Context: an optimization exercise on an open-source flow, tuned for small area, a short achievable clock period and few clock cycles. The choices shown serve that exercise and are no tape-out recipe.
Where RTL was checked, it was by simulation tests only, not by an equivalence proof against the original.
Some runs may be left out. An edit can pass the tests and still lose a function that they never use.
Function not checked in runs 11 and 12: the RTL went through the layout flow alone.

==> constraint.sdc <==
create_clock -name core_clock -period 135.0 [get_ports {clk_i}]
set_input_delay 27.0000 -clock core_clock [delete_from_list [all_inputs] [get_ports {clk_i}]]
set_output_delay 27.0000 -clock core_clock [all_outputs]
set_load 0.01 [all_outputs]
==> flow/run.sh <==
#!/bin/bash
# Layout flow: the standard flow (standard.sh) with repair_timing asked to
# work down to a 28 ns period (setup margin 107 ns at the 135 ns clock)
# and faster port buffers. Tool output goes to standard.log here.
bash standard.sh SETUP_SLACK_MARGIN=107 "BUFFER_PORTS_ARGS=-buffer_cell sky130_fd_sc_hd__buf_2" finish > standard.log 2>&1
==> design.v <==
`timescale 1ns/1ps
`default_nettype none
module Decode
(
    input   wire    [31:0]  instr_i,
    output  wire    [4:0]   rd_o,
    output  wire    [4:0]   rs1_o,
    output  wire    [4:0]   rs2_o,
    output  wire    [2:0]   f3_o,
    output  wire            lui_o,
    output  wire            auipc_o,
    output  wire            jal_o,
    output  wire            jalr_o,
    output  wire            branch_o,
    output  wire            load_o,
    output  wire            store_o,
    output  wire            op_o,        
    output  wire            md_o,        
    output  wire            system_o,    
    output  wire            rd_we_o,     
    output  wire            use_rs1_o,
    output  wire            use_rs2_o,
    output  wire            sub_o,       
    output  wire            sra_o,
    output  wire    [31:0]  imm_o,       
    output  wire    [31:0]  bimm_o       
);
    wire [4:0] opc = instr_i[6:2];
    wire [2:0] f3  = instr_i[14:12];
    assign rd_o  = instr_i[11:7];
    assign rs1_o = instr_i[19:15];
    assign rs2_o = instr_i[24:20];
    assign f3_o  = f3;
    assign lui_o    = (opc == 5'b01101);
    assign auipc_o  = (opc == 5'b00101);
    assign jal_o    = (opc == 5'b11011);
    assign jalr_o   = (opc == 5'b11001);
    assign branch_o = (opc == 5'b11000);
    assign load_o   = (opc == 5'b00000);
    assign store_o  = (opc == 5'b01000);
    wire   opimm    = (opc == 5'b00100);
    wire   op       = (opc == 5'b01100);
    assign op_o     = op & ~instr_i[25];
    assign md_o     = op &  instr_i[25];
    assign system_o = (opc == 5'b11100);
    assign rd_we_o  = (rd_o != 5'd0) &
                      (lui_o | auipc_o | jal_o | jalr_o | load_o | opimm | op | system_o);
    assign use_rs1_o = ~(lui_o | auipc_o | jal_o);
    assign use_rs2_o = op | store_o | branch_o;
    assign sub_o = branch_o | ((op | opimm) & (f3 == 3'b010 | f3 == 3'b011)) |
                   (op & instr_i[30] & (f3 == 3'b000));
    assign sra_o = instr_i[30];
    wire [31:0] imm_i = {{20{instr_i[31]}}, instr_i[31:20]};
    wire [31:0] imm_s = {{20{instr_i[31]}}, instr_i[31:25], instr_i[11:7]};
    wire [31:0] imm_u = {instr_i[31:12], 12'd0};
    wire [31:0] imm_j = {{12{instr_i[31]}}, instr_i[19:12], instr_i[20], instr_i[30:21], 1'b0};
    assign imm_o = store_o ? imm_s :
                   (lui_o | auipc_o) ? imm_u :
                   jal_o ? imm_j : imm_i;
    assign bimm_o = {{20{instr_i[31]}}, instr_i[7], instr_i[30:25], instr_i[11:8], 1'b0};
endmodule
`default_nettype none
module RfAoi222 (input wire a1, a2, b1, b2, c1, c2, output wire y);
    assign y = ~((a1 & a2) | (b1 & b2) | (c1 & c2));
endmodule
module RfAoi22 (input wire a1, a2, b1, b2, output wire y);
    assign y = ~((a1 & a2) | (b1 & b2));
endmodule
module RfNand4 (input wire a, b, c, d, output wire y);
    assign y = ~(a & b & c & d);
endmodule
module RfNand3 (input wire a, b, c, output wire y);
    assign y = ~(a & b & c);
endmodule
module RfOr3 (input wire a, b, c, output wire y);
    assign y = a | b | c;
endmodule
module RfRdBit (input wire [30:0] s, input wire [30:0] d, output wire y);
    wire [10:0] t;
    genvar k;
    generate
        for (k = 0; k < 9; k = k + 1) begin : a3
            RfAoi222 u (.a1(s[3*k]), .a2(d[3*k]), .b1(s[3*k+1]), .b2(d[3*k+1]),
                        .c1(s[3*k+2]), .c2(d[3*k+2]), .y(t[k]));
        end
    endgenerate
    RfAoi22 u9  (.a1(s[27]), .a2(d[27]), .b1(s[28]), .b2(d[28]), .y(t[9]));
    RfAoi22 u10 (.a1(s[29]), .a2(d[29]), .b1(s[30]), .b2(d[30]), .y(t[10]));
    wire n0, n1, n2;
    RfNand4 v0 (.a(t[0]), .b(t[1]), .c(t[2]),  .d(t[3]), .y(n0));
    RfNand4 v1 (.a(t[4]), .b(t[5]), .c(t[6]),  .d(t[7]), .y(n1));
    RfNand3 v2 (.a(t[8]), .b(t[9]), .c(t[10]), .y(n2));
    RfOr3   w  (.a(n0), .b(n1), .c(n2), .y(y));
endmodule
module RegisterFile
(
    input   wire            Clk_i,
    input   wire            Rst_i,
    input   wire    [4:0]   Ra_Sel_i,
    output  wire    [31:0]  Ra_o,
    input   wire    [4:0]   Rb_Sel_i,
    output  wire    [31:0]  Rb_o,
    input   wire            Data_We_i,
    input   wire    [4:0]   Rd_Sel_i,
    input   wire    [31:0]  Data_i
);
    reg [31:1] valid;
    wire [31:0] regs [1:31];
    genvar g, b;
    generate
        for (g = 1; g < 32; g = g + 1) begin : r
            reg [31:0] q;
            always @(posedge Clk_i)
                if (Data_We_i && Rd_Sel_i == g)
                    q <= Data_i;
            assign regs[g] = q;
        end
    endgenerate
    always @(posedge Clk_i) begin
        if (Rst_i)
            valid <= 31'd0;
        else if (Data_We_i && Rd_Sel_i != 5'd0)
            valid[Rd_Sel_i] <= 1'b1;
    end
    wire [30:0] sa, sb;
    generate
        for (g = 1; g < 32; g = g + 1) begin : sel
            assign sa[g-1] = (Ra_Sel_i == g) & valid[g];
            assign sb[g-1] = (Rb_Sel_i == g) & valid[g];
        end
        for (b = 0; b < 32; b = b + 1) begin : rd
            wire [30:0] col;
            for (g = 1; g < 32; g = g + 1) begin : c
                assign col[g-1] = regs[g][b];
            end
            RfRdBit pa (.s(sa), .d(col), .y(Ra_o[b]));
            RfRdBit pb (.s(sb), .d(col), .y(Rb_o[b]));
        end
    endgenerate
endmodule
`default_nettype none
module RcAdd #(parameter W = 32)
(
    input   wire    [W-1:0] a_i,
    input   wire    [W-1:0] b_i,
    input   wire            c_i,
    output  wire    [W-1:0] s_o,
    output  wire            c_o
);
    wire [W:0] c;
    assign c[0] = c_i;
    genvar i;
    generate
        for (i = 0; i < W; i = i + 1) begin : fa
            assign s_o[i]  = a_i[i] ^ b_i[i] ^ c[i];
            assign c[i+1]  = (a_i[i] & b_i[i]) | (c[i] & (a_i[i] ^ b_i[i]));
        end
    endgenerate
    assign c_o = c[W];
endmodule
module Alu
(
    input   wire    [31:0]  a_i,
    input   wire    [31:0]  b_i,
    input   wire            sub_i,       
    input   wire    [2:0]   f3_i,        
    input   wire            sra_i,       
    input   wire            sh_ovr_i,    
    input   wire    [31:0]  sh_x_i,
    input   wire    [4:0]   sh_s_i,
    output  reg     [31:0]  result_o,
    output  wire    [31:0]  sum_o,
    output  wire    [31:0]  shift_o,
    output  wire            eq_o,
    output  wire            lt_o,
    output  wire            ltu_o
);
    wire carry;
    RcAdd #(.W(32)) add
    (
        .a_i    (a_i),
        .b_i    (b_i ^ {32{sub_i}}),
        .c_i    (sub_i),
        .s_o    (sum_o),
        .c_o    (carry)
    );
    wire [31:0] x_ab = a_i ^ b_i;
    assign eq_o  = ~|x_ab;
    assign ltu_o = ~carry;
    assign lt_o  = (a_i[31] ^ b_i[31]) ? a_i[31] : sum_o[31];
    function [31:0] reverse;
        input [31:0] x;
        integer k;
        begin
            for (k = 0; k < 32; k = k + 1)
                reverse[31-k] = x[k];
        end
    endfunction
    wire        left   = sh_ovr_i | (f3_i == 3'b001);
    wire [31:0] sh_src = sh_ovr_i ? sh_x_i : a_i;
    wire [4:0]  sh_amt = sh_ovr_i ? sh_s_i : b_i[4:0];
    wire [31:0] sh_in  = left ? reverse(sh_src) : sh_src;
    wire        sh_fill = sra_i & ~left & sh_src[31];
    /*verilator lint_off UNUSEDSIGNAL*/
    wire [32:0] sh_out = $signed({sh_fill, sh_in}) >>> sh_amt;
    /*verilator lint_on UNUSEDSIGNAL*/
    assign shift_o = left ? reverse(sh_out[31:0]) : sh_out[31:0];
    always @(*) begin
        case (f3_i)
            3'b000:  result_o = sum_o;
            3'b001:  result_o = shift_o;
            3'b010:  result_o = {31'd0, lt_o};
            3'b011:  result_o = {31'd0, ltu_o};
            3'b100:  result_o = x_ab;
            3'b101:  result_o = shift_o;
            3'b110:  result_o = a_i | b_i;
            default: result_o = a_i & b_i;
        endcase
    end
endmodule
module MulDiv
(
    input   wire            clk_i,
    input   wire            rst_i,
    input   wire    [31:0]  a_i,         
    input   wire    [31:0]  b_i,         
    input   wire    [2:0]   f3_i,        
    input   wire            go_i,        
    output  wire            done_o,      
    output  wire    [31:0]  res_o,
    output  wire    [31:0]  sh_x_o,      
    output  wire    [4:0]   sh_s_o,
    input   wire    [31:0]  sh_y_i
);
    reg         act;         
    reg [31:0]  P;           
    reg [31:0]  Q;           
    reg [31:0]  Bs;          
    reg [5:0]   cnt;         
    wire first  = ~act;
    wire is_div = f3_i[2];
    wire is_mul   = (f3_i[1:0] == 2'b00);
    wire a_signed = (f3_i[1:0] == 2'b01) | (f3_i[1:0] == 2'b10);
    wire corr     = ~is_mul & ~(f3_i[1:0] == 2'b01) & b_i[31];    
    wire [35:0] bx = {3'b000, b_i, 1'b0};
    wire [8:0]  g0 = bx[8:0];
    wire [8:0]  g1 = bx[16:8];
    wire [8:0]  g2 = bx[24:16];
    wire [8:0]  g3 = bx[32:24];
    wire nz1 = ~((g1 == 9'h000) | (g1 == 9'h1ff));
    wire nz2 = ~((g2 == 9'h000) | (g2 == 9'h1ff));
    wire nz3 = ~((g3 == 9'h000) | (g3 == 9'h1ff));
    wire [2:0] k0 = nz3 ? 3'd3 : nz2 ? 3'd2 : nz1 ? 3'd1 : 3'd0;
    wire [2:0] didx = first ? (is_mul ? k0 : 3'd0) : cnt[2:0];
    reg  [8:0] g;
    always @(*) begin
        case (didx)
            3'd0:    g = g0;
            3'd1:    g = g1;
            3'd2:    g = g2;
            3'd3:    g = g3;
            default: g = 9'b000000010;       
        endcase
    end
    wire [32:0] A33 = {a_signed & a_i[31], a_i};
    wire [39:0] pp [0:3];
    wire [3:0]  pneg;
    genvar gj;
    generate
        for (gj = 0; gj < 4; gj = gj + 1) begin : booth
            wire b2 = g[2*gj+2];
            wire b1 = g[2*gj+1];
            wire b0 = g[2*gj];
            wire one = b1 ^ b0;
            wire two = (b2 & ~b1 & ~b0) | (~b2 & b1 & b0);
            wire ng  = b2 & ~(b1 & b0);
            wire [33:0] m  = one ? {A33[32], A33} : (two ? {A33, 1'b0} : 34'd0);
            wire [33:0] mx = m ^ {34{ng}};
            wire [39:0] e  = {{6{mx[33]}}, mx};
            assign pp[gj]   = e << (2 * gj);
            assign pneg[gj] = ng;
        end
    endgenerate
    wire [39:0] X = first  ? 40'd0 :
                    is_mul ? {8'd0, P[23:0], 8'd0} :
                             {{8{P[31]}}, P};
    wire [39:0] nb = {33'd0, pneg[3], 1'b0, pneg[2], 1'b0, pneg[1], 1'b0, pneg[0]};
    wire [39:0] s1, c1, s2, c2, s3, c3, s4, c4;
    assign s1 = X ^ pp[0] ^ pp[1];
    assign c1 = {((X & pp[0]) | (pp[1] & (X ^ pp[0]))), 1'b0} ;
    assign s2 = pp[2] ^ pp[3] ^ nb;
    assign c2 = {((pp[2] & pp[3]) | (nb & (pp[2] ^ pp[3]))), 1'b0};
    assign s3 = s1 ^ c1 ^ s2;
    assign c3 = {((s1 & c1) | (s2 & (s1 ^ c1))), 1'b0};
    assign s4 = s3 ^ c3 ^ c2;
    assign c4 = {((s3 & c3) | (c2 & (s3 ^ c3))), 1'b0};
    wire [39:0] S;
    wire        clo;
    wire [19:0] shi0, shi1;
    RcAdd #(.W(20)) mfl  (.a_i(s4[19:0]),  .b_i(c4[19:0]),  .c_i(1'b0), .s_o(S[19:0]), .c_o(clo));
    RcAdd #(.W(20)) mfh0 (.a_i(s4[39:20]), .b_i(c4[39:20]), .c_i(1'b0), .s_o(shi0), .c_o());
    RcAdd #(.W(20)) mfh1 (.a_i(s4[39:20]), .b_i(c4[39:20]), .c_i(1'b1), .s_o(shi1), .c_o());
    assign S[39:20] = clo ? shi1 : shi0;
    wire        noshift  = is_mul | (didx == 3'd4);
    wire        mul_done = is_mul ? (didx == 3'd0) : ((didx == 3'd3) & ~corr) | (didx == 3'd4);
    wire [31:0] mul_res  = noshift ? S[31:0] : S[39:8];
    wire [2:0]  mul_cnt  = is_mul ? didx - 3'd1 : didx + 3'd1;
    wire sgn = ~f3_i[0];
    wire rem = f3_i[1];
    wire sa  = sgn & a_i[31];
    wire sb  = sgn & b_i[31];
    wire neg = rem ? sa : (sa ^ sb);
    wire fix = ~first & (cnt == 6'd0);       
    wire [32:0] t1 = {1'b0, P} - {1'b0, Bs};
    wire        q1 = ~t1[32];
    wire [31:0] R1 = q1 ? t1[31:0] : P;
    wire [31:0] t2;
    wire        c2o;
    RcAdd #(.W(32)) sub2
    (
        .a_i    (R1),
        .b_i    (~{1'b0, Bs[31:1]}),
        .c_i    (1'b1),
        .s_o    (t2),
        .c_o    (c2o)
    );
    wire        q2 = c2o;
    wire [31:0] R2 = q2 ? t2 : R1;
    wire        two = |cnt[5:1];
    wire [31:0] Rn = two ? R2 : R1;
    wire [31:0] Qn = two ? {Q[29:0], q1, q2} : {Q[30:0], q1};
    wire [31:0] raw = rem ? Rn : Qn;
    wire [31:0] nin  = first ? a_i : (rem ? P : Q);
    wire [31:0] nout, bneg;
    wire [32:0] na, nb2;
    assign na[0]  = 1'b1;
    assign nb2[0] = 1'b1;
    genvar gn;
    generate
        for (gn = 0; gn < 32; gn = gn + 1) begin : negs
            assign nout[gn]  = ~nin[gn] ^ na[gn];
            assign na[gn+1]  = ~nin[gn] & na[gn];
            assign bneg[gn]  = ~b_i[gn] ^ nb2[gn];
            assign nb2[gn+1] = ~b_i[gn] & nb2[gn];
        end
    endgenerate
    wire [31:0] amag = sa ? nout : a_i;
    wire [31:0] bmag = sb ? bneg : b_i;
    function [5:0] bitlen;
        input [31:0] x;
        integer k;
        begin
            bitlen = 6'd0;
            for (k = 0; k < 32; k = k + 1)
                if (x[k]) bitlen = k[5:0] + 6'd1;
        end
    endfunction
    wire [5:0] la = bitlen(amag);
    wire [5:0] lb = bitlen(bmag);
    wire       bz = ~|b_i;
    wire       a_lt_b = (la < lb);
    wire [5:0] s6 = la - lb;
    assign sh_x_o = bmag;
    assign sh_s_o = s6[4:0];
    wire [5:0] cnt_dec = cnt - (two ? 6'd2 : 6'd1);
    wire div_done = first ? (bz | a_lt_b) : (fix | (~two | (cnt == 6'd2)) & ~neg);
    wire [31:0] div_res = first ? ((rem | ~bz) ? (rem ? a_i : 32'd0) : 32'hffffffff)
                                : (fix ? nout : raw);
    assign done_o = is_div ? div_done : mul_done;
    assign res_o  = is_div ? div_res : mul_res;
    always @(posedge clk_i) begin
        if (rst_i)
            act <= 1'b0;
        else if (go_i)
            act <= ~done_o;
    end
    always @(posedge clk_i) begin
        if (go_i) begin
            if (is_div) begin
                if (first) begin
                    P   <= amag;
                    Q   <= 32'd0;
                    Bs  <= sh_y_i;
                    cnt <= s6 + 6'd1;
                end else begin
                    P   <= Rn;
                    Q   <= Qn;
                    Bs  <= {2'b00, Bs[31:2]};
                    cnt <= cnt_dec;
                end
            end else begin
                P   <= mul_res;
                cnt <= {3'd0, mul_cnt};
            end
        end
    end
endmodule
`default_nettype none
module CSR_Unit
(
    input   wire            clk_i,
    input   wire            rst_i,
    input   wire [11:0]     addr_i,
    output  wire [31:0]     data_o
);
    reg [63:0]  csr_cycle;
    wire [64:0] cy;
    assign cy[0] = 1'b1;
    genvar i;
    generate
        for (i = 0; i < 64; i = i + 1) begin : inc
            assign cy[i+1] = cy[i] & csr_cycle[i];
        end
    endgenerate
    always @(posedge clk_i) begin
        if (rst_i)
            csr_cycle <= 64'd0;
        else
            csr_cycle <= csr_cycle ^ cy[63:0];
    end
    assign data_o = (addr_i == 12'hc00) ? csr_cycle[31:0] :
                    (addr_i == 12'hc80) ? csr_cycle[63:32] : 32'd0;
endmodule
`default_nettype none
module AtomRV
(
    input   wire            clk_i,
    input   wire            rst_i,
    output  wire    [31:0]  imem_addr_o,
    input   wire    [31:0]  imem_data_i,
    output  wire            imem_valid_o,
    input   wire            imem_ack_i,
    output  wire    [31:0]  dmem_addr_o,
    input   wire    [31:0]  dmem_data_i,
    output  wire    [31:0]  dmem_data_o,
    output  wire     [3:0]  dmem_sel_o,
    output  wire            dmem_we_o,
    output  wire            dmem_valid_o,
    input   wire            dmem_ack_i
);
    reg  [31:2] pc_f;
    reg         fetch_en;
    reg         v_e;
    reg  [31:0] ir;
    reg  [31:2] pc_e;
    reg         p_e;         
    reg         m_v;         
    reg         m_we;        
    reg         m_wen;       
    reg         m_load;
    reg  [31:0] m_addr;
    reg  [31:0] m_data;      
    reg  [3:0]  m_sel;
    reg  [4:0]  m_rd;
    reg  [3:0]  m_lb0;
    reg         m_l1w, m_l1h, m_lhi;
    reg  [3:0]  m_ssel;
    wire [4:0]  rd, rs1, rs2;
    wire [2:0]  f3;
    wire        is_lui, is_auipc, is_jal, is_jalr, is_br, is_ld, is_st, is_op, is_md, is_sys;
    wire        rd_we, use1, use2, sub, sra;
    wire [31:0] imm, bimm;
    Decode decode
    (
        .instr_i    (ir),
        .rd_o       (rd),
        .rs1_o      (rs1),
        .rs2_o      (rs2),
        .f3_o       (f3),
        .lui_o      (is_lui),
        .auipc_o    (is_auipc),
        .jal_o      (is_jal),
        .jalr_o     (is_jalr),
        .branch_o   (is_br),
        .load_o     (is_ld),
        .store_o    (is_st),
        .op_o       (is_op),
        .md_o       (is_md),
        .system_o   (is_sys),
        .rd_we_o    (rd_we),
        .use_rs1_o  (use1),
        .use_rs2_o  (use2),
        .sub_o      (sub),
        .sra_o      (sra),
        .imm_o      (imm),
        .bimm_o     (bimm)
    );
    wire [31:0] rf1, rf2;
    wire [31:0] ld_val;
    wire        rf_we = m_wen;
    wire [31:0] rf_wd = m_load ? ld_val : m_data;
    RegisterFile rf
    (
        .Clk_i      (clk_i),
        .Rst_i      (rst_i),
        .Ra_Sel_i   (rs1),
        .Ra_o       (rf1),
        .Rb_Sel_i   (rs2),
        .Rb_o       (rf2),
        .Data_We_i  (rf_we),
        .Rd_Sel_i   (m_rd),
        .Data_i     (rf_wd)
    );
    wire m_fwd = m_wen & ~m_load;
    wire [31:0] rs1v = (m_fwd && m_rd == rs1) ? m_data : rf1;
    wire [31:0] rs2v = (m_fwd && m_rd == rs2) ? m_data : rf2;
    wire load_use = m_wen & m_load & ((use1 && m_rd == rs1) || (use2 && m_rd == rs2));
    wire csr_wait = is_sys & m_v;
    wire md_done;
    wire md_go    = v_e & is_md & ~m_v & ~load_use;
    wire ex_want  = v_e & ~load_use & ~csr_wait & ~(is_md & (m_v | ~md_done));
    wire mem_free = ~m_v | dmem_ack_i;
    wire ex_go    = ex_want & mem_free;
    wire ex_free  = ~v_e | ex_go;
    wire [31:0] pc_e32 = {pc_e, 2'b00};
    wire [31:0] op_a = is_lui ? 32'd0 : ((is_auipc | is_jal) ? pc_e32 : rs1v);
    wire [31:0] op_b = (is_op | is_md | is_br) ? rs2v : imm;
    wire [31:0] alu_res, sum, shift_out;
    wire        eq, lt, ltu;
    wire [31:0] md_sh_x;
    wire [4:0]  md_sh_s;
    wire [31:0] md_res;
    Alu alu
    (
        .a_i        (op_a),
        .b_i        (op_b),
        .sub_i      (sub),
        .f3_i       ((is_op | ~is_md & (ir[4] & ~ir[2])) ? f3 : 3'b000),
        .sra_i      (sra),
        .sh_ovr_i   (is_md),
        .sh_x_i     (md_sh_x),
        .sh_s_i     (md_sh_s),
        .result_o   (alu_res),
        .sum_o      (sum),
        .shift_o    (shift_out),
        .eq_o       (eq),
        .lt_o       (lt),
        .ltu_o      (ltu)
    );
    MulDiv muldiv
    (
        .clk_i      (clk_i),
        .rst_i      (rst_i),
        .a_i        (rs1v),
        .b_i        (rs2v),
        .f3_i       (f3),
        .go_i       (md_go),
        .done_o     (md_done),
        .res_o      (md_res),
        .sh_x_o     (md_sh_x),
        .sh_s_o     (md_sh_s),
        .sh_y_i     (shift_out)
    );
    wire [31:2] tsum;
    RcAdd #(.W(30)) tadd (.a_i(pc_e), .b_i(p_e ? 30'd1 : bimm[31:2]), .c_i(1'b0), .s_o(tsum), .c_o());
    wire br_cond = (f3[2] ? (f3[1] ? ltu : lt) : eq) ^ f3[0];
    wire taken   = is_jal | is_jalr | (is_br & (br_cond ^ p_e));
    wire [31:2] target = is_br ? tsum : sum[31:2];
    wire [31:0] csr_val;
    CSR_Unit csr_unit
    (
        .clk_i      (clk_i),
        .rst_i      (rst_i),
        .addr_i     (ir[31:20]),
        .data_o     (csr_val)
    );
    reg [31:0] ex_res;
    always @(*) begin
        if (is_st)
            ex_res = f3[1] ? rs2v : (f3[0] ? {2{rs2v[15:0]}} : {4{rs2v[7:0]}});
        else if (is_jal | is_jalr)
            ex_res = {pc_f, 2'b00};      
        else if (is_sys)
            ex_res = csr_val;
        else if (is_md)
            ex_res = md_res;
        else
            ex_res = alu_res;
    end
    reg [3:0] ld_lb0, ld_ssel;
    always @(*) begin
        case (f3[1:0])
            2'b00:   ld_lb0 = 4'b0001 << sum[1:0];
            2'b01:   ld_lb0 = sum[1] ? 4'b0100 : 4'b0001;
            default: ld_lb0 = 4'b0001;
        endcase
        case ({f3[2], f3[1:0]})
            3'b000:  ld_ssel = 4'b0001 << sum[1:0];
            3'b001:  ld_ssel = sum[1] ? 4'b1000 : 4'b0010;
            default: ld_ssel = 4'b0000;
        endcase
    end
    reg [3:0] st_sel;
    always @(*) begin
        case (f3[1:0])
            2'b00:   st_sel = 4'b0001 << sum[1:0];
            2'b01:   st_sel = sum[1] ? 4'b1100 : 4'b0011;
            default: st_sel = 4'b1111;
        endcase
    end
    wire redirect = ex_go & taken;
    wire [31:2] pc_inc;
    wire [30:0] pcc;
    assign pcc[0] = 1'b1;
    genvar gi;
    generate
        for (gi = 0; gi < 30; gi = gi + 1) begin : pcinc
            assign pc_inc[gi+2] = pc_f[gi+2] ^ pcc[gi];
            assign pcc[gi+1]    = pc_f[gi+2] & pcc[gi];
        end
    endgenerate
    wire fetched  = fetch_en & imem_ack_i;
    wire [31:0] fi = imem_data_i;
    wire        f_bwd = (fi[6:2] == 5'b11000) & fi[31];
    wire [10:0] f_off = {fi[31], fi[7], fi[30:25], fi[11:9]};
    wire [11:0] f_lo  = {1'b0, pc_f[12:2]} + {1'b0, f_off};
    wire [31:13] pc_hi_dec;
    wire [19:0] phb;
    assign phb[0] = 1'b1;
    genvar gh;
    generate
        for (gh = 0; gh < 19; gh = gh + 1) begin : hidec
            assign pc_hi_dec[gh+13] = pc_f[gh+13] ^ phb[gh];
            assign phb[gh+1]        = ~pc_f[gh+13] & phb[gh];
        end
    endgenerate
    wire [31:2] f_target = {f_lo[11] ? pc_f[31:13] : pc_hi_dec, f_lo[10:0]};
    assign imem_addr_o  = {pc_f, 2'b00};
    assign imem_valid_o = fetch_en;
    always @(posedge clk_i) begin
        if (rst_i) begin
            fetch_en <= 1'b0;
            pc_f     <= 30'd0;
            v_e      <= 1'b0;
        end else begin
            fetch_en <= 1'b1;
            if (redirect) begin
                pc_f <= target;
                v_e  <= 1'b0;
            end else if (ex_free) begin
                v_e  <= fetched;
                if (fetched)
                    pc_f <= f_bwd ? f_target : pc_inc;
            end
        end
    end
    always @(posedge clk_i) begin
        if (ex_free) begin
            ir   <= imem_data_i;
            pc_e <= pc_f;
            p_e  <= f_bwd;
        end
    end
    always @(posedge clk_i) begin
        if (rst_i) begin
            m_v   <= 1'b0;
            m_wen <= 1'b0;
        end else if (mem_free) begin
            m_v   <= ex_want & (is_ld | is_st);
            m_wen <= ex_want & rd_we;
        end
    end
    always @(posedge clk_i) begin
        if (mem_free) begin
            m_we   <= is_st;
            m_load <= is_ld;
            m_addr <= sum;
            m_data <= ex_res;
            m_sel  <= st_sel;
            m_rd   <= rd;
            m_lb0  <= ld_lb0;
            m_l1w  <= f3[1] | (f3[0] & ~sum[1]);
            m_l1h  <= ~f3[1] & f3[0] & sum[1];
            m_lhi  <= f3[1];
            m_ssel <= ld_ssel;
        end
    end
    assign dmem_valid_o = m_v;
    assign dmem_we_o    = m_we;
    assign dmem_addr_o  = {m_addr[31:2], 2'b00};
    assign dmem_sel_o   = m_sel;
    assign dmem_data_o  = m_data;
    wire [31:0] d = dmem_data_i;
    wire        ld_sign = |(m_ssel & {d[31], d[23], d[15], d[7]});
    wire [7:0]  ld_b0 = ({8{m_lb0[0]}} & d[7:0])   | ({8{m_lb0[1]}} & d[15:8]) |
                        ({8{m_lb0[2]}} & d[23:16]) | ({8{m_lb0[3]}} & d[31:24]);
    wire [7:0]  ld_b1 = m_l1w ? d[15:8] : (m_l1h ? d[31:24] : {8{ld_sign}});
    wire [15:0] ld_hi = m_lhi ? d[31:16] : {16{ld_sign}};
    assign ld_val = {ld_hi, ld_b1, ld_b0};
endmodule
`default_nettype none
 module AtomBones
(
    input   wire    clk_i,
    input   wire    rst_i,
    output  wire    [31:0]  imem_addr_o,     
    input   wire    [31:0]  imem_data_i,     
    output  wire            imem_valid_o,    
    input   wire            imem_ack_i,      
    output  wire    [31:0]  dmem_addr_o,     
    input   wire    [31:0]  dmem_data_i,     
    output  wire    [31:0]  dmem_data_o,     
    output  wire    [3:0]   dmem_sel_o,      
    output  wire            dmem_we_o,       
    output  wire            dmem_valid_o,    
    input   wire            dmem_ack_i       
);
    AtomRV atom_core
    (
        .clk_i          (clk_i),   
        .rst_i          (rst_i),   
        .imem_addr_o    (imem_addr_o),   
        .imem_data_i    (imem_data_i),   
        .imem_valid_o   (imem_valid_o),   
        .imem_ack_i     (imem_ack_i),   
        .dmem_addr_o    (dmem_addr_o),   
        .dmem_data_i    (dmem_data_i),   
        .dmem_data_o    (dmem_data_o),   
        .dmem_sel_o     (dmem_sel_o),   
        .dmem_we_o      (dmem_we_o),   
        .dmem_valid_o   (dmem_valid_o),   
        .dmem_ack_i     (dmem_ack_i)
    );
endmodule
==> standard.sh <==
#!/bin/bash
# synth_recipe.tcl (not shown) runs the flow's synth.tcl, then flattens the netlist and writes it again
# the make line also repeats each setting of config.mk as NAME=value (left out here)
make -C /OpenROAD-flow-scripts/flow DESIGN_CONFIG=/design/flow/config.mk WORK_HOME=/design/flow/orfs CLKGATE_MAP_FILE= SYNTH_SCRIPT=/design/flow/synth_recipe.tcl "${@:-finish}"
==> config.mk <==
export PLATFORM = sky130hd
export DESIGN_NAME = AtomBones
export DESIGN_NICKNAME = AtomBones
export VERILOG_FILES = /design/flow/design.v
export SDC_FILE = /design/flow/constraint.sdc
export NUM_CORES = 8
export LEC_CHECK = 0
export CAP_MARGIN = 30
export CORE_MARGIN = 2
export CORE_UTILIZATION = 60
export SLEW_MARGIN = 20
export SYNTH_HIERARCHICAL = 1
export SYNTH_MINIMUM_KEEP_SIZE = 0
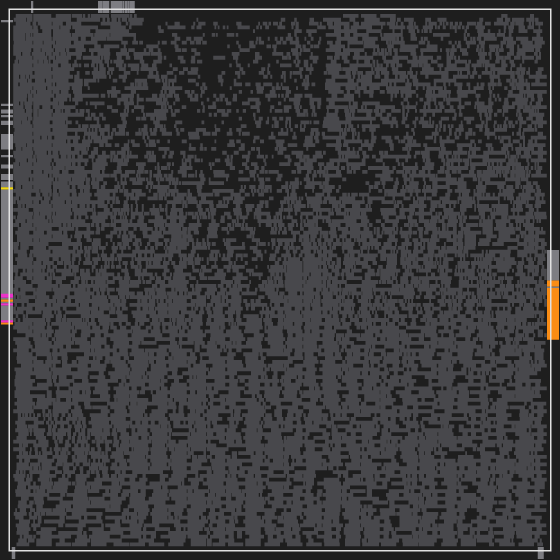
*Ports around the boundary, run 1*
Pins as bars across the die edge, other pins in gray.
legend:
  dmem_valid_o:
    color: yellow
    pins: 1
    direction: output
    edge: left
  dmem_data_i:
    color: orange
    pins: 32
    direction: input
    edge: 30 right, 2 left
  dmem_sel_o:
    color: magenta
    pins: 4
    direction: output
    edge: left
all pins by edge: 96 left, 47 right, 22 top, 6 bottom

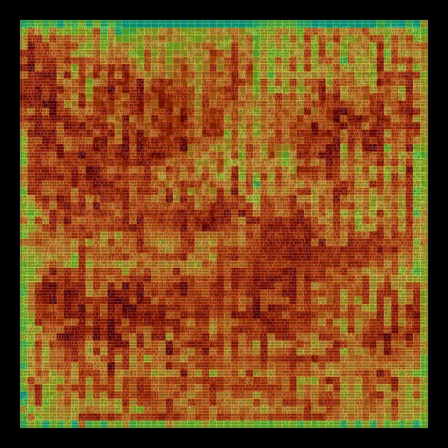
*Routing congestion, run 1*
M1 GR Usage: 0.633
GRT Util Overall: 0.480
met2 Usage GRT: 0.653
routed len/inst: 37.1 microns
post-layout util: 0.689

==> summary.txt, run 1 <==
STA
  • Setup TNS: 0 ns
  • Fin crit period: 28.61 ns
  • PnR worst setup slack: 106.39 ns
  • Peak Freq: 34.9 MHz
  • Hold Fails Final Rpt: 0
  • # setup viols final: 0
  • Max-slew violation count: 61
  • Unrepaired setup endpoints after global routing: true
  • Final period util: 0.212
  • Slew at the pin closest to its max-slew limit: 1.65 ns
  • Clk_skew: 0.122 ns
  • Min Hold Slack: 0.463 ns
  • Relative slew margins: -0.0985

Cells and area
  • Buffer share of cell area: 0.0487
  • Diode count: 20
  • Seq/total area: 0.398
  • Multi-input combinational area share: 0.462
  • # clk buffers: 185
  • Synthesis-to-layout area growth: 14.2%
  • Footprint of the multi-input gates: 46300 sq um
  • Most flops, register: atom_core.rf.r.q
  • Nets: 8789
  • Largest class: multi-input gates
  • Reg area: 39900 sq um
  • Final Instance Area: 100000 sq um
  • Most frequent cells in the layout: 1238 x edfxtp_1, 585 x a222oi_1, 489 x inv_1, 477 x nor2_1, 470 x a21oi_1
  • Max FFs per register: 992
  • FF+latch count: 1368
  • Non-clock inverter count: 498
  • Leading registers by flop count: atom_core.rf.r.q (992), atom_core.csr_unit.csr_cycle (64)
  • Final Non-Filler Cells: 10200
  • Count of multi-input gates: 5530
  • Non-CTS buffers: 603
  • Fill cells: 10500
  • Clock-cell share of area: 0.0474
  • Proportion of layout cells with a drive suffix above 1: 0.188
  • Commonest non-fill, non-tap cell in the layout: edfxtp_1

Die
  • Site Rows: 140
  • Core ar.: 145000 sq um
  • Die area: 149000 sq um
  • N_taps: 1917
  • Starting density of the core: 0.603
  • Die Width: 386 microns
  • Die Ht: 386 microns
  • IO Pins: 171

Worst setup path
  • R2R Path End: atom_core.m_data[30]
  • Path depth of the worst reg2reg path: 61
  • Crit path kind: reg -> out
  • Crit. Startpoint: atom_core.m_data[23]
  • WP buf/inv: 1
  • WP depth: 1
  • Max FO, Critical Path: 2
  • CP Cell Sequence: buf_2
  • Reg-to-reg startpoint: atom_core.ir[23]
  • Max incr delay on CP: 0.63 ns
  • R2R setup slack: 113.87 ns
  • Crit end category: output pin
  • CP endpoint: dmem_data_o[23]
  • Worst EP arrival: 1.61 ns
  • Slowest stage cell, crit path: edfxtp_1
  • CP top delay family: flip-flops
  • CP Launch Type: register
  • CP required: 108.00 ns

Global route
  • Largest net degree at the start of global routing: 98
  • Global-route wire length before repair: 518000 microns
  • M3 GR Usage: 0.208
  • GRT busiest layer: met2
  • GRT overflow: 0
  • Initial antenna violation count: 32
  • Vias in the first global route: 73000

Route
  • Iter 0 DRT Violations: 17300
  • Via density: 7.65
  • Antenna-violating nets left: 0
  • Met2 wire len: 151000 microns
  • Drt pass-1 iters: 15
  • Met1 Wirelength: 130000 microns
  • Metal3 WL: 68400 microns
  • Highest routed layer: met5
  • Residual DRC: 0

Logic synthesis
  • Synth Cell Area: 87700 sq um
  • Yosys warning count: 11
  • Syn Inst Count: 7810
  • Synth Area per Inst: 11.2 sq um

Clock tree
  • Cts hold-fix bufs: 0
  • Buffer count from post-CTS setup fixing: 108
  • Max Root-Sink Buffers: 3
  • Total CTS buffers: 143
  • Clk latency of the worst-skew pair: 0.88 ns
  • CTS tree: built
  • CTS H-Tree Depth: 4
  • Clock Pin Slew Worst Setup and Hold Paths: 0.06 ns
  • Num Clock Sinks: 1368
  • CTS-repair resized insts: 219
  • Root Driver: clkbuf_16

Outcome
  • Fail Reasons: capacitance limit, slew limit
  • Status: complete, but fails checks

Min path
  • Worst Hold Endpoint: atom_core.csr_unit.csr_cycle[0]
  • Hold Crit Depth: 1
  • Hold Path Class: reg -> reg
  • Worst hold start: atom_core.csr_unit.csr_cycle[0]

Place
  • I/O Buffers: 164
  • Final Wtd Congestion: 1.05
  • Place WS: 105.41 ns
  • Area of placed instances: 91900 sq um
  • Final HPWL DP: 253000 microns
  • Dpl cells: 9688

Job
  • MaxCap Viol Count: 1
Testbench counts for the RTL of run 1, summed over its fixed seeds: cycles 515,098.
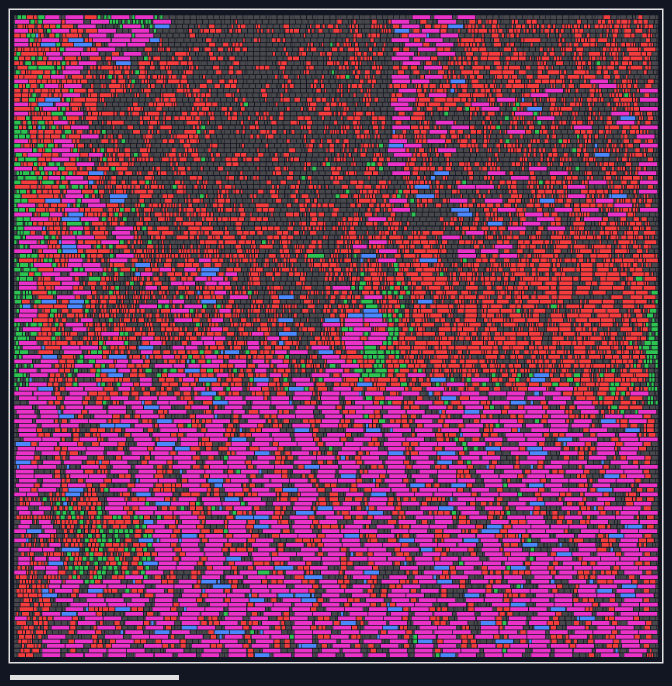
*Placement by cell class, run 1*
The bar under the picture is 100 microns long. Fill, decap, tap and diode cells in gray.
legend:
  combinational and other logic:
    color: red
    cells: 6028
  clock drivers and dummy loads:
    color: blue
    cells: 259
  flops:
    color: magenta
    cells: 1368
  other buffers and delay cells:
    color: green
    cells: 603

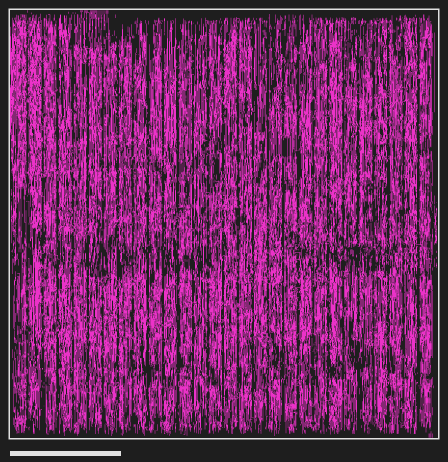
*Signal wires on met2, run 1*
The bar under the picture is 100 microns long.
main direction: vertical
nets with wire on the layer: 7699
via count: 78000
Post-Route WL: 378000 microns

==> run 2, diff against run 1 <==
--- a/design.v
+++ b/design.v
@@ -229,4 +229,7 @@
     output  wire            done_o,      
     output  wire    [31:0]  res_o,
+    input   wire    [31:0]  p_i,
+    input   wire    [31:0]  q_i,
+    output  wire    [31:0]  q_o,         
     output  wire    [31:0]  sh_x_o,      
     output  wire    [4:0]   sh_s_o,
@@ -234,6 +237,6 @@
 );
     reg         act;         
-    reg [31:0]  P;           
-    reg [31:0]  Q;           
+    wire [31:0] P = p_i;     
+    wire [31:0] Q = q_i;     
     reg [31:0]  Bs;          
     reg [5:0]   cnt;         
@@ -368,5 +371,6 @@
                                 : (fix ? nout : raw);
     assign done_o = is_div ? div_done : mul_done;
-    assign res_o  = is_div ? div_res : mul_res;
+    assign res_o  = is_div ? (div_done ? div_res : (first ? amag : Rn)) : mul_res;
+    assign q_o    = first ? 32'd0 : Qn;
     always @(posedge clk_i) begin
         if (rst_i)
@@ -379,16 +383,11 @@
             if (is_div) begin
                 if (first) begin
-                    P   <= amag;
-                    Q   <= 32'd0;
                     Bs  <= sh_y_i;
                     cnt <= s6 + 6'd1;
                 end else begin
-                    P   <= Rn;
-                    Q   <= Qn;
                     Bs  <= {2'b00, Bs[31:2]};
                     cnt <= cnt_dec;
                 end
             end else begin
-                P   <= mul_res;
                 cnt <= {3'd0, mul_cnt};
             end
@@ -521,4 +520,5 @@
     wire [4:0]  md_sh_s;
     wire [31:0] md_res;
+    wire [31:0] md_q;
     Alu alu
     (
@@ -548,4 +548,7 @@
         .done_o     (md_done),
         .res_o      (md_res),
+        .p_i        (m_data),
+        .q_i        (m_addr),
+        .q_o        (md_q),
         .sh_x_o     (md_sh_x),
         .sh_s_o     (md_sh_s),
@@ -665,5 +668,5 @@
             m_we   <= is_st;
             m_load <= is_ld;
-            m_addr <= sum;
+            m_addr <= is_md ? md_q : sum;
             m_data <= ex_res;
             m_sel  <= st_sel;
==> flow/run.sh (replaced) <==
#!/bin/bash
# Layout flow: the standard flow (standard.sh) with repair_timing asked to
# work the paths to and from the ports down to a 28.6 ns period (setup
# margin 106.4 ns at the 135 ns clock), no gate cloning, faster port
# buffers, and a clock tree of smaller buffers without dummy loads.
# Tool output goes to standard.log here.
bash standard.sh SETUP_SLACK_MARGIN=106.4 SKIP_GATE_CLONING=1 \
  "BUFFER_PORTS_ARGS=-buffer_cell sky130_fd_sc_hd__buf_2" \
  "CTS_ARGS=-sink_clustering_enable -repair_clock_nets -dont_use_dummy_load -buf_list {sky130_fd_sc_hd__clkbuf_8}" \
  finish > standard.log 2>&1
--- a/config.mk
+++ b/config.mk
@@ -8,5 +8,5 @@
 export CAP_MARGIN = 30
 export CORE_MARGIN = 2
-export CORE_UTILIZATION = 60
+export CORE_UTILIZATION = 45
 export SLEW_MARGIN = 20
 export SYNTH_HIERARCHICAL = 1
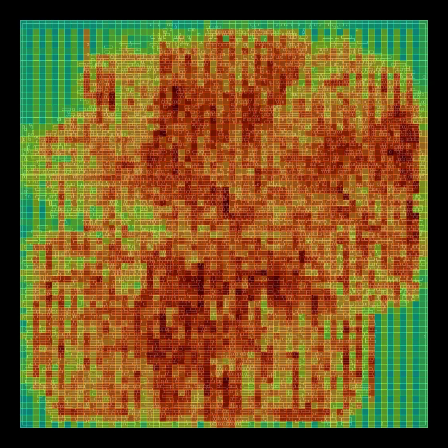
*Routing congestion, run 2*
GRT Util Overall: 0.404
M1 GR Usage: 0.527
post-layout util: 0.500
routed len/inst: 38.9 microns

==> run 2 against run 1 <==
  * The run now finishes clean
  * Area after synthesis fell by 0.71%
  * Synthesized cell count fell by 0.47%
  * Die area rose by 32%
  * Critical path type unchanged
  * Critical path depth rose by 1
  * Utilization fell by 19 points
  * Wire length rose by 9.3%
  * Hold slack got worse by 0.014 ns
  * Clock skew rose by 0.14 ns
  * Flip-flop and latch count fell by 62
  * Maximum frequency fell by 0.57%
==> summary.txt, run 2 <==
Outcome
  • Status: no timing/DRC/antenna violations

Worst setup path
  • Reg-to-reg startpoint: atom_core.ir[24]
  • Max incr delay on CP: 0.50 ns (-0.13 ns)
  • Crit end category: output pin
  • WP depth: 2 (+1)
  • Worst EP arrival: 1.78 ns (+0.17 ns)
  • CP Launch Type: register
  • CP required: 108.00 ns (about the same)
  • Path depth of the worst reg2reg path: 63 (+3.3%)
  • R2R setup slack: 113.33 ns (-0.54 ns)
  • Crit. Startpoint: atom_core.m_data[1]
  • WP buf/inv: 2 (+1)
  • Crit path kind: reg -> out
  • Max FO, Critical Path: 2 (unchanged)
  • Slowest stage cell, crit path: edfxtp_1

Logic synthesis
  • Syn Inst Count: 7773 (-0.47%)
  • Synth Cell Area: 87100 sq um (-0.71%)

Clock tree
  • CTS-repair resized insts: 126 (-42%)
  • Clock Pin Slew Worst Setup and Hold Paths: 0.05 ns (about the same)
  • Clk latency of the worst-skew pair: 1.07 ns (+0.19 ns)
  • CTS tree: built
  • Total CTS buffers: 217 (+52%)
  • Root Driver: clkbuf_8
  • Max Root-Sink Buffers: 3 (unchanged)

Cells and area
  • Proportion of layout cells with a drive suffix above 1: 0.186 (-0.00224)
  • Buffer share of cell area: 0.0465 (-0.00215)
  • Commonest non-fill, non-tap cell in the layout: edfxtp_1
  • Synthesis-to-layout area growth: 10.4%
  • Leading registers by flop count: atom_core.rf.r.q (992), atom_core.csr_unit.csr_cycle (64)
  • Seq/total area: 0.395 (-0.00301)
  • Non-clock inverter count: 485 (-2.6%)
  • Max FFs per register: 992 (unchanged)
  • Diode count: 28 (+40%)
  • Final Instance Area: 96100 sq um (-4.0%)
  • Clock-cell share of area: 0.0311 (-0.0164)
  • FF+latch count: 1306 (-4.5%)
  • Footprint of the multi-input gates: 45600 sq um (-1.5%)
  • Final Non-Filler Cells: 10600 (+4.2%)
  • Most frequent cells in the layout: 1176 x edfxtp_1, 582 x a222oi_1, 480 x inv_1, 444 x nor2_1, 435 x nand2_1

Min path
  • Worst hold start: atom_core.csr_unit.csr_cycle[0]
  • Hold Crit Depth: 1 (unchanged)
  • Worst Hold Endpoint: atom_core.csr_unit.csr_cycle[0]

STA
  • Peak Freq: 34.7 MHz (-0.57%)
  • Setup TNS: 0 ns (unchanged)
  • Slew at the pin closest to its max-slew limit: 1.14 ns (-0.506 ns)
  • Final period util: 0.213 (+0.00121)
  • # setup viols final: 0 (unchanged)
  • PnR worst setup slack: 106.22 ns (-0.164 ns)
  • Max-slew violation count: 0 (-100%)
  • Fin crit period: 28.78 ns (+0.164 ns)
  • Relative slew margins: 0.239 (+0.337)

Place
  • Dpl cells: 10300 (+6.2%)
  • Area of placed instances: 91800 sq um (about the same)
  • I/O Buffers: 164 (unchanged)
  • Final Wtd Congestion: 1.08 (+3.0%)
  • Place WS: 105.31 ns (-0.106 ns)
  • Final HPWL DP: 281000 microns (+11%)

Die
  • Site Rows: 161 (+15%)
  • Die Ht: 444 microns (+15%)
  • N_taps: 2526 (+32%)
  • IO Pins: 171 (unchanged)
  • Die area: 197000 sq um (+32%)

Route
  • Metal3 WL: 67300 microns (-1.6%)
  • Residual DRC: 0 (unchanged)
  • Iter 0 DRT Violations: 15200 (-12%)
  • Met1 Wirelength: 150000 microns (+16%)
  • Highest routed layer: met5
  • Met2 wire len: 167000 microns (+11%)

Global route
  • GRT busiest layer: met2
  • GRT overflow: 0 (unchanged)
  • Initial antenna violation count: 60 (+88%)

Job
  • MaxCap Viol Count: 0 (-1)
Testbench counts for the RTL of run 2, summed over its fixed seeds: cycles 515,098.
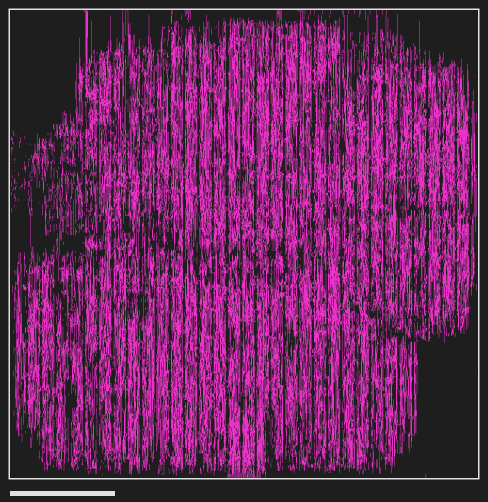
*Signal wires on met2, run 2*
The bar under the picture is 100 microns long.
main direction: vertical
longest straight run: 141 microns
share of all routed wire: 40%
Post-Route WL: 413000 microns
met2 Usage GRT: 0.563
via count: 77000

==> run 3, diff against run 2 <==
--- a/flow/run.sh
+++ b/flow/run.sh
@@ -7,4 +7,4 @@
 bash standard.sh SETUP_SLACK_MARGIN=106.4 SKIP_GATE_CLONING=1 \
   "BUFFER_PORTS_ARGS=-buffer_cell sky130_fd_sc_hd__buf_2" \
-  "CTS_ARGS=-sink_clustering_enable -repair_clock_nets -dont_use_dummy_load -buf_list {sky130_fd_sc_hd__clkbuf_8}" \
+  "CTS_ARGS=-sink_clustering_enable -repair_clock_nets -dont_use_dummy_load -buf_list {sky130_fd_sc_hd__clkbuf_4 sky130_fd_sc_hd__clkbuf_8}" \
   finish > standard.log 2>&1
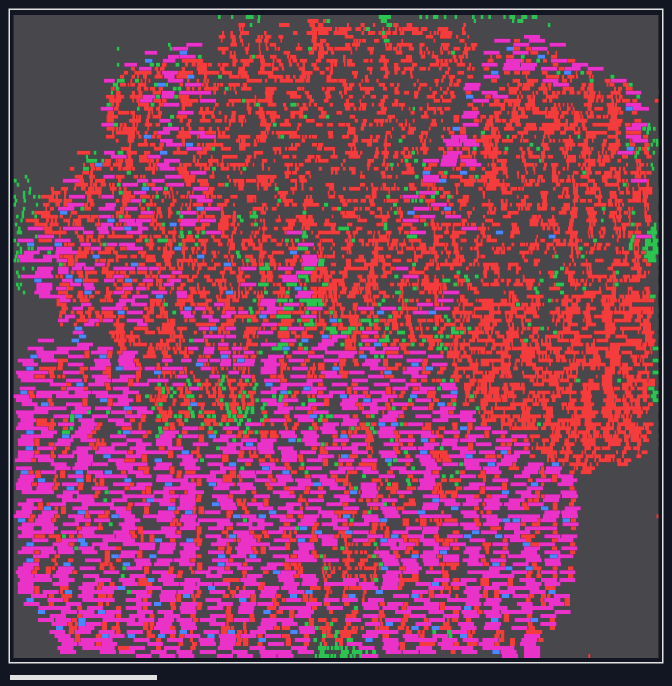
*Placement by cell class, run 3*
The bar under the picture is 100 microns long. Fill, decap, tap and diode cells in gray.
legend:
  combinational and other logic:
    color: red
    cells: 5964
  other buffers and delay cells:
    color: green
    cells: 580
  flops:
    color: magenta
    cells: 1306
  clock drivers:
    color: blue
    cells: 217
Seq/total area: 0.395
Final Instance Area: 96100 sq um
Core ar.: 192000 sq um
Site Rows: 161

==> run 3 against run 2 <==
  * Still clean on timing, DRC and antenna
  * Worst setup slack did not move
  * Critical endpoint unchanged
  * Maximum frequency did not move
  * Wire length did not move
  * Critical path depth did not move
==> summary.txt, run 3 <==
Worst setup path
  • Crit. Startpoint: atom_core.m_data[1]
  • WP buf/inv: 2 (unchanged)
  • Max FO, Critical Path: 2 (unchanged)
  • WP depth: 2 (unchanged)
  • Max incr delay on CP: 0.50 ns (about the same)
  • Crit path kind: reg -> out
  • CP required: 108.00 ns (about the same)
  • CP Cell Sequence: buf_12 > buf_6
  • Slowest stage cell, crit path: edfxtp_1
  • Reg-to-reg startpoint: atom_core.ir[24]
  • R2R setup slack: 113.33 ns (about the same)
  • Path depth of the worst reg2reg path: 63 (unchanged)
  • Crit end category: output pin
  • Worst EP arrival: 1.78 ns (about the same)
  • CP endpoint: dmem_data_o[1]
  • CP Launch Type: register
  • CP top delay family: flip-flops

Route
  • Met1 Wirelength: 150000 microns (unchanged)
  • Via count: 77000 (unchanged)
  • Met2 wire len: 167000 microns (unchanged)
  • Highest routed layer: met5
  • Residual DRC: 0 (unchanged)
  • Routed len/inst: 38.9 microns (unchanged)
  • Iter 0 DRT Violations: 15200 (unchanged)
  • Metal3 WL: 67300 microns (unchanged)
  • Post-Route WL: 413000 microns (unchanged)

Global route
  • GRT busiest layer: met2
  • GRT Util Overall: 0.404 (unchanged)
  • Largest net degree at the start of global routing: 129
  • M1 GR Usage: 0.527 (unchanged)
  • Initial antenna violation count: 60 (unchanged)
  • GRT overflow: 0 (unchanged)
  • Global-route wire length before repair: 560000 microns
  • Met2 Usage GRT: 0.563 (unchanged)
  • Vias in the first global route: 71400

STA
  • Final period util: 0.213 (unchanged)
  • Slew at the pin closest to its max-slew limit: 1.14 ns (unchanged)
  • Max-slew violation count: 0 (unchanged)
  • Hold Fails Final Rpt: 0
  • PnR worst setup slack: 106.22 ns (unchanged)
  • # setup viols final: 0 (unchanged)
  • Unrepaired setup endpoints after global routing: true
  • Fin crit period: 28.78 ns (unchanged)
  • Clk_skew: 0.266 ns
  • Relative slew margins: 0.239 (unchanged)
  • Setup TNS: 0 ns (unchanged)
  • Peak Freq: 34.7 MHz (unchanged)
  • Min Hold Slack: 0.450 ns

Cells and area
  • FF+latch count: 1306 (unchanged)
  • Most frequent cells in the layout: 1176 x edfxtp_1, 582 x a222oi_1, 480 x inv_1, 444 x nor2_1, 435 x nand2_1
  • Non-CTS buffers: 580
  • Footprint of the multi-input gates: 45600 sq um (unchanged)
  • Commonest non-fill, non-tap cell in the layout: edfxtp_1
  • Clock-cell share of area: 0.0311 (unchanged)
  • Diode count: 28 (unchanged)
  • Proportion of layout cells with a drive suffix above 1: 0.186 (unchanged)
  • Final Non-Filler Cells: 10600 (unchanged)
  • Max FFs per register: 992 (unchanged)
  • Post-layout util: 0.500 (unchanged)
  • # clk buffers: 217
  • Non-clock inverter count: 485 (unchanged)
  • Buffer share of cell area: 0.0465 (unchanged)
  • Synthesis-to-layout area growth: 10.4% (unchanged)
  • Count of multi-input gates: 5479
  • Leading registers by flop count: atom_core.rf.r.q (992), atom_core.csr_unit.csr_cycle (64)

Die
  • Die area: 197000 sq um (unchanged)
  • N_taps: 2526 (unchanged)
  • IO Pins: 171 (unchanged)
  • Starting density of the core: 0.453

Clock tree
  • CTS H-Tree Depth: 4
  • Cts hold-fix bufs: 0
  • Clk latency of the worst-skew pair: 1.07 ns (about the same)
  • CTS-repair resized insts: 126 (unchanged)
  • CTS tree: built
  • Root Driver: clkbuf_8
  • Num Clock Sinks: 1306
  • Max Root-Sink Buffers: 3 (unchanged)
  • Clock Pin Slew Worst Setup and Hold Paths: 0.05 ns (about the same)
  • Total CTS buffers: 217 (unchanged)

Place
  • Place WS: 105.31 ns (unchanged)
  • Final HPWL DP: 281000 microns (unchanged)
  • Dpl cells: 10300 (unchanged)
  • Area of placed instances: 91800 sq um (unchanged)
  • Final Wtd Congestion: 1.08 (unchanged)

Min path
  • Hold Crit Depth: 1 (unchanged)
  • Worst Hold Endpoint: atom_core.csr_unit.csr_cycle[0]
  • Worst hold start: atom_core.csr_unit.csr_cycle[0]
  • Hold Path Class: reg -> reg

Job
  • MaxCap Viol Count: 0 (unchanged)

Logic synthesis
  • Syn Inst Count: 7773 (unchanged)
  • Yosys warning count: 11
  • Synth Cell Area: 87100 sq um (unchanged)

Outcome
  • Status: no timing/DRC/antenna violations
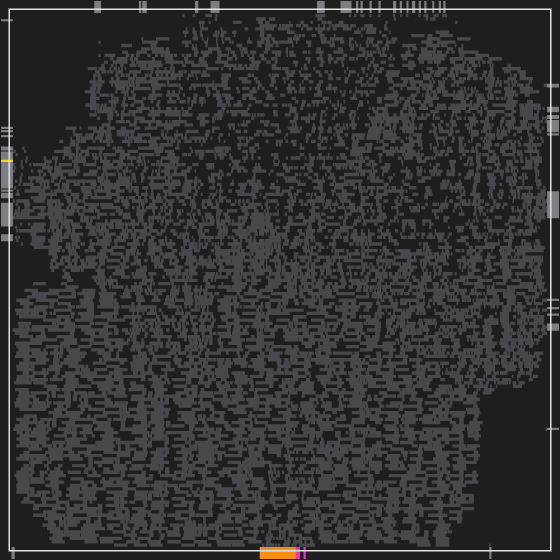
*Ports around the boundary, run 3*
Pins as bars across the die edge, other pins in gray.
legend:
  dmem_data_i:
    color: orange
    pins: 32
    direction: input
    edge: bottom
  dmem_valid_o:
    color: yellow
    pins: 1
    direction: output
    edge: left
  dmem_sel_o:
    color: magenta
    pins: 4
    direction: output
    edge: bottom
all pins by edge: 50 left, 43 top, 39 right, 39 bottom
I/O Buffers: 164
Die Width: 444 microns

==> run 4, diff against run 3 <==
--- a/flow/run.sh
+++ b/flow/run.sh
@@ -7,4 +7,4 @@
 bash standard.sh SETUP_SLACK_MARGIN=106.4 SKIP_GATE_CLONING=1 \
   "BUFFER_PORTS_ARGS=-buffer_cell sky130_fd_sc_hd__buf_2" \
-  "CTS_ARGS=-sink_clustering_enable -repair_clock_nets -dont_use_dummy_load -buf_list {sky130_fd_sc_hd__clkbuf_4 sky130_fd_sc_hd__clkbuf_8}" \
+  "CTS_ARGS=-sink_clustering_enable -repair_clock_nets -dont_use_dummy_load -buf_list {sky130_fd_sc_hd__clkbuf_4}" \
   finish > standard.log 2>&1
--- a/config.mk
+++ b/config.mk
@@ -8,5 +8,5 @@
 export CAP_MARGIN = 30
 export CORE_MARGIN = 2
-export CORE_UTILIZATION = 45
+export CORE_UTILIZATION = 50
 export SLEW_MARGIN = 20
 export SYNTH_HIERARCHICAL = 1
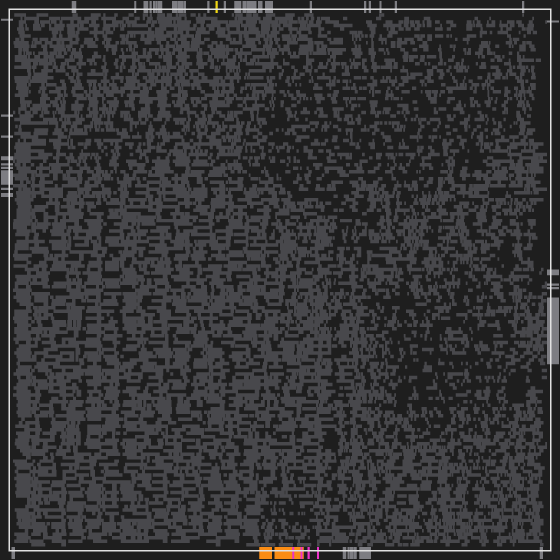
*Ports around the boundary, run 4*
Pins as bars across the die edge, other pins in gray.
legend:
  dmem_valid_o:
    color: yellow
    pins: 1
    direction: output
    edge: top
  dmem_sel_o:
    color: magenta
    pins: 4
    direction: output
    edge: bottom
  dmem_data_i:
    color: orange
    pins: 32
    direction: input
    edge: bottom
all pins by edge: 55 bottom, 54 top, 44 right, 18 left

==> run 4 against run 3 <==
  * Maximum frequency decreased by 1.4%
  * Critical path depth fell by 1
  * Die area decreased by 9.9%
  * First-iteration DRC count up 0.66%
  * Still clean
  * Clock-buffer cell count increased by 135
  * Sequential share of layout area down 0.078 points
  * Register-to-register slack gained 0.04 ns
  * Cell area up 0.19%
==> summary.txt, run 4 <==
Cells and area
  • Buffer share of cell area: 0.0546 (+0.00811)
  • Final Non-Filler Cells: 10600 (-0.11%)
  • Proportion of layout cells with a drive suffix above 1: 0.204 (+0.0187)
  • Diode count: 29 (+3.6%)
  • Max FFs per register: 992 (unchanged)
  • Count of multi-input gates: 5479 (unchanged)
  • Reg area: 38000 sq um
  • Clock-cell share of area: 0.0274 (-0.00363)
  • FF+latch count: 1306 (unchanged)
  • Commonest non-fill, non-tap cell in the layout: edfxtp_1
  • Leading registers by flop count: atom_core.rf.r.q (992), atom_core.csr_unit.csr_cycle (64)
  • Synthesis-to-layout area growth: 10.6%
  • Most frequent cells in the layout: 1176 x edfxtp_1, 582 x a222oi_1, 480 x inv_1, 446 x nor2_1, 435 x nand2_1
  • Footprint of the multi-input gates: 45600 sq um (about the same)
  • # clk buffers: 352 (+62%)

Global route
  • Vias in the first global route: 72700 (+1.8%)
  • M1 GR Usage: 0.594 (+0.0667)
  • Global-route wire length before repair: 581000 microns (+3.9%)
  • GRT Util Overall: 0.468 (+0.0637)
  • Largest net degree at the start of global routing: 96 (-26%)
  • Met2 Usage GRT: 0.672 (+0.109)
  • GRT busiest layer: met2
  • GRT overflow: 0 (unchanged)
  • Initial antenna violation count: 63 (+5.0%)

Worst setup path
  • Max FO, Critical Path: 4 (+2)
  • R2R setup slack: 113.37 ns (+0.04 ns)
  • CP required: 108.00 ns (about the same)
  • Crit end category: output pin
  • Crit. Startpoint: atom_core.m_addr[24]
  • Worst EP arrival: 2.19 ns (+0.41 ns)
  • Max incr delay on CP: 0.54 ns (+0.04 ns)
  • CP top delay family: flip-flops
  • CP Cell Sequence: buf_2
  • Path depth of the worst reg2reg path: 54 (-14%)
  • CP endpoint: dmem_addr_o[24]
  • Reg-to-reg startpoint: atom_core.ir[23]
  • CP Launch Type: register
  • WP depth: 1 (-1)
  • Slowest stage cell, crit path: edfxtp_1
  • WP buf/inv: 1 (-1)

Clock tree
  • Clk latency of the worst-skew pair: 1.45 ns (+0.38 ns)
  • Total CTS buffers: 352 (+62%)
  • Max Root-Sink Buffers: 4 (+1)
  • Cts hold-fix bufs: 0 (unchanged)
  • Num Clock Sinks: 1306 (unchanged)
  • Root Driver: clkbuf_4
  • Clock Pin Slew Worst Setup and Hold Paths: 0.06 ns (about the same)
  • CTS-repair resized insts: 219 (+74%)
  • CTS tree: built

Min path
  • Hold Crit Depth: 1 (unchanged)
  • Worst Hold Endpoint: atom_core.csr_unit.csr_cycle[0]
  • Worst hold start: atom_core.csr_unit.csr_cycle[0]

Logic synthesis
  • Synth Cell Area: 87100 sq um (unchanged)
  • Syn Inst Count: 7773 (unchanged)
  • Yosys warning count: 11 (unchanged)

Route
  • Residual DRC: 0 (unchanged)
  • Routed len/inst: 40.4 microns (+3.9%)
  • Post-Route WL: 428000 microns (+3.8%)
  • Met2 wire len: 178000 microns (+6.8%)
  • Met1 Wirelength: 153000 microns (+1.9%)
  • Iter 0 DRT Violations: 15300 (+0.66%)
  • Metal3 WL: 60100 microns (-11%)
  • Highest routed layer: met5
  • Via count: 77800 (+1.1%)

Die
  • Starting density of the core: 0.502 (+0.0494)
  • IO Pins: 171 (unchanged)
  • Die area: 178000 sq um (-9.9%)
  • Die Width: 421 microns (-5.1%)
  • Site Rows: 153 (-5.0%)

STA
  • PnR worst setup slack: 105.81 ns (-0.415 ns)
  • Max-slew violation count: 0 (unchanged)
  • Peak Freq: 34.3 MHz (-1.4%)
  • Clk_skew: 0.227 ns (-0.0393 ns)
  • Min Hold Slack: 0.461 ns (+0.0111 ns)
  • Slew at the pin closest to its max-slew limit: 1.39 ns (+0.250 ns)
  • Unrepaired setup endpoints after global routing: true
  • Setup TNS: 0 ns (unchanged)
  • Final period util: 0.216 (+0.00307)
  • # setup viols final: 0 (unchanged)
  • Hold Fails Final Rpt: 0 (unchanged)
  • Relative slew margins: 0.0720 (-0.167)
  • Fin crit period: 29.19 ns (+0.415 ns)

Place
  • Dpl cells: 10100 (-1.6%)
  • Area of placed instances: 91800 sq um (about the same)
  • Final HPWL DP: 298000 microns (+6.0%)
  • Place WS: 105.25 ns (-0.0520 ns)
  • Final Wtd Congestion: 1.06 (-2.0%)
  • I/O Buffers: 164 (unchanged)

Job
  • MaxCap Viol Count: 0 (unchanged)

Outcome
  • Status: no timing/DRC/antenna violations
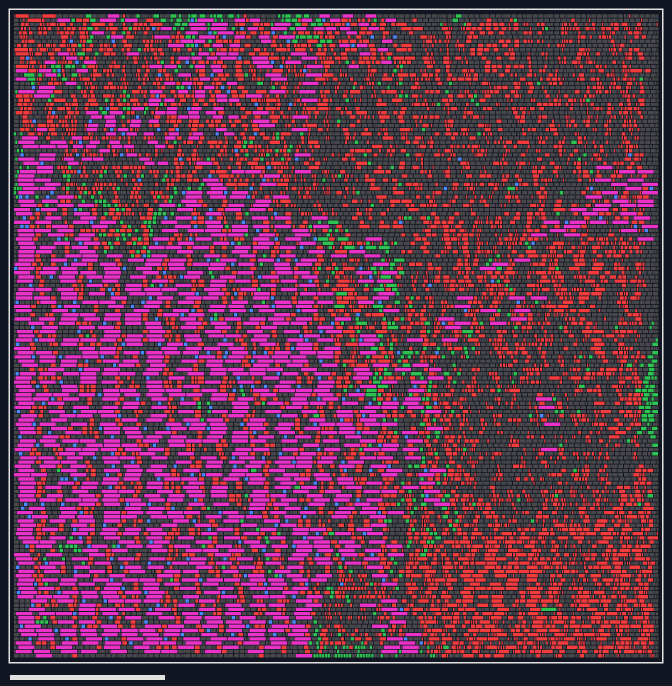
*Placement by cell class, run 4*
The bar under the picture is 100 microns long. Fill, decap, tap and diode cells in gray.
legend:
  combinational and other logic:
    color: red
    cells: 5964
  clock drivers:
    color: blue
    cells: 352
  other buffers and delay cells:
    color: green
    cells: 633
  flops:
    color: magenta
    cells: 1306
Final Instance Area: 96300 sq um
post-layout util: 0.555
Core ar.: 173000 sq um
Seq/total area: 0.395

==> run 5, diff against run 4 <==
--- a/flow/run.sh
+++ b/flow/run.sh
@@ -7,4 +7,4 @@
 bash standard.sh SETUP_SLACK_MARGIN=106.4 SKIP_GATE_CLONING=1 \
   "BUFFER_PORTS_ARGS=-buffer_cell sky130_fd_sc_hd__buf_2" \
-  "CTS_ARGS=-sink_clustering_enable -repair_clock_nets -dont_use_dummy_load -buf_list {sky130_fd_sc_hd__clkbuf_4}" \
+  "CTS_ARGS=-sink_clustering_enable -repair_clock_nets -dont_use_dummy_load -sink_clustering_size 20 -buf_list {sky130_fd_sc_hd__clkbuf_4 sky130_fd_sc_hd__clkbuf_8}" \
   finish > standard.log 2>&1
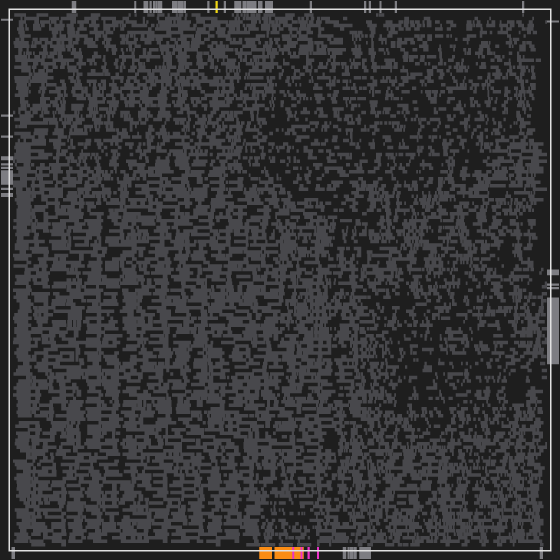
*Ports around the boundary, run 5*
Pins as bars across the die edge, other pins in gray.
Die Width: 421 microns
Die Ht: 421 microns

==> run 5 against run 4 <==
  * Wire length down 0.41%
  * Utilization down 0.066 points
  * Critical endpoint unchanged
  * Area after synthesis did not move
  * Worst setup slack gained 0.38 ns
  * Die area unchanged
  * Synthesized cell count is the same
==> summary.txt, run 5 <==
Min path
  • Worst Hold Endpoint: atom_core.csr_unit.csr_cycle[0]
  • Worst hold start: atom_core.csr_unit.csr_cycle[0]
  • Hold Crit Depth: 1 (unchanged)

Global route
  • Global-route wire length before repair: 578000 microns (-0.58%)
  • M3 GR Usage: 0.155
  • Initial antenna violation count: 67 (+6.3%)
  • Met2 Usage GRT: 0.668 (-0.00441)
  • GRT overflow: 0 (unchanged)
  • Vias in the first global route: 71700 (-1.4%)
  • Largest net degree at the start of global routing: 96 (unchanged)

Worst setup path
  • Max FO, Critical Path: 4 (unchanged)
  • CP Launch Type: register
  • CP required: 108.00 ns (about the same)
  • Worst EP arrival: 1.82 ns (-0.37 ns)
  • WP buf/inv: 1 (unchanged)
  • Slowest stage cell, crit path: edfxtp_1
  • WP depth: 1 (unchanged)
  • CP Cell Sequence: buf_2
  • Crit. Startpoint: atom_core.m_addr[24]
  • Max incr delay on CP: 0.55 ns (about the same)
  • Reg-to-reg startpoint: atom_core.ir[23]
  • CP top delay family: flip-flops
  • Path depth of the worst reg2reg path: 54 (unchanged)
  • Crit end category: output pin
  • CP endpoint: dmem_addr_o[24]
  • Crit path kind: reg -> out
  • R2R setup slack: 113.50 ns (+0.13 ns)

Place
  • Place WS: 105.25 ns (unchanged)
  • Final Wtd Congestion: 1.06 (unchanged)
  • Dpl cells: 10100 (unchanged)
  • Final HPWL DP: 298000 microns (unchanged)
  • Area of placed instances: 91800 sq um (unchanged)
  • I/O Buffers: 164 (unchanged)

Cells and area
  • Buffer share of cell area: 0.0507 (-0.00397)
  • # clk buffers: 212 (-40%)
  • Commonest non-fill, non-tap cell in the layout: edfxtp_1
  • Leading registers by flop count: atom_core.rf.r.q (992), atom_core.csr_unit.csr_cycle (64)
  • Most frequent cells in the layout: 1176 x edfxtp_1, 582 x a222oi_1, 480 x inv_1, 446 x nor2_1, 435 x nand2_1
  • FF+latch count: 1306 (unchanged)
  • Footprint of the multi-input gates: 45600 sq um (about the same)
  • Max FFs per register: 992 (unchanged)
  • Diode count: 35 (+21%)
  • Seq/total area: 0.395 (about the same)
  • Reg area: 38000 sq um (-0.12%)
  • Multi-input combinational area share: 0.474
  • Final Non-Filler Cells: 10500 (-1.4%)
  • Final Instance Area: 96200 sq um (-0.12%)
  • Proportion of layout cells with a drive suffix above 1: 0.187 (-0.0173)
  • Clock-cell share of area: 0.0303 (+0.00289)
  • Synthesis-to-layout area growth: 10.4%
  • Count of multi-input gates: 5479 (unchanged)

Clock tree
  • Clk latency of the worst-skew pair: 1.07 ns (-0.38 ns)
  • Max Root-Sink Buffers: 3 (-1)
  • Total CTS buffers: 212 (-40%)
  • Root Driver: clkbuf_8
  • CTS-repair resized insts: 151 (-31%)
  • Clock Pin Slew Worst Setup and Hold Paths: 0.06 ns (about the same)
  • Cts hold-fix bufs: 0 (unchanged)
  • CTS H-Tree Depth: 4
  • Num Clock Sinks: 1306 (unchanged)
  • CTS tree: built

Route
  • Residual DRC: 0 (unchanged)
  • Highest routed layer: met5
  • Met1 Wirelength: 150000 microns (-1.5%)
  • Met2 wire len: 178000 microns (-0.14%)
  • Metal3 WL: 60700 microns (+0.88%)
  • Via count: 77000 (-1.1%)
  • Iter 0 DRT Violations: 14800 (-3.4%)
  • Post-Route WL: 427000 microns (-0.41%)
  • Via density: 7.36

Die
  • Starting density of the core: 0.502 (unchanged)
  • Core ar.: 173000 sq um (unchanged)
  • Site Rows: 153 (unchanged)
  • IO Pins: 171 (unchanged)
  • Die area: 178000 sq um (unchanged)

STA
  • Slew at the pin closest to its max-slew limit: 1.23 ns (-0.160 ns)
  • Unrepaired setup endpoints after global routing: true
  • Min Hold Slack: 0.460 ns (-0.000572 ns)
  • PnR worst setup slack: 106.18 ns (+0.375 ns)
  • Setup TNS: 0 ns (unchanged)
  • Fin crit period: 28.82 ns (-0.375 ns)
  • Relative slew margins: 0.179 (+0.107)
  • # setup viols final: 0 (unchanged)
  • Max-slew violation count: 0 (unchanged)
  • Final period util: 0.213 (-0.00278)
  • Hold Fails Final Rpt: 0 (unchanged)
  • Clk_skew: 0.209 ns (-0.0183 ns)
  • Peak Freq: 34.7 MHz (+1.3%)

Job
  • MaxCap Viol Count: 0 (unchanged)

Logic synthesis
  • Yosys warning count: 11 (unchanged)
  • Synth Cell Area: 87100 sq um (unchanged)
  • Syn Inst Count: 7773 (unchanged)

Outcome
  • Status: no timing/DRC/antenna violations
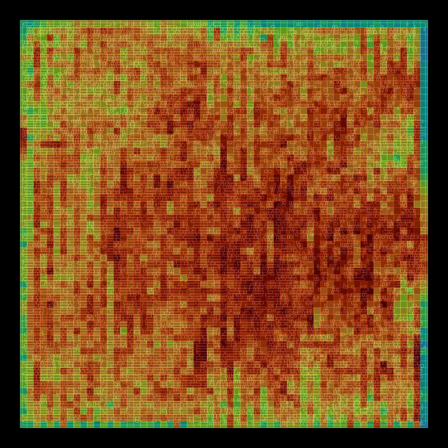
*Routing congestion, run 5*
routed len/inst: 40.8 microns
M1 GR Usage: 0.590
GRT Util Overall: 0.466
post-layout util: 0.555
GRT busiest layer: met2

==> run 6, diff against run 5 <==
==> flow/run.sh (replaced) <==
#!/bin/bash
# Layout flow: the standard flow (standard.sh) with repair_timing asked to
# work the paths to and from the ports down to a 28.6 ns period (setup
# margin 106.4 ns at the 135 ns clock), no gate cloning, and faster port
# buffers. Tool output goes to standard.log here.
bash standard.sh SETUP_SLACK_MARGIN=106.4 SKIP_GATE_CLONING=1 "BUFFER_PORTS_ARGS=-buffer_cell sky130_fd_sc_hd__buf_2" finish > standard.log 2>&1
--- a/config.mk
+++ b/config.mk
@@ -8,5 +8,5 @@
 export CAP_MARGIN = 30
 export CORE_MARGIN = 2
-export CORE_UTILIZATION = 50
+export CORE_UTILIZATION = 60
 export SLEW_MARGIN = 20
 export SYNTH_HIERARCHICAL = 1
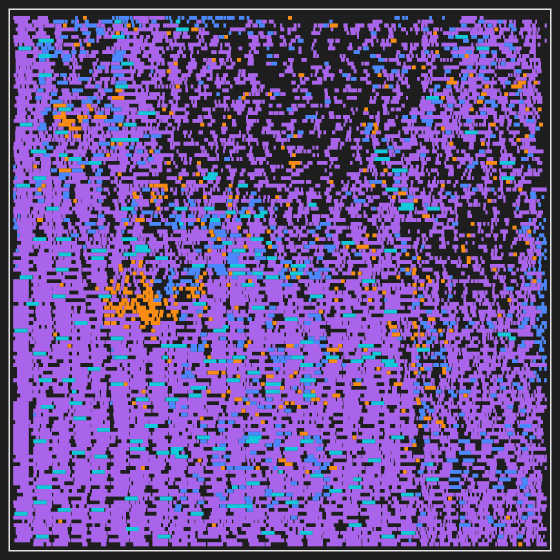
*Cells by drive strength, run 6*
legend:
  _0 and _1 cells:
    color: purple
    cells: 6623
    most_used: edfxtp_1
  _6 and larger:
    color: cyan
    cells: 190
    most_used: clkbuf_16
  _2 cells:
    color: blue
    cells: 804
    most_used: mux2_2
  _3 and _4 cells:
    color: orange
    cells: 425
    most_used: buf_4

==> run 6 against run 5 <==
  * Highest routed layer unchanged
  * Largest cell class unchanged
  * Area after synthesis unchanged
  * First-iteration DRC count is 19% higher
  * Die area decreased by 17%
  * Worst setup slack better by 0.14 ns
  * Register-to-register slack worse by 0.79 ns
  * Flip-flop and latch count unchanged
  * Utilization is 12 points higher
  * Synthesized cell count did not move
==> summary.txt, run 6 <==
Outcome
  • Status: no timing/DRC/antenna violations

Cells and area
  • Non-clock inverter count: 485
  • Diode count: 91 (+160%)
  • Final Non-Filler Cells: 10000 (-4.0%)
  • Leading registers by flop count: atom_core.rf.r.q (992), atom_core.csr_unit.csr_cycle (64)
  • Synthesis-to-layout area growth: 10.6%
  • FF+latch count: 1306 (unchanged)
  • Max FFs per register: 992 (unchanged)
  • Commonest non-fill, non-tap cell in the layout: edfxtp_1
  • Buffer share of cell area: 0.0393 (-0.0113)
  • Clock-cell share of area: 0.0466 (+0.0163)
  • Proportion of layout cells with a drive suffix above 1: 0.176 (-0.0107)
  • Multi-input combinational area share: 0.474 (about the same)
  • Count of multi-input gates: 5479 (unchanged)
  • # clk buffers: 163 (-23%)
  • Post-layout util: 0.670 (+0.115)
  • Footprint of the multi-input gates: 45700 sq um (+0.12%)
  • Seq/total area: 0.394 (-0.000696)

STA
  • Hold Fails Final Rpt: 0 (unchanged)
  • Relative slew margins: 0.170 (-0.00883)
  • Min Hold Slack: 0.497 ns (+0.0371 ns)
  • # setup viols final: 0 (unchanged)
  • PnR worst setup slack: 106.33 ns (+0.144 ns)
  • Slew at the pin closest to its max-slew limit: 1.25 ns (+0.0133 ns)
  • Max-slew violation count: 0 (unchanged)
  • Fin crit period: 28.67 ns (-0.144 ns)
  • Peak Freq: 34.9 MHz (+0.50%)
  • Unrepaired setup endpoints after global routing: true
  • Setup TNS: 0 ns (unchanged)
  • Clk_skew: 0.0811 ns (-0.127 ns)
  • Final period util: 0.212 (-0.00107)

Logic synthesis
  • Synth Cell Area: 87100 sq um (unchanged)
  • Syn Inst Count: 7773 (unchanged)
  • Yosys warning count: 11 (unchanged)

Clock tree
  • Total CTS buffers: 138 (-35%)
  • Clk latency of the worst-skew pair: 0.84 ns (-0.23 ns)
  • Root Driver: clkbuf_16
  • Cts hold-fix bufs: 0 (unchanged)
  • Max Root-Sink Buffers: 3 (unchanged)
  • CTS-repair resized insts: 40 (-74%)
  • Buffer count from post-CTS setup fixing: 17
  • CTS H-Tree Depth: 4 (unchanged)
  • Clock Pin Slew Worst Setup and Hold Paths: 0.06 ns (about the same)

Place
  • I/O Buffers: 164 (unchanged)
  • Dpl cells: 9672 (-4.5%)
  • Place WS: 105.37 ns (+0.120 ns)
  • Final Wtd Congestion: 1.11 (+4.6%)
  • Area of placed instances: 91100 sq um (-0.80%)

Route
  • Post-Route WL: 414000 microns (-2.9%)
  • Highest routed layer: met5
  • Routed len/inst: 41.3 microns (+1.2%)
  • Iter 0 DRT Violations: 17600 (+19%)
  • Via density: 7.97 (+8.3%)
  • Metal3 WL: 81300 microns (+34%)
  • Met1 Wirelength: 135000 microns (-10%)
  • Met2 wire len: 160000 microns (-9.9%)
  • Residual DRC: 0 (unchanged)

Global route
  • GRT overflow: 0 (unchanged)
  • Global-route wire length before repair: 565000 microns (-2.3%)
  • GRT busiest layer: met2
  • Largest net degree at the start of global routing: 74 (-23%)
  • M1 GR Usage: 0.661 (+0.0704)
  • M3 GR Usage: 0.334 (+0.180)
  • GRT Util Overall: 0.548 (+0.0828)
  • Vias in the first global route: 73400 (+2.4%)
  • Initial antenna violation count: 84 (+25%)

Worst setup path
  • CP Launch Type: register
  • Slowest stage cell, crit path: edfxtp_1
  • Worst EP arrival: 1.67 ns (-0.15 ns)
  • CP endpoint: dmem_data_o[5]
  • Max FO, Critical Path: 2 (-2)
  • Reg-to-reg startpoint: atom_core.ir[20]
  • Max incr delay on CP: 0.64 ns (+0.09 ns)
  • R2R setup slack: 112.71 ns (-0.79 ns)
  • WP depth: 1 (unchanged)
  • CP top delay family: flip-flops
  • CP Cell Sequence: buf_2
  • CP required: 108.00 ns (about the same)
  • Crit path kind: reg -> out
  • Crit end category: output pin

Die
  • Site Rows: 139 (-9.2%)
  • IO Pins: 171 (unchanged)
  • Die area: 148000 sq um (-17%)
  • Die Ht: 385 microns (-8.6%)
  • Core ar.: 144000 sq um (-17%)
  • Starting density of the core: 0.606 (+0.103)

Min path
  • Worst hold start: atom_core.rf.valid[28]
  • Hold Crit Depth: 2 (+1)
  • Worst Hold Endpoint: atom_core.rf.valid[28]

Job
  • MaxCap Viol Count: 0 (unchanged)
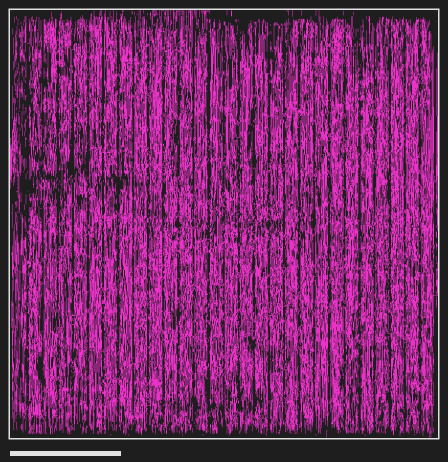
*Signal wires on met2, run 6*
The bar under the picture is 100 microns long.
via count: 80000
met2 Usage GRT: 0.728

==> run 7, diff against run 6 <==
--- a/design.v
+++ b/design.v
@@ -219,4 +219,7 @@
     end
 endmodule
+module MdBoothCell (input wire one, two, ng, a, am1, output wire y);
+    assign y = ((one & a) | (two & am1)) ^ ng;
+endmodule
 module MulDiv
 (
@@ -275,12 +278,16 @@
             wire b1 = g[2*gj+1];
             wire b0 = g[2*gj];
-            wire one = b1 ^ b0;
-            wire two = (b2 & ~b1 & ~b0) | (~b2 & b1 & b0);
-            wire ng  = b2 & ~(b1 & b0);
-            wire [33:0] m  = one ? {A33[32], A33} : (two ? {A33, 1'b0} : 34'd0);
-            wire [33:0] mx = m ^ {34{ng}};
+            wire bone = b1 ^ b0;
+            wire btwo = (b2 & ~b1 & ~b0) | (~b2 & b1 & b0);
+            wire bng = b2 & ~(b1 & b0);
+            wire [33:0] mx;
+            wire [34:0] ae = {A33[32], A33, 1'b0};
+            genvar gb;
+            for (gb = 0; gb < 34; gb = gb + 1) begin : sel
+                MdBoothCell u (.one(bone), .two(btwo), .ng(bng), .a(ae[gb+1]), .am1(ae[gb]), .y(mx[gb]));
+            end
             wire [39:0] e  = {{6{mx[33]}}, mx};
             assign pp[gj]   = e << (2 * gj);
-            assign pneg[gj] = ng;
+            assign pneg[gj] = bng;
         end
     endgenerate
==> flow/run.sh (replaced) <==
#!/bin/bash
# Layout flow: the standard flow (standard.sh) with repair_timing asked to
# work the paths to and from the ports down to a 28.6 ns period (setup
# margin 106.4 ns at the 135 ns clock), no gate cloning, faster port
# buffers, and a clock tree of smaller buffers without dummy loads.
# Tool output goes to standard.log here.
bash standard.sh SETUP_SLACK_MARGIN=106.4 SKIP_GATE_CLONING=1 \
  "BUFFER_PORTS_ARGS=-buffer_cell sky130_fd_sc_hd__buf_2" \
  "CTS_ARGS=-sink_clustering_enable -repair_clock_nets -dont_use_dummy_load -buf_list {sky130_fd_sc_hd__clkbuf_4 sky130_fd_sc_hd__clkbuf_8}" \
  finish > standard.log 2>&1
--- a/config.mk
+++ b/config.mk
@@ -8,5 +8,6 @@
 export CAP_MARGIN = 30
 export CORE_MARGIN = 2
-export CORE_UTILIZATION = 60
+export CORE_UTILIZATION = 45
+export GPL_TIMING_DRIVEN = 0
 export SLEW_MARGIN = 20
 export SYNTH_HIERARCHICAL = 1
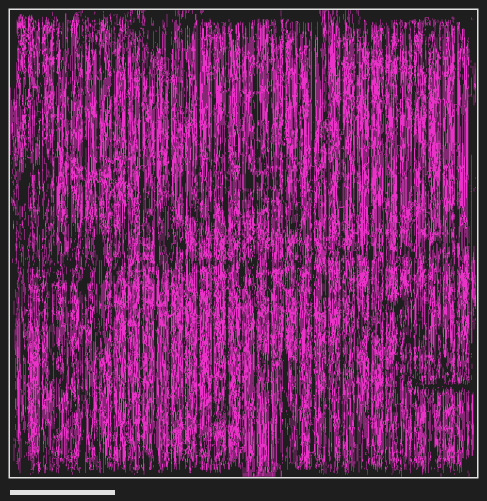
*Signal wires on met2, run 7*
The bar under the picture is 100 microns long.
via count: 79300
Post-Route WL: 460000 microns
met2 Usage GRT: 0.637

==> run 7 against run 6 <==
  * Wire length rose by 11%
  * Global-route usage shrank 9.4 points
  * Flip-flop and latch count unchanged
  * Still clean
  * Highest routed layer unchanged
==> summary.txt, run 7 <==
Outcome
  • Status: no timing/DRC/antenna violations

STA
  • Final period util: 0.213 (+0.000948)
  • PnR worst setup slack: 106.20 ns (-0.128 ns)
  • Slew at the pin closest to its max-slew limit: 1.20 ns (-0.0448 ns)
  • Min Hold Slack: 0.450 ns (-0.0477 ns)
  • Hold Fails Final Rpt: 0 (unchanged)
  • Setup TNS: 0 ns (unchanged)
  • Peak Freq: 34.7 MHz (-0.45%)
  • Unrepaired setup endpoints after global routing: true
  • Fin crit period: 28.80 ns (+0.128 ns)
  • # setup viols final: 0 (unchanged)
  • Clk_skew: 0.221 ns (+0.140 ns)
  • Relative slew margins: 0.187 (+0.0172)
  • Max-slew violation count: 0 (unchanged)

Clock tree
  • Num Clock Sinks: 1306
  • CTS H-Tree Depth: 4 (unchanged)
  • Clk latency of the worst-skew pair: 1.04 ns (+0.20 ns)
  • Total CTS buffers: 212 (+54%)
  • Max Root-Sink Buffers: 3 (unchanged)
  • CTS-repair resized insts: 130 (+230%)
  • Clock Pin Slew Worst Setup and Hold Paths: 0.05 ns (about the same)
  • Root Driver: clkbuf_8
  • Buffer count from post-CTS setup fixing: 111 (+94)
  • CTS tree: built
  • Cts hold-fix bufs: 0 (unchanged)

Die
  • Die area: 196000 sq um (+32%)
  • Starting density of the core: 0.452 (-0.154)
  • Die Ht: 443 microns (+15%)
  • Site Rows: 161 (+16%)
  • Core ar.: 192000 sq um (+33%)
  • IO Pins: 171 (unchanged)

Worst setup path
  • CP Cell Sequence: buf_12 > buf_6
  • Crit path kind: reg -> out
  • CP top delay family: flip-flops
  • Max FO, Critical Path: 2 (unchanged)
  • R2R setup slack: 112.02 ns (-0.69 ns)
  • CP required: 108.00 ns (about the same)
  • Worst EP arrival: 1.80 ns (+0.13 ns)
  • WP depth: 2 (+1)
  • Slowest stage cell, crit path: edfxtp_1
  • CP Launch Type: register
  • CP endpoint: dmem_data_o[7]
  • Crit end category: output pin
  • Max incr delay on CP: 0.55 ns (-0.09 ns)
  • Path depth of the worst reg2reg path: 67
  • Reg-to-reg startpoint: atom_core.ir[20]

Cells and area
  • Final Instance Area: 101000 sq um
  • Footprint of the multi-input gates: 45800 sq um (+0.30%)
  • Max FFs per register: 992 (unchanged)
  • Clock-cell share of area: 0.0288 (-0.0178)
  • Most flops, register: atom_core.rf.r.q
  • Diode count: 32 (-65%)
  • Proportion of layout cells with a drive suffix above 1: 0.209 (+0.0323)
  • Leading registers by flop count: atom_core.rf.r.q (992), atom_core.csr_unit.csr_cycle (64)
  • Multi-input combinational area share: 0.453 (-0.0212)
  • Seq/total area: 0.375 (-0.0184)
  • Most frequent cells in the layout: 1176 x edfxtp_1, 581 x a222oi_1, 481 x inv_1, 408 x nor2_1, 399 x a21oi_1
  • Commonest non-fill, non-tap cell in the layout: edfxtp_1
  • Final Non-Filler Cells: 10900 (+8.8%)
  • Post-layout util: 0.527 (-0.143)
  • Count of multi-input gates: 5369 (-2.0%)
  • Non-clock inverter count: 485 (unchanged)
  • # clk buffers: 212 (+30%)
  • Synthesis-to-layout area growth: 16.7%
  • Buffer share of cell area: 0.0927 (+0.0534)
  • Largest class: multi-input gates
  • FF+latch count: 1306 (unchanged)

Route
  • Metal3 WL: 69500 microns (-15%)
  • Met1 Wirelength: 171000 microns (+26%)
  • Residual DRC: 0 (unchanged)
  • Highest routed layer: met5
  • Met2 wire len: 187000 microns (+17%)
  • Iter 0 DRT Violations: 16000 (-9.6%)
  • Via density: 7.26 (-8.9%)
  • Routed len/inst: 42.2 microns (+2.2%)
  • Drt pass-1 iters: 11

Place
  • Place WS: 105.62 ns (+0.242 ns)
  • Dpl cells: 10500 (+8.9%)
  • I/O Buffers: 164 (unchanged)
  • Area of placed instances: 96500 sq um (+5.9%)
  • Final Wtd Congestion: 1.05 (-4.8%)

Global route
  • Initial antenna violation count: 73 (-13%)
  • GRT busiest layer: met2
  • M3 GR Usage: 0.177 (-0.157)
  • Largest net degree at the start of global routing: 63 (-15%)
  • GRT overflow: 0 (unchanged)
  • Vias in the first global route: 73800 (+0.47%)
  • M1 GR Usage: 0.595 (-0.0661)
  • GRT Util Overall: 0.454 (-0.0939)
  • Global-route wire length before repair: 616000 microns (+9.0%)

Min path
  • Hold Crit Depth: 1 (-1)
  • Worst Hold Endpoint: atom_core.csr_unit.csr_cycle[0]
  • Worst hold start: atom_core.csr_unit.csr_cycle[0]

Logic synthesis
  • Yosys warning count: 11 (unchanged)
  • Synth Cell Area: 86700 sq um (-0.48%)
  • Syn Inst Count: 7590 (-2.4%)

Job
  • MaxCap Viol Count: 0 (unchanged)
Testbench counts for the RTL of run 7, summed over its fixed seeds: cycles 515,098.
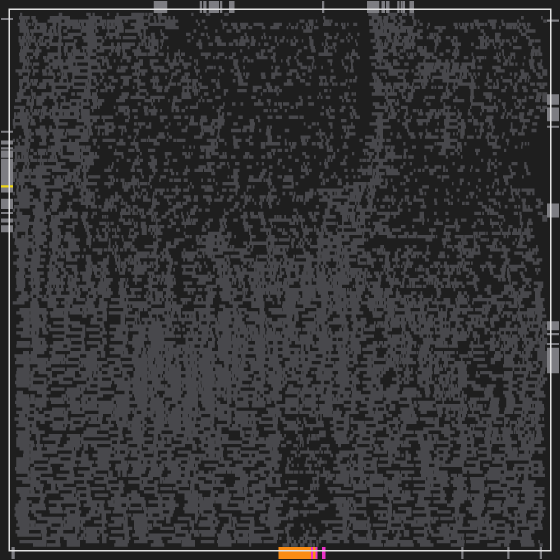
*Ports around the boundary, run 7*
Pins as bars across the die edge, other pins in gray.
legend:
  dmem_sel_o:
    color: magenta
    pins: 4
    direction: output
    edge: bottom
  dmem_valid_o:
    color: yellow
    pins: 1
    direction: output
    edge: left
  dmem_data_i:
    color: orange
    pins: 32
    direction: input
    edge: bottom
all pins by edge: 46 right, 42 left, 42 top, 41 bottom

==> run 8, diff against run 7 <==
--- a/config.mk
+++ b/config.mk
@@ -9,5 +9,5 @@
 export CORE_MARGIN = 2
 export CORE_UTILIZATION = 45
-export GPL_TIMING_DRIVEN = 0
+export PLACE_DENSITY = 0.75
 export SLEW_MARGIN = 20
 export SYNTH_HIERARCHICAL = 1
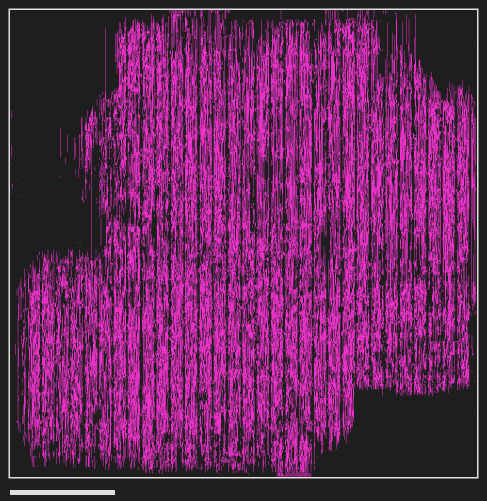
*Signal wires on met2, run 8*
The bar under the picture is 100 microns long.
met2 Usage GRT: 0.570
via count: 77000

==> run 8 against run 7 <==
  * Still clean on timing, DRC and antenna
  * Cell count fell by 3.6%
  * Register-to-register slack better by 1.8 ns
  * Maximum frequency shrank 0.21%
  * Area after synthesis did not move
  * Utilization decreased by 2.6 points
  * Clock-buffer cell count decreased by 3
  * Via count shrank 2.8%
  * Critical path depth is the same
  * Sequential share of layout area is 2.0 points higher
  * Highest routed layer unchanged
==> summary.txt, run 8 <==
Outcome
  • Status: no timing/DRC/antenna violations

STA
  • Relative slew margins: 0.188 (+0.000635)
  • PnR worst setup slack: 106.14 ns (-0.0620 ns)
  • Slew at the pin closest to its max-slew limit: 1.20 ns (+0.00275 ns)
  • Hold Fails Final Rpt: 0 (unchanged)
  • Peak Freq: 34.6 MHz (-0.21%)
  • Fin crit period: 28.86 ns (+0.0620 ns)
  • Max-slew violation count: 0 (unchanged)
  • Min Hold Slack: 0.449 ns (-0.000674 ns)
  • Setup TNS: 0 ns (unchanged)
  • # setup viols final: 0 (unchanged)
  • Clk_skew: 0.145 ns (-0.0756 ns)
  • Unrepaired setup endpoints after global routing: true
  • Final period util: 0.214 (+0.000459)

Worst setup path
  • WP buf/inv: 2
  • Crit end category: output pin
  • WP depth: 2 (unchanged)
  • CP Cell Sequence: buf_6 > buf_6
  • R2R Path End: atom_core.m_data[31]
  • R2R setup slack: 113.78 ns (+1.76 ns)
  • CP Launch Type: register
  • Worst EP arrival: 1.86 ns (+0.06 ns)
  • Crit. Startpoint: atom_core.m_data[21]
  • CP required: 108.00 ns (about the same)
  • Max incr delay on CP: 0.57 ns (+0.02 ns)
  • CP top delay family: flip-flops
  • CP endpoint: dmem_data_o[21]
  • Max FO, Critical Path: 2 (unchanged)
  • Crit path kind: reg -> out
  • Most used cell along the critical path: buf_6
  • Slowest stage cell, crit path: edfxtp_1
  • Reg-to-reg startpoint: atom_core.ir[20]
  • Path depth of the worst reg2reg path: 66 (-1.5%)

Place
  • I/O Buffers: 164 (unchanged)
  • Place WS: 105.30 ns (-0.311 ns)
  • Dpl cells: 10200 (-3.3%)
  • Final HPWL DP: 282000 microns
  • Area of placed instances: 91900 sq um (-4.8%)
  • Final Wtd Congestion: 1.07 (+1.5%)

Cells and area
  • Most flops, register: atom_core.rf.r.q
  • Final Instance Area: 96100 sq um (-5.0%)
  • Non-clock inverter count: 485 (unchanged)
  • Final Non-Filler Cells: 10500 (-3.6%)
  • Most frequent cells in the layout: 1176 x edfxtp_1, 581 x a222oi_1, 480 x inv_1, 410 x a21oi_1, 400 x nor2_1
  • Synthesis-to-layout area growth: 10.9%
  • Reg area: 38000 sq um
  • FF+latch count: 1306 (unchanged)
  • Footprint of the multi-input gates: 45500 sq um (-0.61%)
  • Nets: 8615
  • Max FFs per register: 992 (unchanged)
  • Clock-cell share of area: 0.0299 (+0.00109)
  • # clk buffers: 209 (-1.4%)
  • Diode count: 41 (+28%)
  • Multi-input combinational area share: 0.474 (+0.0209)
  • Proportion of layout cells with a drive suffix above 1: 0.194 (-0.0150)
  • Seq/total area: 0.396 (+0.0201)
  • Largest class: multi-input gates
  • Count of multi-input gates: 5369 (unchanged)
  • Buffer share of cell area: 0.0477 (-0.0450)
  • Non-CTS buffers: 593
  • Leading registers by flop count: atom_core.rf.r.q (992), atom_core.csr_unit.csr_cycle (64)
  • Post-layout util: 0.501 (-0.0263)
  • Commonest non-fill, non-tap cell in the layout: edfxtp_1
  • Fill cells: 16700

Die
  • N_taps: 2526
  • Die Width: 443 microns
  • Die Ht: 443 microns (unchanged)
  • Site Rows: 161 (unchanged)
  • Core ar.: 192000 sq um (unchanged)
  • Starting density of the core: 0.452 (unchanged)
  • IO Pins: 171 (unchanged)
  • Die area: 196000 sq um (unchanged)

Clock tree
  • CTS tree: built
  • Total CTS buffers: 209 (-1.4%)
  • CTS-repair resized insts: 138 (+6.2%)
  • CTS H-Tree Depth: 4 (unchanged)
  • Clock Pin Slew Worst Setup and Hold Paths: 0.06 ns (about the same)
  • Root Driver: clkbuf_8
  • Cts hold-fix bufs: 0 (unchanged)
  • Clk latency of the worst-skew pair: 1.00 ns (-0.04 ns)
  • Num Clock Sinks: 1306 (unchanged)
  • Max Root-Sink Buffers: 3 (unchanged)
  • Buffer count from post-CTS setup fixing: 74 (-33%)

Logic synthesis
  • Yosys warning count: 11 (unchanged)
  • Synth Area per Inst: 11.4 sq um
  • Synth Cell Area: 86700 sq um (unchanged)
  • Syn Inst Count: 7590 (unchanged)

Global route
  • GRT overflow: 0 (unchanged)
  • M1 GR Usage: 0.492 (-0.103)
  • Global-route wire length before repair: 561000 microns (-8.9%)
  • Initial antenna violation count: 84 (+15%)
  • Vias in the first global route: 72600 (-1.6%)
  • GRT busiest layer: met2
  • Largest net degree at the start of global routing: 71 (+13%)
  • GRT Util Overall: 0.405 (-0.0490)
  • M3 GR Usage: 0.182 (+0.00510)

Route
  • Metal3 WL: 68200 microns (-1.8%)
  • Routed len/inst: 39.1 microns (-7.3%)
  • Met2 wire len: 166000 microns (-11%)
  • Drt pass-1 iters: 13 (+2)
  • Via density: 7.31 (+0.74%)
  • Antenna-violating nets left: 0
  • Iter 0 DRT Violations: 15700 (-1.6%)
  • Post-Route WL: 412000 microns (-11%)
  • Highest routed layer: met5
  • Met1 Wirelength: 139000 microns (-19%)
  • Residual DRC: 0 (unchanged)

Min path
  • Worst Hold Endpoint: atom_core.csr_unit.csr_cycle[0]
  • Hold Crit Depth: 1 (unchanged)
  • Worst hold start: atom_core.csr_unit.csr_cycle[0]
  • Hold Path Class: reg -> reg

Job
  • MaxCap Viol Count: 0 (unchanged)
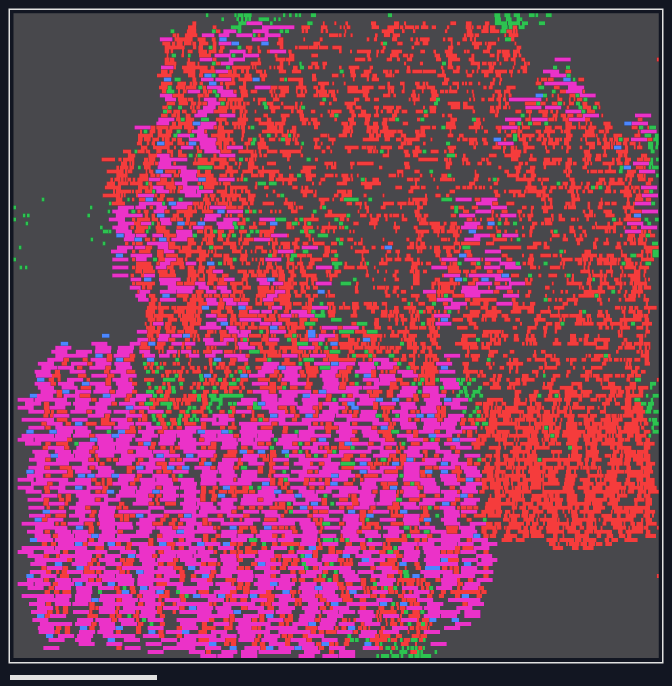
*Placement by cell class, run 8*
The bar under the picture is 100 microns long. Fill, decap, tap and diode cells in gray.
legend:
  other buffers and delay cells:
    color: green
    cells: 593
  combinational and other logic:
    color: red
    cells: 5854
  clock drivers:
    color: blue
    cells: 209
  flops:
    color: magenta
    cells: 1306

==> run 9, diff against run 8 <==
--- a/config.mk
+++ b/config.mk
@@ -9,5 +9,4 @@
 export CORE_MARGIN = 2
 export CORE_UTILIZATION = 45
-export PLACE_DENSITY = 0.75
 export SLEW_MARGIN = 20
 export SYNTH_HIERARCHICAL = 1
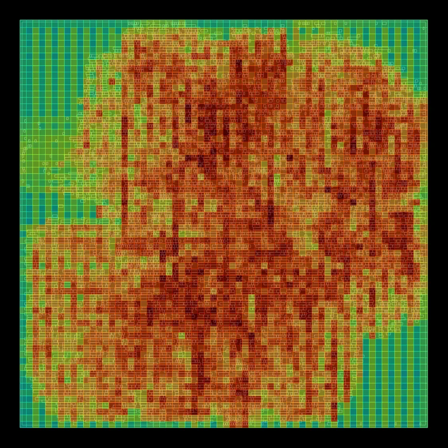
*Routing congestion, run 9*
GRT Util Overall: 0.395
M1 GR Usage: 0.503

==> run 9 against run 8 <==
  * Still clean on timing, DRC and antenna
  * Critical path depth rose by 1
  * Wire length fell by 2.9%
  * Area after synthesis did not move
  * First-iteration DRC count fell by 7.7%
  * Worst setup slack improved by 0.16 ns
  * Cell count fell by 0.33%
  * Clock skew fell by 0.0041 ns
  * Non-clock buffer count fell by 34
  * Largest cell class unchanged
  * Highest routed layer unchanged
==> summary.txt, run 9 <==
Worst setup path
  • Path depth of the worst reg2reg path: 66 (unchanged)
  • Worst EP arrival: 1.70 ns (-0.16 ns)
  • Most used cell along the critical path: buf_6
  • CP required: 108.00 ns (about the same)
  • Crit end category: output pin
  • WP depth: 3 (+1)
  • Slowest stage cell, crit path: edfxtp_1
  • Max incr delay on CP: 0.38 ns (-0.19 ns)
  • Crit. Startpoint: atom_core.m_data[7]
  • Max FO, Critical Path: 2 (unchanged)
  • CP Launch Type: register
  • CP endpoint: dmem_data_o[7]
  • Crit path kind: reg -> out
  • CP Cell Sequence: buf_6 > buf_12 > buf_6
  • CP top delay family: buffers and inverters
  • WP buf/inv: 3 (+1)
  • Reg-to-reg startpoint: atom_core.ir[22]
  • R2R setup slack: 113.27 ns (-0.51 ns)

Cells and area
  • Commonest non-fill, non-tap cell in the layout: edfxtp_1
  • Most frequent cells in the layout: 1176 x edfxtp_1, 581 x a222oi_1, 480 x inv_1, 410 x a21oi_1, 401 x nor2_1
  • Final Non-Filler Cells: 10500 (-0.33%)
  • Clock-cell share of area: 0.0315 (+0.00160)
  • FF+latch count: 1306 (unchanged)
  • # clk buffers: 220 (+5.3%)
  • Fill cells: 17200 (+2.7%)
  • Max FFs per register: 992 (unchanged)
  • Diode count: 29 (-29%)
  • Count of multi-input gates: 5369 (unchanged)
  • Multi-input combinational area share: 0.475 (+0.000836)
  • Reg area: 38000 sq um (unchanged)
  • Seq/total area: 0.396 (about the same)
  • Post-layout util: 0.500 (about the same)
  • Largest class: multi-input gates
  • Buffer share of cell area: 0.0452 (-0.00254)
  • Proportion of layout cells with a drive suffix above 1: 0.193 (-0.00108)
  • Nets: 8592 (-0.27%)
  • Most flops, register: atom_core.rf.r.q
  • Final Instance Area: 96000 sq um (about the same)

STA
  • Setup TNS: 0 ns (unchanged)
  • PnR worst setup slack: 106.30 ns (+0.163 ns)
  • Fin crit period: 28.70 ns (-0.163 ns)
  • Slew at the pin closest to its max-slew limit: 1.16 ns (-0.0401 ns)
  • Unrepaired setup endpoints after global routing: true
  • Hold Fails Final Rpt: 0 (unchanged)
  • Max-slew violation count: 0 (unchanged)
  • # setup viols final: 0 (unchanged)
  • Relative slew margins: 0.224 (+0.0361)
  • Clk_skew: 0.141 ns (-0.00414 ns)
  • Final period util: 0.213 (-0.00121)
  • Min Hold Slack: 0.468 ns (+0.0187 ns)

Global route
  • GRT overflow: 0 (unchanged)
  • Initial antenna violation count: 60 (-29%)
  • GRT busiest layer: met2
  • M3 GR Usage: 0.160 (-0.0219)
  • Global-route wire length before repair: 547000 microns (-2.4%)
  • Largest net degree at the start of global routing: 129 (+82%)
  • Vias in the first global route: 70800 (-2.4%)
  • Met2 Usage GRT: 0.549 (-0.0212)

Place
  • Final HPWL DP: 270000 microns (-4.2%)
  • Area of placed instances: 91700 sq um (-0.16%)
  • Final Wtd Congestion: 1.08 (+1.2%)
  • Dpl cells: 10200 (-0.19%)
  • I/O Buffers: 164 (unchanged)
  • Place WS: 105.08 ns (-0.222 ns)

Clock tree
  • CTS H-Tree Depth: 4 (unchanged)
  • Total CTS buffers: 220 (+5.3%)
  • CTS tree: built
  • Root Driver: clkbuf_8
  • Cts hold-fix bufs: 0 (unchanged)
  • Buffer count from post-CTS setup fixing: 69 (-6.8%)
  • Num Clock Sinks: 1306 (unchanged)
  • Clock Pin Slew Worst Setup and Hold Paths: 0.06 ns (about the same)
  • Clk latency of the worst-skew pair: 1.01 ns (about the same)
  • Max Root-Sink Buffers: 3 (unchanged)
  • CTS-repair resized insts: 152 (+10%)

Logic synthesis
  • Syn Inst Count: 7590 (unchanged)
  • Yosys warning count: 11 (unchanged)
  • Synth Area per Inst: 11.4 sq um (unchanged)
  • Synth Cell Area: 86700 sq um (unchanged)

Outcome
  • Status: no timing/DRC/antenna violations

Min path
  • Worst hold start: atom_core.csr_unit.csr_cycle[0]
  • Hold Path Class: reg -> reg
  • Worst Hold Endpoint: atom_core.csr_unit.csr_cycle[0]

Route
  • Drt pass-1 iters: 14 (+1)
  • Met1 Wirelength: 143000 microns (+2.5%)
  • Metal3 WL: 64300 microns (-5.7%)
  • Antenna-violating nets left: 0 (unchanged)
  • Met2 wire len: 161000 microns (-3.4%)
  • Highest routed layer: met5
  • Iter 0 DRT Violations: 14500 (-7.7%)
  • Via count: 75500 (-1.9%)
  • Post-Route WL: 400000 microns (-2.9%)
  • Residual DRC: 0 (unchanged)
  • Via density: 7.20 (-1.6%)

Die
  • Site Rows: 161 (unchanged)
  • Die area: 196000 sq um (unchanged)
  • Starting density of the core: 0.452 (unchanged)
  • Die Width: 443 microns (unchanged)
  • Die Ht: 443 microns (unchanged)
  • N_taps: 2526 (unchanged)
  • IO Pins: 171 (unchanged)
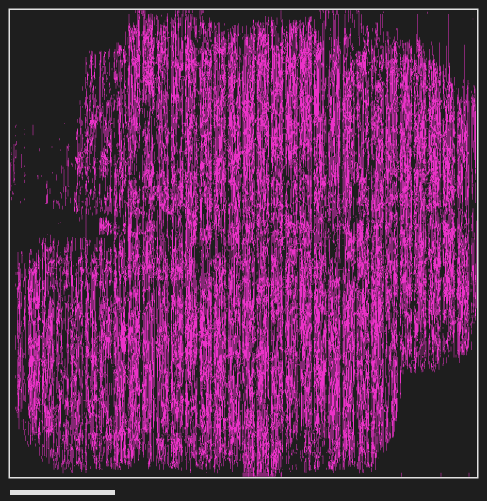
*Signal wires on met2, run 9*
The bar under the picture is 100 microns long.
longest straight run: 173 microns
share of all routed wire: 40%
wire length on this layer: 161 mm

==> run 10, diff against run 9 <==
==> flow/run.sh (replaced) <==
#!/bin/bash
# Layout flow: the standard flow (standard.sh) with repair_timing asked to
# work the paths to and from the ports down to a 28.4 ns period (setup
# margin 106.6 ns at the 135 ns clock), no gate cloning, faster port
# buffers, and a clock tree of smaller buffers without dummy loads.
# Tool output goes to standard.log here.
bash standard.sh SETUP_SLACK_MARGIN=106.6 SKIP_GATE_CLONING=1 \
  "BUFFER_PORTS_ARGS=-buffer_cell sky130_fd_sc_hd__buf_2" \
  "CTS_ARGS=-sink_clustering_enable -repair_clock_nets -dont_use_dummy_load -buf_list {sky130_fd_sc_hd__clkbuf_4 sky130_fd_sc_hd__clkbuf_8}" \
  finish > standard.log 2>&1
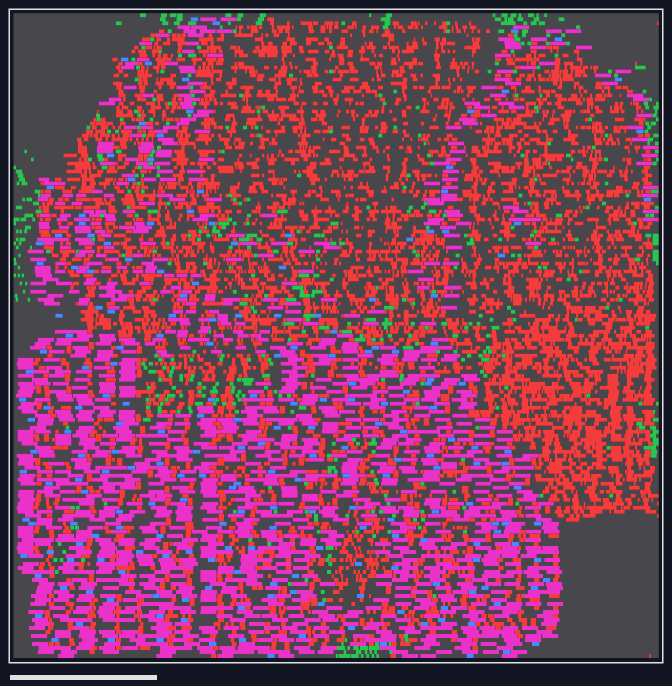
*Placement by cell class, run 10*
The bar under the picture is 100 microns long. Fill, decap, tap and diode cells in gray.
post-layout util: 0.503
Core ar.: 192000 sq um
Final Instance Area: 96600 sq um
Seq/total area: 0.394

==> run 10 against run 9 <==
  * Synthesized cell count unchanged
  * Cell count up 0.55%
  * Non-clock buffer count up 56
  * Critical path type unchanged
  * Cell area up 0.57%
  * Die area unchanged
  * Area after synthesis unchanged
  * Sequential share of layout area down 0.21 points
==> summary.txt, run 10 <==
Worst setup path
  • CP top delay family: flip-flops
  • WP buf/inv: 1 (-2)
  • Crit end category: output pin
  • R2R Path End: atom_core.m_data[31]
  • Slowest stage cell, crit path: edfxtp_1
  • Crit. Startpoint: atom_core.m_sel[2]
  • CP Cell Sequence: buf_2
  • Worst EP arrival: 1.72 ns (+0.02 ns)
  • Path depth of the worst reg2reg path: 66 (unchanged)
  • CP endpoint: dmem_sel_o[2]
  • R2R setup slack: 113.41 ns (+0.14 ns)
  • Crit path kind: reg -> out
  • CP required: 108.00 ns (about the same)
  • Max incr delay on CP: 0.62 ns (+0.24 ns)
  • Reg-to-reg startpoint: atom_core.ir[23]
  • Max FO, Critical Path: 1 (-1)
  • WP depth: 1 (-2)
  • CP Launch Type: register

Clock tree
  • Clk latency of the worst-skew pair: 1.04 ns (+0.03 ns)
  • Cts hold-fix bufs: 0 (unchanged)
  • Total CTS buffers: 217 (-1.4%)
  • Max Root-Sink Buffers: 3 (unchanged)
  • Buffer count from post-CTS setup fixing: 99 (+43%)
  • Clock Pin Slew Worst Setup and Hold Paths: 0.06 ns (about the same)
  • Num Clock Sinks: 1306 (unchanged)
  • Root Driver: clkbuf_8
  • CTS H-Tree Depth: 4 (unchanged)
  • CTS-repair resized insts: 203 (+34%)

Route
  • Post-Route WL: 417000 microns (+4.3%)
  • Highest routed layer: met5
  • Drt pass-1 iters: 13 (-1)
  • Via density: 7.21 (+0.16%)
  • Iter 0 DRT Violations: 14600 (+0.93%)
  • Via count: 76100 (+0.71%)
  • Met2 wire len: 169000 microns (+4.9%)
  • Antenna-violating nets left: 0 (unchanged)
  • Met1 Wirelength: 153000 microns (+6.8%)
  • Metal3 WL: 66000 microns (+2.6%)
  • Residual DRC: 0 (unchanged)

Cells and area
  • Final Non-Filler Cells: 10600 (+0.55%)
  • # clk buffers: 217 (-1.4%)
  • Max FFs per register: 992 (unchanged)
  • Largest class: multi-input gates
  • Diode count: 34 (+17%)
  • Multi-input combinational area share: 0.472 (-0.00301)
  • Most frequent cells in the layout: 1176 x edfxtp_1, 581 x a222oi_1, 479 x inv_1, 410 x a21oi_1, 408 x buf_4
  • Proportion of layout cells with a drive suffix above 1: 0.197 (+0.00473)
  • Count of multi-input gates: 5369 (unchanged)
  • Fill cells: 17200 (-0.035%)
  • Reg area: 38000 sq um (about the same)
  • Clock-cell share of area: 0.0309 (-0.000606)
  • Most flops, register: atom_core.rf.r.q
  • Buffer share of cell area: 0.0510 (+0.00585)
  • Commonest non-fill, non-tap cell in the layout: edfxtp_1
  • FF+latch count: 1306 (unchanged)

Min path
  • Hold Path Class: reg -> reg
  • Hold Crit Depth: 1
  • Worst hold start: atom_core.csr_unit.csr_cycle[0]
  • Worst Hold Endpoint: atom_core.csr_unit.csr_cycle[0]

STA
  • Relative slew margins: 0.182 (-0.0413)
  • Peak Freq: 34.8 MHz
  • PnR worst setup slack: 106.28 ns (-0.0190 ns)
  • Min Hold Slack: 0.462 ns (-0.00549 ns)
  • Final period util: 0.213 (about the same)
  • # setup viols final: 0 (unchanged)
  • Unrepaired setup endpoints after global routing: true
  • Max-slew violation count: 0 (unchanged)
  • Clk_skew: 0.204 ns (+0.0626 ns)
  • Fin crit period: 28.72 ns (+0.0190 ns)
  • Slew at the pin closest to its max-slew limit: 1.21 ns (+0.0479 ns)
  • Setup TNS: 0 ns (unchanged)
  • Hold Fails Final Rpt: 0 (unchanged)

Place
  • Final Wtd Congestion: 1.07 (-1.3%)
  • I/O Buffers: 164 (unchanged)
  • Place WS: 105.17 ns (+0.0830 ns)
  • Area of placed instances: 91700 sq um (about the same)
  • Final HPWL DP: 287000 microns (+6.4%)
  • Dpl cells: 10200 (+0.12%)

Logic synthesis
  • Synth Cell Area: 86700 sq um (unchanged)
  • Yosys warning count: 11 (unchanged)
  • Syn Inst Count: 7590 (unchanged)
  • Synth Area per Inst: 11.4 sq um (unchanged)

Die
  • Site Rows: 161 (unchanged)
  • IO Pins: 171 (unchanged)
  • N_taps: 2526 (unchanged)
  • Starting density of the core: 0.452 (unchanged)
  • Die Ht: 443 microns (unchanged)
  • Die Width: 443 microns (unchanged)
  • Die area: 196000 sq um (unchanged)

Global route
  • GRT overflow: 0 (unchanged)
  • Global-route wire length before repair: 567000 microns (+3.6%)
  • Vias in the first global route: 71500 (+0.98%)
  • GRT busiest layer: met2
  • Largest net degree at the start of global routing: 111 (-14%)
  • Initial antenna violation count: 58 (-3.3%)

Outcome
  • Status: no timing/DRC/antenna violations
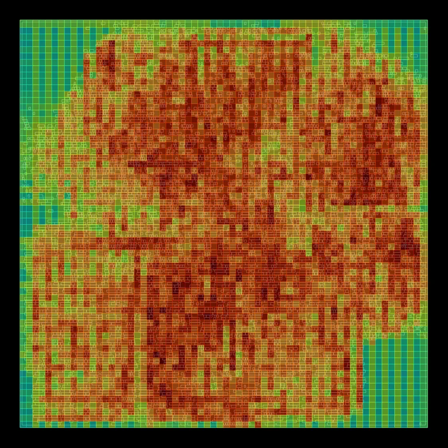
*Routing congestion, run 10*
met2 Usage GRT: 0.573
GRT Util Overall: 0.412
M1 GR Usage: 0.529
M3 GR Usage: 0.175
routed len/inst: 39.5 microns

==> run 11, diff against run 10 <==
--- a/design.v
+++ b/design.v
@@ -219,7 +219,4 @@
     end
 endmodule
-module MdBoothCell (input wire one, two, ng, a, am1, output wire y);
-    assign y = ((one & a) | (two & am1)) ^ ng;
-endmodule
 module MulDiv
 (
@@ -232,7 +229,4 @@
     output  wire            done_o,      
     output  wire    [31:0]  res_o,
-    input   wire    [31:0]  p_i,
-    input   wire    [31:0]  q_i,
-    output  wire    [31:0]  q_o,         
     output  wire    [31:0]  sh_x_o,      
     output  wire    [4:0]   sh_s_o,
@@ -240,6 +234,6 @@
 );
     reg         act;         
-    wire [31:0] P = p_i;     
-    wire [31:0] Q = q_i;     
+    reg [31:0]  P;           
+    reg [31:0]  Q;           
     reg [31:0]  Bs;          
     reg [5:0]   cnt;         
@@ -278,16 +272,12 @@
             wire b1 = g[2*gj+1];
             wire b0 = g[2*gj];
-            wire bone = b1 ^ b0;
-            wire btwo = (b2 & ~b1 & ~b0) | (~b2 & b1 & b0);
-            wire bng = b2 & ~(b1 & b0);
-            wire [33:0] mx;
-            wire [34:0] ae = {A33[32], A33, 1'b0};
-            genvar gb;
-            for (gb = 0; gb < 34; gb = gb + 1) begin : sel
-                MdBoothCell u (.one(bone), .two(btwo), .ng(bng), .a(ae[gb+1]), .am1(ae[gb]), .y(mx[gb]));
-            end
+            wire one = b1 ^ b0;
+            wire two = (b2 & ~b1 & ~b0) | (~b2 & b1 & b0);
+            wire ng  = b2 & ~(b1 & b0);
+            wire [33:0] m  = one ? {A33[32], A33} : (two ? {A33, 1'b0} : 34'd0);
+            wire [33:0] mx = m ^ {34{ng}};
             wire [39:0] e  = {{6{mx[33]}}, mx};
             assign pp[gj]   = e << (2 * gj);
-            assign pneg[gj] = bng;
+            assign pneg[gj] = ng;
         end
     endgenerate
@@ -306,10 +296,5 @@
     assign c4 = {((s3 & c3) | (c2 & (s3 ^ c3))), 1'b0};
     wire [39:0] S;
-    wire        clo;
-    wire [19:0] shi0, shi1;
-    RcAdd #(.W(20)) mfl  (.a_i(s4[19:0]),  .b_i(c4[19:0]),  .c_i(1'b0), .s_o(S[19:0]), .c_o(clo));
-    RcAdd #(.W(20)) mfh0 (.a_i(s4[39:20]), .b_i(c4[39:20]), .c_i(1'b0), .s_o(shi0), .c_o());
-    RcAdd #(.W(20)) mfh1 (.a_i(s4[39:20]), .b_i(c4[39:20]), .c_i(1'b1), .s_o(shi1), .c_o());
-    assign S[39:20] = clo ? shi1 : shi0;
+    RcAdd #(.W(40)) mfin (.a_i(s4), .b_i(c4), .c_i(1'b0), .s_o(S), .c_o());
     wire        noshift  = is_mul | (didx == 3'd4);
     wire        mul_done = is_mul ? (didx == 3'd0) : ((didx == 3'd3) & ~corr) | (didx == 3'd4);
@@ -378,6 +363,5 @@
                                 : (fix ? nout : raw);
     assign done_o = is_div ? div_done : mul_done;
-    assign res_o  = is_div ? (div_done ? div_res : (first ? amag : Rn)) : mul_res;
-    assign q_o    = first ? 32'd0 : Qn;
+    assign res_o  = is_div ? div_res : mul_res;
     always @(posedge clk_i) begin
         if (rst_i)
@@ -390,11 +374,16 @@
             if (is_div) begin
                 if (first) begin
+                    P   <= amag;
+                    Q   <= 32'd0;
                     Bs  <= sh_y_i;
                     cnt <= s6 + 6'd1;
                 end else begin
+                    P   <= Rn;
+                    Q   <= Qn;
                     Bs  <= {2'b00, Bs[31:2]};
                     cnt <= cnt_dec;
                 end
             end else begin
+                P   <= mul_res;
                 cnt <= {3'd0, mul_cnt};
             end
@@ -459,7 +448,5 @@
     reg  [3:0]  m_sel;
     reg  [4:0]  m_rd;
-    reg  [3:0]  m_lb0;
-    reg         m_l1w, m_l1h, m_lhi;
-    reg  [3:0]  m_ssel;
+    reg  [2:0]  m_f3;
     wire [4:0]  rd, rs1, rs2;
     wire [2:0]  f3;
@@ -493,5 +480,5 @@
     );
     wire [31:0] rf1, rf2;
-    wire [31:0] ld_val;
+    reg  [31:0] ld_val;
     wire        rf_we = m_wen;
     wire [31:0] rf_wd = m_load ? ld_val : m_data;
@@ -527,5 +514,4 @@
     wire [4:0]  md_sh_s;
     wire [31:0] md_res;
-    wire [31:0] md_q;
     Alu alu
     (
@@ -555,7 +541,4 @@
         .done_o     (md_done),
         .res_o      (md_res),
-        .p_i        (m_data),
-        .q_i        (m_addr),
-        .q_o        (md_q),
         .sh_x_o     (md_sh_x),
         .sh_s_o     (md_sh_s),
@@ -588,17 +571,4 @@
             ex_res = alu_res;
     end
-    reg [3:0] ld_lb0, ld_ssel;
-    always @(*) begin
-        case (f3[1:0])
-            2'b00:   ld_lb0 = 4'b0001 << sum[1:0];
-            2'b01:   ld_lb0 = sum[1] ? 4'b0100 : 4'b0001;
-            default: ld_lb0 = 4'b0001;
-        endcase
-        case ({f3[2], f3[1:0]})
-            3'b000:  ld_ssel = 4'b0001 << sum[1:0];
-            3'b001:  ld_ssel = sum[1] ? 4'b1000 : 4'b0010;
-            default: ld_ssel = 4'b0000;
-        endcase
-    end
     reg [3:0] st_sel;
     always @(*) begin
@@ -675,13 +645,9 @@
             m_we   <= is_st;
             m_load <= is_ld;
-            m_addr <= is_md ? md_q : sum;
+            m_addr <= sum;
             m_data <= ex_res;
             m_sel  <= st_sel;
             m_rd   <= rd;
-            m_lb0  <= ld_lb0;
-            m_l1w  <= f3[1] | (f3[0] & ~sum[1]);
-            m_l1h  <= ~f3[1] & f3[0] & sum[1];
-            m_lhi  <= f3[1];
-            m_ssel <= ld_ssel;
+            m_f3   <= f3;
         end
     end
@@ -691,11 +657,14 @@
     assign dmem_sel_o   = m_sel;
     assign dmem_data_o  = m_data;
-    wire [31:0] d = dmem_data_i;
-    wire        ld_sign = |(m_ssel & {d[31], d[23], d[15], d[7]});
-    wire [7:0]  ld_b0 = ({8{m_lb0[0]}} & d[7:0])   | ({8{m_lb0[1]}} & d[15:8]) |
-                        ({8{m_lb0[2]}} & d[23:16]) | ({8{m_lb0[3]}} & d[31:24]);
-    wire [7:0]  ld_b1 = m_l1w ? d[15:8] : (m_l1h ? d[31:24] : {8{ld_sign}});
-    wire [15:0] ld_hi = m_lhi ? d[31:16] : {16{ld_sign}};
-    assign ld_val = {ld_hi, ld_b1, ld_b0};
+    wire [7:0]  ld_b = m_addr[1] ? (m_addr[0] ? dmem_data_i[31:24] : dmem_data_i[23:16])
+                                 : (m_addr[0] ? dmem_data_i[15:8]  : dmem_data_i[7:0]);
+    wire [15:0] ld_h = m_addr[1] ? dmem_data_i[31:16] : dmem_data_i[15:0];
+    always @(*) begin
+        case (m_f3[1:0])
+            2'b00:   ld_val = {{24{~m_f3[2] & ld_b[7]}}, ld_b};
+            2'b01:   ld_val = {{16{~m_f3[2] & ld_h[15]}}, ld_h};
+            default: ld_val = dmem_data_i;
+        endcase
+    end
 endmodule
 `default_nettype none
==> run.sh (new file) <==
#!/bin/bash
# synth_recipe.tcl (not shown) runs the flow's synth.tcl, then flattens the netlist and writes it again
# the make line also repeats each setting of config.mk as NAME=value (left out here)
make -C /OpenROAD-flow-scripts/flow DESIGN_CONFIG=/design/flow/config.mk WORK_HOME=/design/flow/orfs CLKGATE_MAP_FILE= SYNTH_SCRIPT=/design/flow/synth_recipe.tcl finish
--- a/config.mk
+++ b/config.mk
@@ -8,5 +8,5 @@
 export CAP_MARGIN = 30
 export CORE_MARGIN = 2
-export CORE_UTILIZATION = 45
+export CORE_UTILIZATION = 75
 export SLEW_MARGIN = 20
 export SYNTH_HIERARCHICAL = 1
removed: flow/run.sh
removed: standard.sh
==> run 11 against run 10 <==
  * The run now fails in 5_1_grt
  * Area after synthesis increased by 0.33%
  * Synthesized cell count increased by 2.4%
==> summary.txt, run 11 <==
Outcome
  • Status: aborted with a tool error
  • Exit stage: 5_1_grt
  • First error: [ERROR GRT-0116] Global routing finished with congestion. Check the congestion regions in the DRC Viewer.

Logic synthesis
  • Syn Inst Count: 7774 (+2.4%)
  • Yosys warning count: 11 (unchanged)
  • Synth Cell Area: 87000 sq um (+0.33%)
  • Synth Area per Inst: 11.2 sq um (-2.0%)

Place
  • I/O Buffers: 164 (unchanged)
  • Area of placed instances: 90700 sq um (-1.1%)
  • Place WS: 104.81 ns (-0.352 ns)
  • Dpl cells: 9212 (-9.5%)
  • Final Wtd Congestion: 1.10 (+2.8%)
  • Final HPWL DP: 252000 microns (-12%)

Clock tree
  • CTS-repair resized insts: 0 (-100%)
  • Root Driver: clkbuf_16
  • Buffer count from post-CTS setup fixing: 0 (-100%)
  • CTS H-Tree Depth: 4 (unchanged)
  • Total CTS buffers: 134 (-38%)
  • Cts hold-fix bufs: 0 (unchanged)
  • Max Root-Sink Buffers: 3 (unchanged)

Global route
  • Met2 Usage GRT: 0.902
  • M1 GR Usage: 0.801
  • Global-route wire length before repair: 659000 microns
  • GRT overflow: 317
  • Largest net degree at the start of global routing: 80
  • Vias in the first global route: 92400
  • M3 GR Usage: 0.667
  • GRT Util Overall: 0.771
  • GRT busiest layer: met2

Die
  • Die Width: 345 microns (-22%)
  • IO Pins: 171 (unchanged)
  • Site Rows: 124 (-23%)
  • Die Ht: 345 microns (-22%)
  • Starting density of the core: 0.759 (+0.307)
==> run 12, diff against run 11 <==
==> flow/run.sh (new file) <==
#!/bin/bash
# Layout flow: the standard flow (standard.sh) with repair_timing asked to
# work down to a 28.5 ns period (setup margin 106.5 ns at the 135 ns clock)
# and faster port buffers. Tool output goes to standard.log here.
bash standard.sh SETUP_SLACK_MARGIN=106.5 "BUFFER_PORTS_ARGS=-buffer_cell sky130_fd_sc_hd__buf_2" finish > standard.log 2>&1
==> standard.sh (new file) <==
#!/bin/bash
# synth_recipe.tcl (not shown) runs the flow's synth.tcl, then flattens the netlist and writes it again
# the make line also repeats each setting of config.mk as NAME=value (left out here)
make -C /OpenROAD-flow-scripts/flow DESIGN_CONFIG=/design/flow/config.mk WORK_HOME=/design/flow/orfs CLKGATE_MAP_FILE= SYNTH_SCRIPT=/design/flow/synth_recipe.tcl "${@:-finish}"
--- a/config.mk
+++ b/config.mk
@@ -8,5 +8,5 @@
 export CAP_MARGIN = 30
 export CORE_MARGIN = 2
-export CORE_UTILIZATION = 75
+export CORE_UTILIZATION = 60
 export SLEW_MARGIN = 20
 export SYNTH_HIERARCHICAL = 1
removed: run.sh
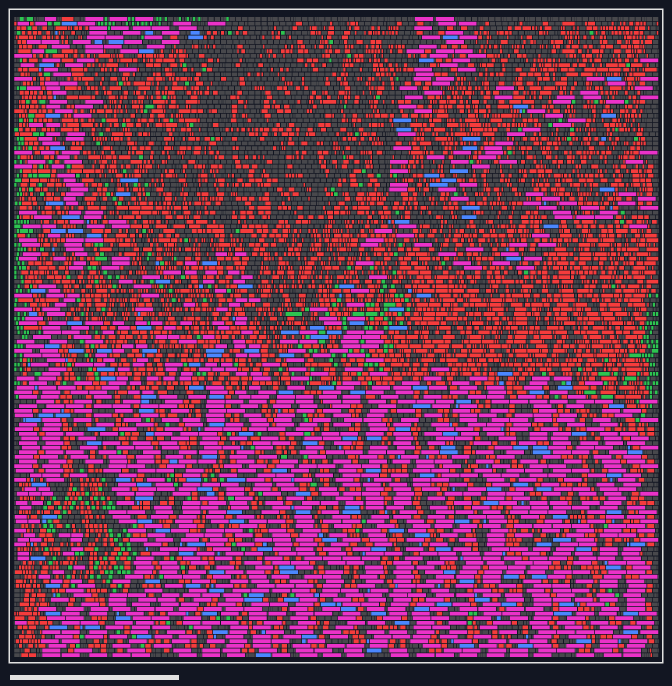
*Placement by cell class, run 12*
The bar under the picture is 100 microns long. Fill, decap, tap and diode cells in gray.
Seq/total area: 0.410
Final Instance Area: 96800 sq um
Site Rows: 139

==> run 12 against run 11 <==
  * Now clean on timing, DRC and antenna
  * Synthesized cell count is the same
  * Area after synthesis is the same
==> summary.txt, run 12 <==
Outcome
  • Status: no timing/DRC/antenna violations

Cells and area
  • Proportion of layout cells with a drive suffix above 1: 0.167
  • Non-CTS buffers: 493
  • Final Non-Filler Cells: 9964
  • FF+latch count: 1363
  • Diode count: 10
  • Count of multi-input gates: 5463
  • Buffer share of cell area: 0.0364
  • Synthesis-to-layout area growth: 11.3%
  • Leading registers by flop count: atom_core.rf.r.q (992), atom_core.csr_unit.csr_cycle (64)
  • Commonest non-fill, non-tap cell in the layout: edfxtp_1
  • Footprint of the multi-input gates: 44500 sq um
  • Nets: 8560
  • Largest class: multi-input gates
  • Non-clock inverter count: 469
  • Clock-cell share of area: 0.0511
  • Fill cells: 10800
  • Most flops, register: atom_core.rf.r.q
  • Max FFs per register: 992
  • Most frequent cells in the layout: 1233 x edfxtp_1, 589 x a222oi_1, 491 x nor2_1, 474 x a21oi_1, 459 x inv_1
  • Post-layout util: 0.673
  • Multi-input combinational area share: 0.459
  • # clk buffers: 176
  • Reg area: 39700 sq um

Clock tree
  • Buffer count from post-CTS setup fixing: 48 (+48)
  • Num Clock Sinks: 1363
  • CTS-repair resized insts: 73 (+73)
  • Cts hold-fix bufs: 0 (unchanged)
  • CTS H-Tree Depth: 4 (unchanged)
  • Root Driver: clkbuf_16
  • Clock Pin Slew Worst Setup and Hold Paths: 0.07 ns
  • CTS tree: built
  • Max Root-Sink Buffers: 3 (unchanged)
  • Clk latency of the worst-skew pair: 0.85 ns
  • Total CTS buffers: 145 (+8.2%)

STA
  • Unrepaired setup endpoints after global routing: true
  • Final period util: 0.213
  • Fin crit period: 28.70 ns
  • Relative slew margins: 0.137
  • Clk_skew: 0.123 ns
  • Max-slew violation count: 0
  • Slew at the pin closest to its max-slew limit: 1.30 ns
  • Setup TNS: 0 ns
  • PnR worst setup slack: 106.30 ns
  • Peak Freq: 34.8 MHz
  • Min Hold Slack: 0.453 ns
  • # setup viols final: 0
  • Hold Fails Final Rpt: 0

Route
  • Antenna-violating nets left: 0
  • Post-Route WL: 360000 microns
  • Residual DRC: 0
  • Routed len/inst: 36.2 microns
  • Metal3 WL: 64100 microns
  • Iter 0 DRT Violations: 15600
  • Highest routed layer: met5
  • Met2 wire len: 146000 microns
  • Met1 Wirelength: 127000 microns
  • Drt pass-1 iters: 12
  • Via count: 75500
  • Via density: 7.58

Die
  • Die area: 148000 sq um
  • Die Ht: 385 microns (+12%)
  • Die Width: 385 microns (+12%)
  • Core ar.: 144000 sq um
  • Starting density of the core: 0.605 (-0.154)
  • IO Pins: 171 (unchanged)
  • N_taps: 1903

Worst setup path
  • R2R setup slack: 106.80 ns
  • Path depth of the worst reg2reg path: 83
  • Crit path kind: in -> reg
  • Max FO, Critical Path: 15
  • CP Launch Type: input port
  • R2R Path End: atom_core.m_data[31]
  • CP endpoint: atom_core.rf.r[30].q[15]
  • Crit end category: register
  • CP top delay family: compound AO/OA/AOI/OAI gates
  • Worst EP arrival: 29.17 ns
  • CP Cell Sequence: buf_2 > mux4_2 > nand2_1 > nor2_4 > buf_4 > a211oi_4 > a21oi_4
  • Crit. Startpoint: dmem_data_i[23]
  • WP buf/inv: 2
  • Reg-to-reg startpoint: atom_core.ir[20]
  • Max incr delay on CP: 0.68 ns
  • Slowest stage cell, crit path: a211oi_4
  • CP required: 135.47 ns
  • WP depth: 7

Logic synthesis
  • Yosys warning count: 11 (unchanged)
  • Synth Area per Inst: 11.2 sq um (unchanged)
  • Synth Cell Area: 87000 sq um (unchanged)
  • Syn Inst Count: 7774 (unchanged)

Min path
  • Hold Crit Depth: 1
  • Worst Hold Endpoint: atom_core.csr_unit.csr_cycle[0]
  • Hold Path Class: reg -> reg
  • Worst hold start: atom_core.csr_unit.csr_cycle[0]

Place
  • Final HPWL DP: 247000 microns (-2.0%)
  • Dpl cells: 9594 (+4.1%)
  • Final Wtd Congestion: 1.06 (-3.2%)
  • I/O Buffers: 164 (unchanged)
  • Area of placed instances: 90600 sq um (-0.17%)
  • Place WS: 105.27 ns (+0.456 ns)

Global route
  • Largest net degree at the start of global routing: 97
  • GRT busiest layer: met2
  • Vias in the first global route: 71400
  • GRT overflow: 0
  • Initial antenna violation count: 36
  • M1 GR Usage: 0.630
  • Global-route wire length before repair: 501000 microns

Job
  • MaxCap Viol Count: 0
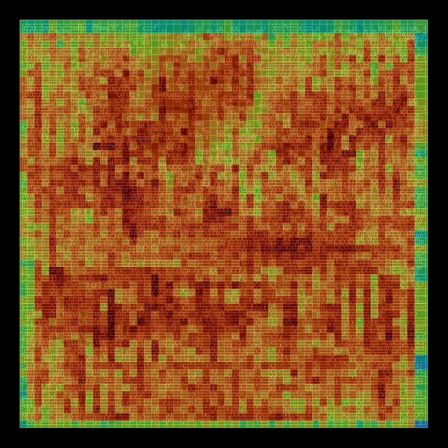
*Routing congestion, run 12*
M3 GR Usage: 0.194
GRT Util Overall: 0.471
met2 Usage GRT: 0.651

re-timing with driven ports:
In the flow no input, the clock included, has a driving cell. The finished layouts below were timed again as built, in two steps.
Step 1 (the two cells are an assumption about what drives the block):
set clk [get_ports {clk_i}]
set_driving_cell -lib_cell sky130_fd_sc_hd__clkbuf_16 $clk
set_driving_cell -lib_cell sky130_fd_sc_hd__buf_2 [delete_from_list [all_inputs] $clk]
Step 2 adds t to the input delays and takes it off the output delays; t is the mean of the earliest and latest rising clock arrival at the registers after step 1. Input paths then give back, and output paths get back, about the clock's delay inside the block.
a / b / c = ideal ports / drivers / drivers and shift; a / b = the first two.
run	t, ns	setup WS [ns]	worst hold slack (ns)	latest minus earliest clock arrival (ns)	cell pins on the clock port's net
run 1	0.910	106.385 / 106.295 / 105.472	0.463 / 0.463 / 0.463	0.122 / 0.123	1
run 2	1.013	106.221 / 106.141 / 105.458	0.450 / 0.450 / 0.450	0.266 / 0.266	1
run 3	1.013	106.221 / 106.141 / 105.458	0.450 / 0.450 / 0.450	0.266 / 0.266	1
run 4	1.441	105.806 / 105.706 / 105.163	0.461 / 0.461 / 0.461	0.232 / 0.232	1
run 5	1.050	106.181 / 106.094 / 105.449	0.460 / 0.460 / 0.460	0.209 / 0.209	1
run 6	0.884	106.325 / 106.241 / 105.554	0.497 / 0.497 / 0.497	0.081 / 0.082	1
run 7	1.018	106.197 / 106.108 / 105.495	0.450 / 0.450 / 0.450	0.221 / 0.221	1
run 8	1.008	106.135 / 106.055 / 105.439	0.449 / 0.449 / 0.449	0.146 / 0.145	1
run 9	1.022	106.298 / 106.213 / 105.538	0.468 / 0.468 / 0.468	0.141 / 0.141	1
run 10	1.034	106.279 / 106.186 / 105.649	0.462 / 0.462 / 0.462	0.203 / 0.204	1
run 12	0.880	106.298 / 106.366 / 105.486	0.453 / 0.453 / 0.453	0.123 / 0.124	1
For run 1, which loses most, drivers alone change the setup slack by -0.090 ns; drivers and shift together by -0.913 ns.
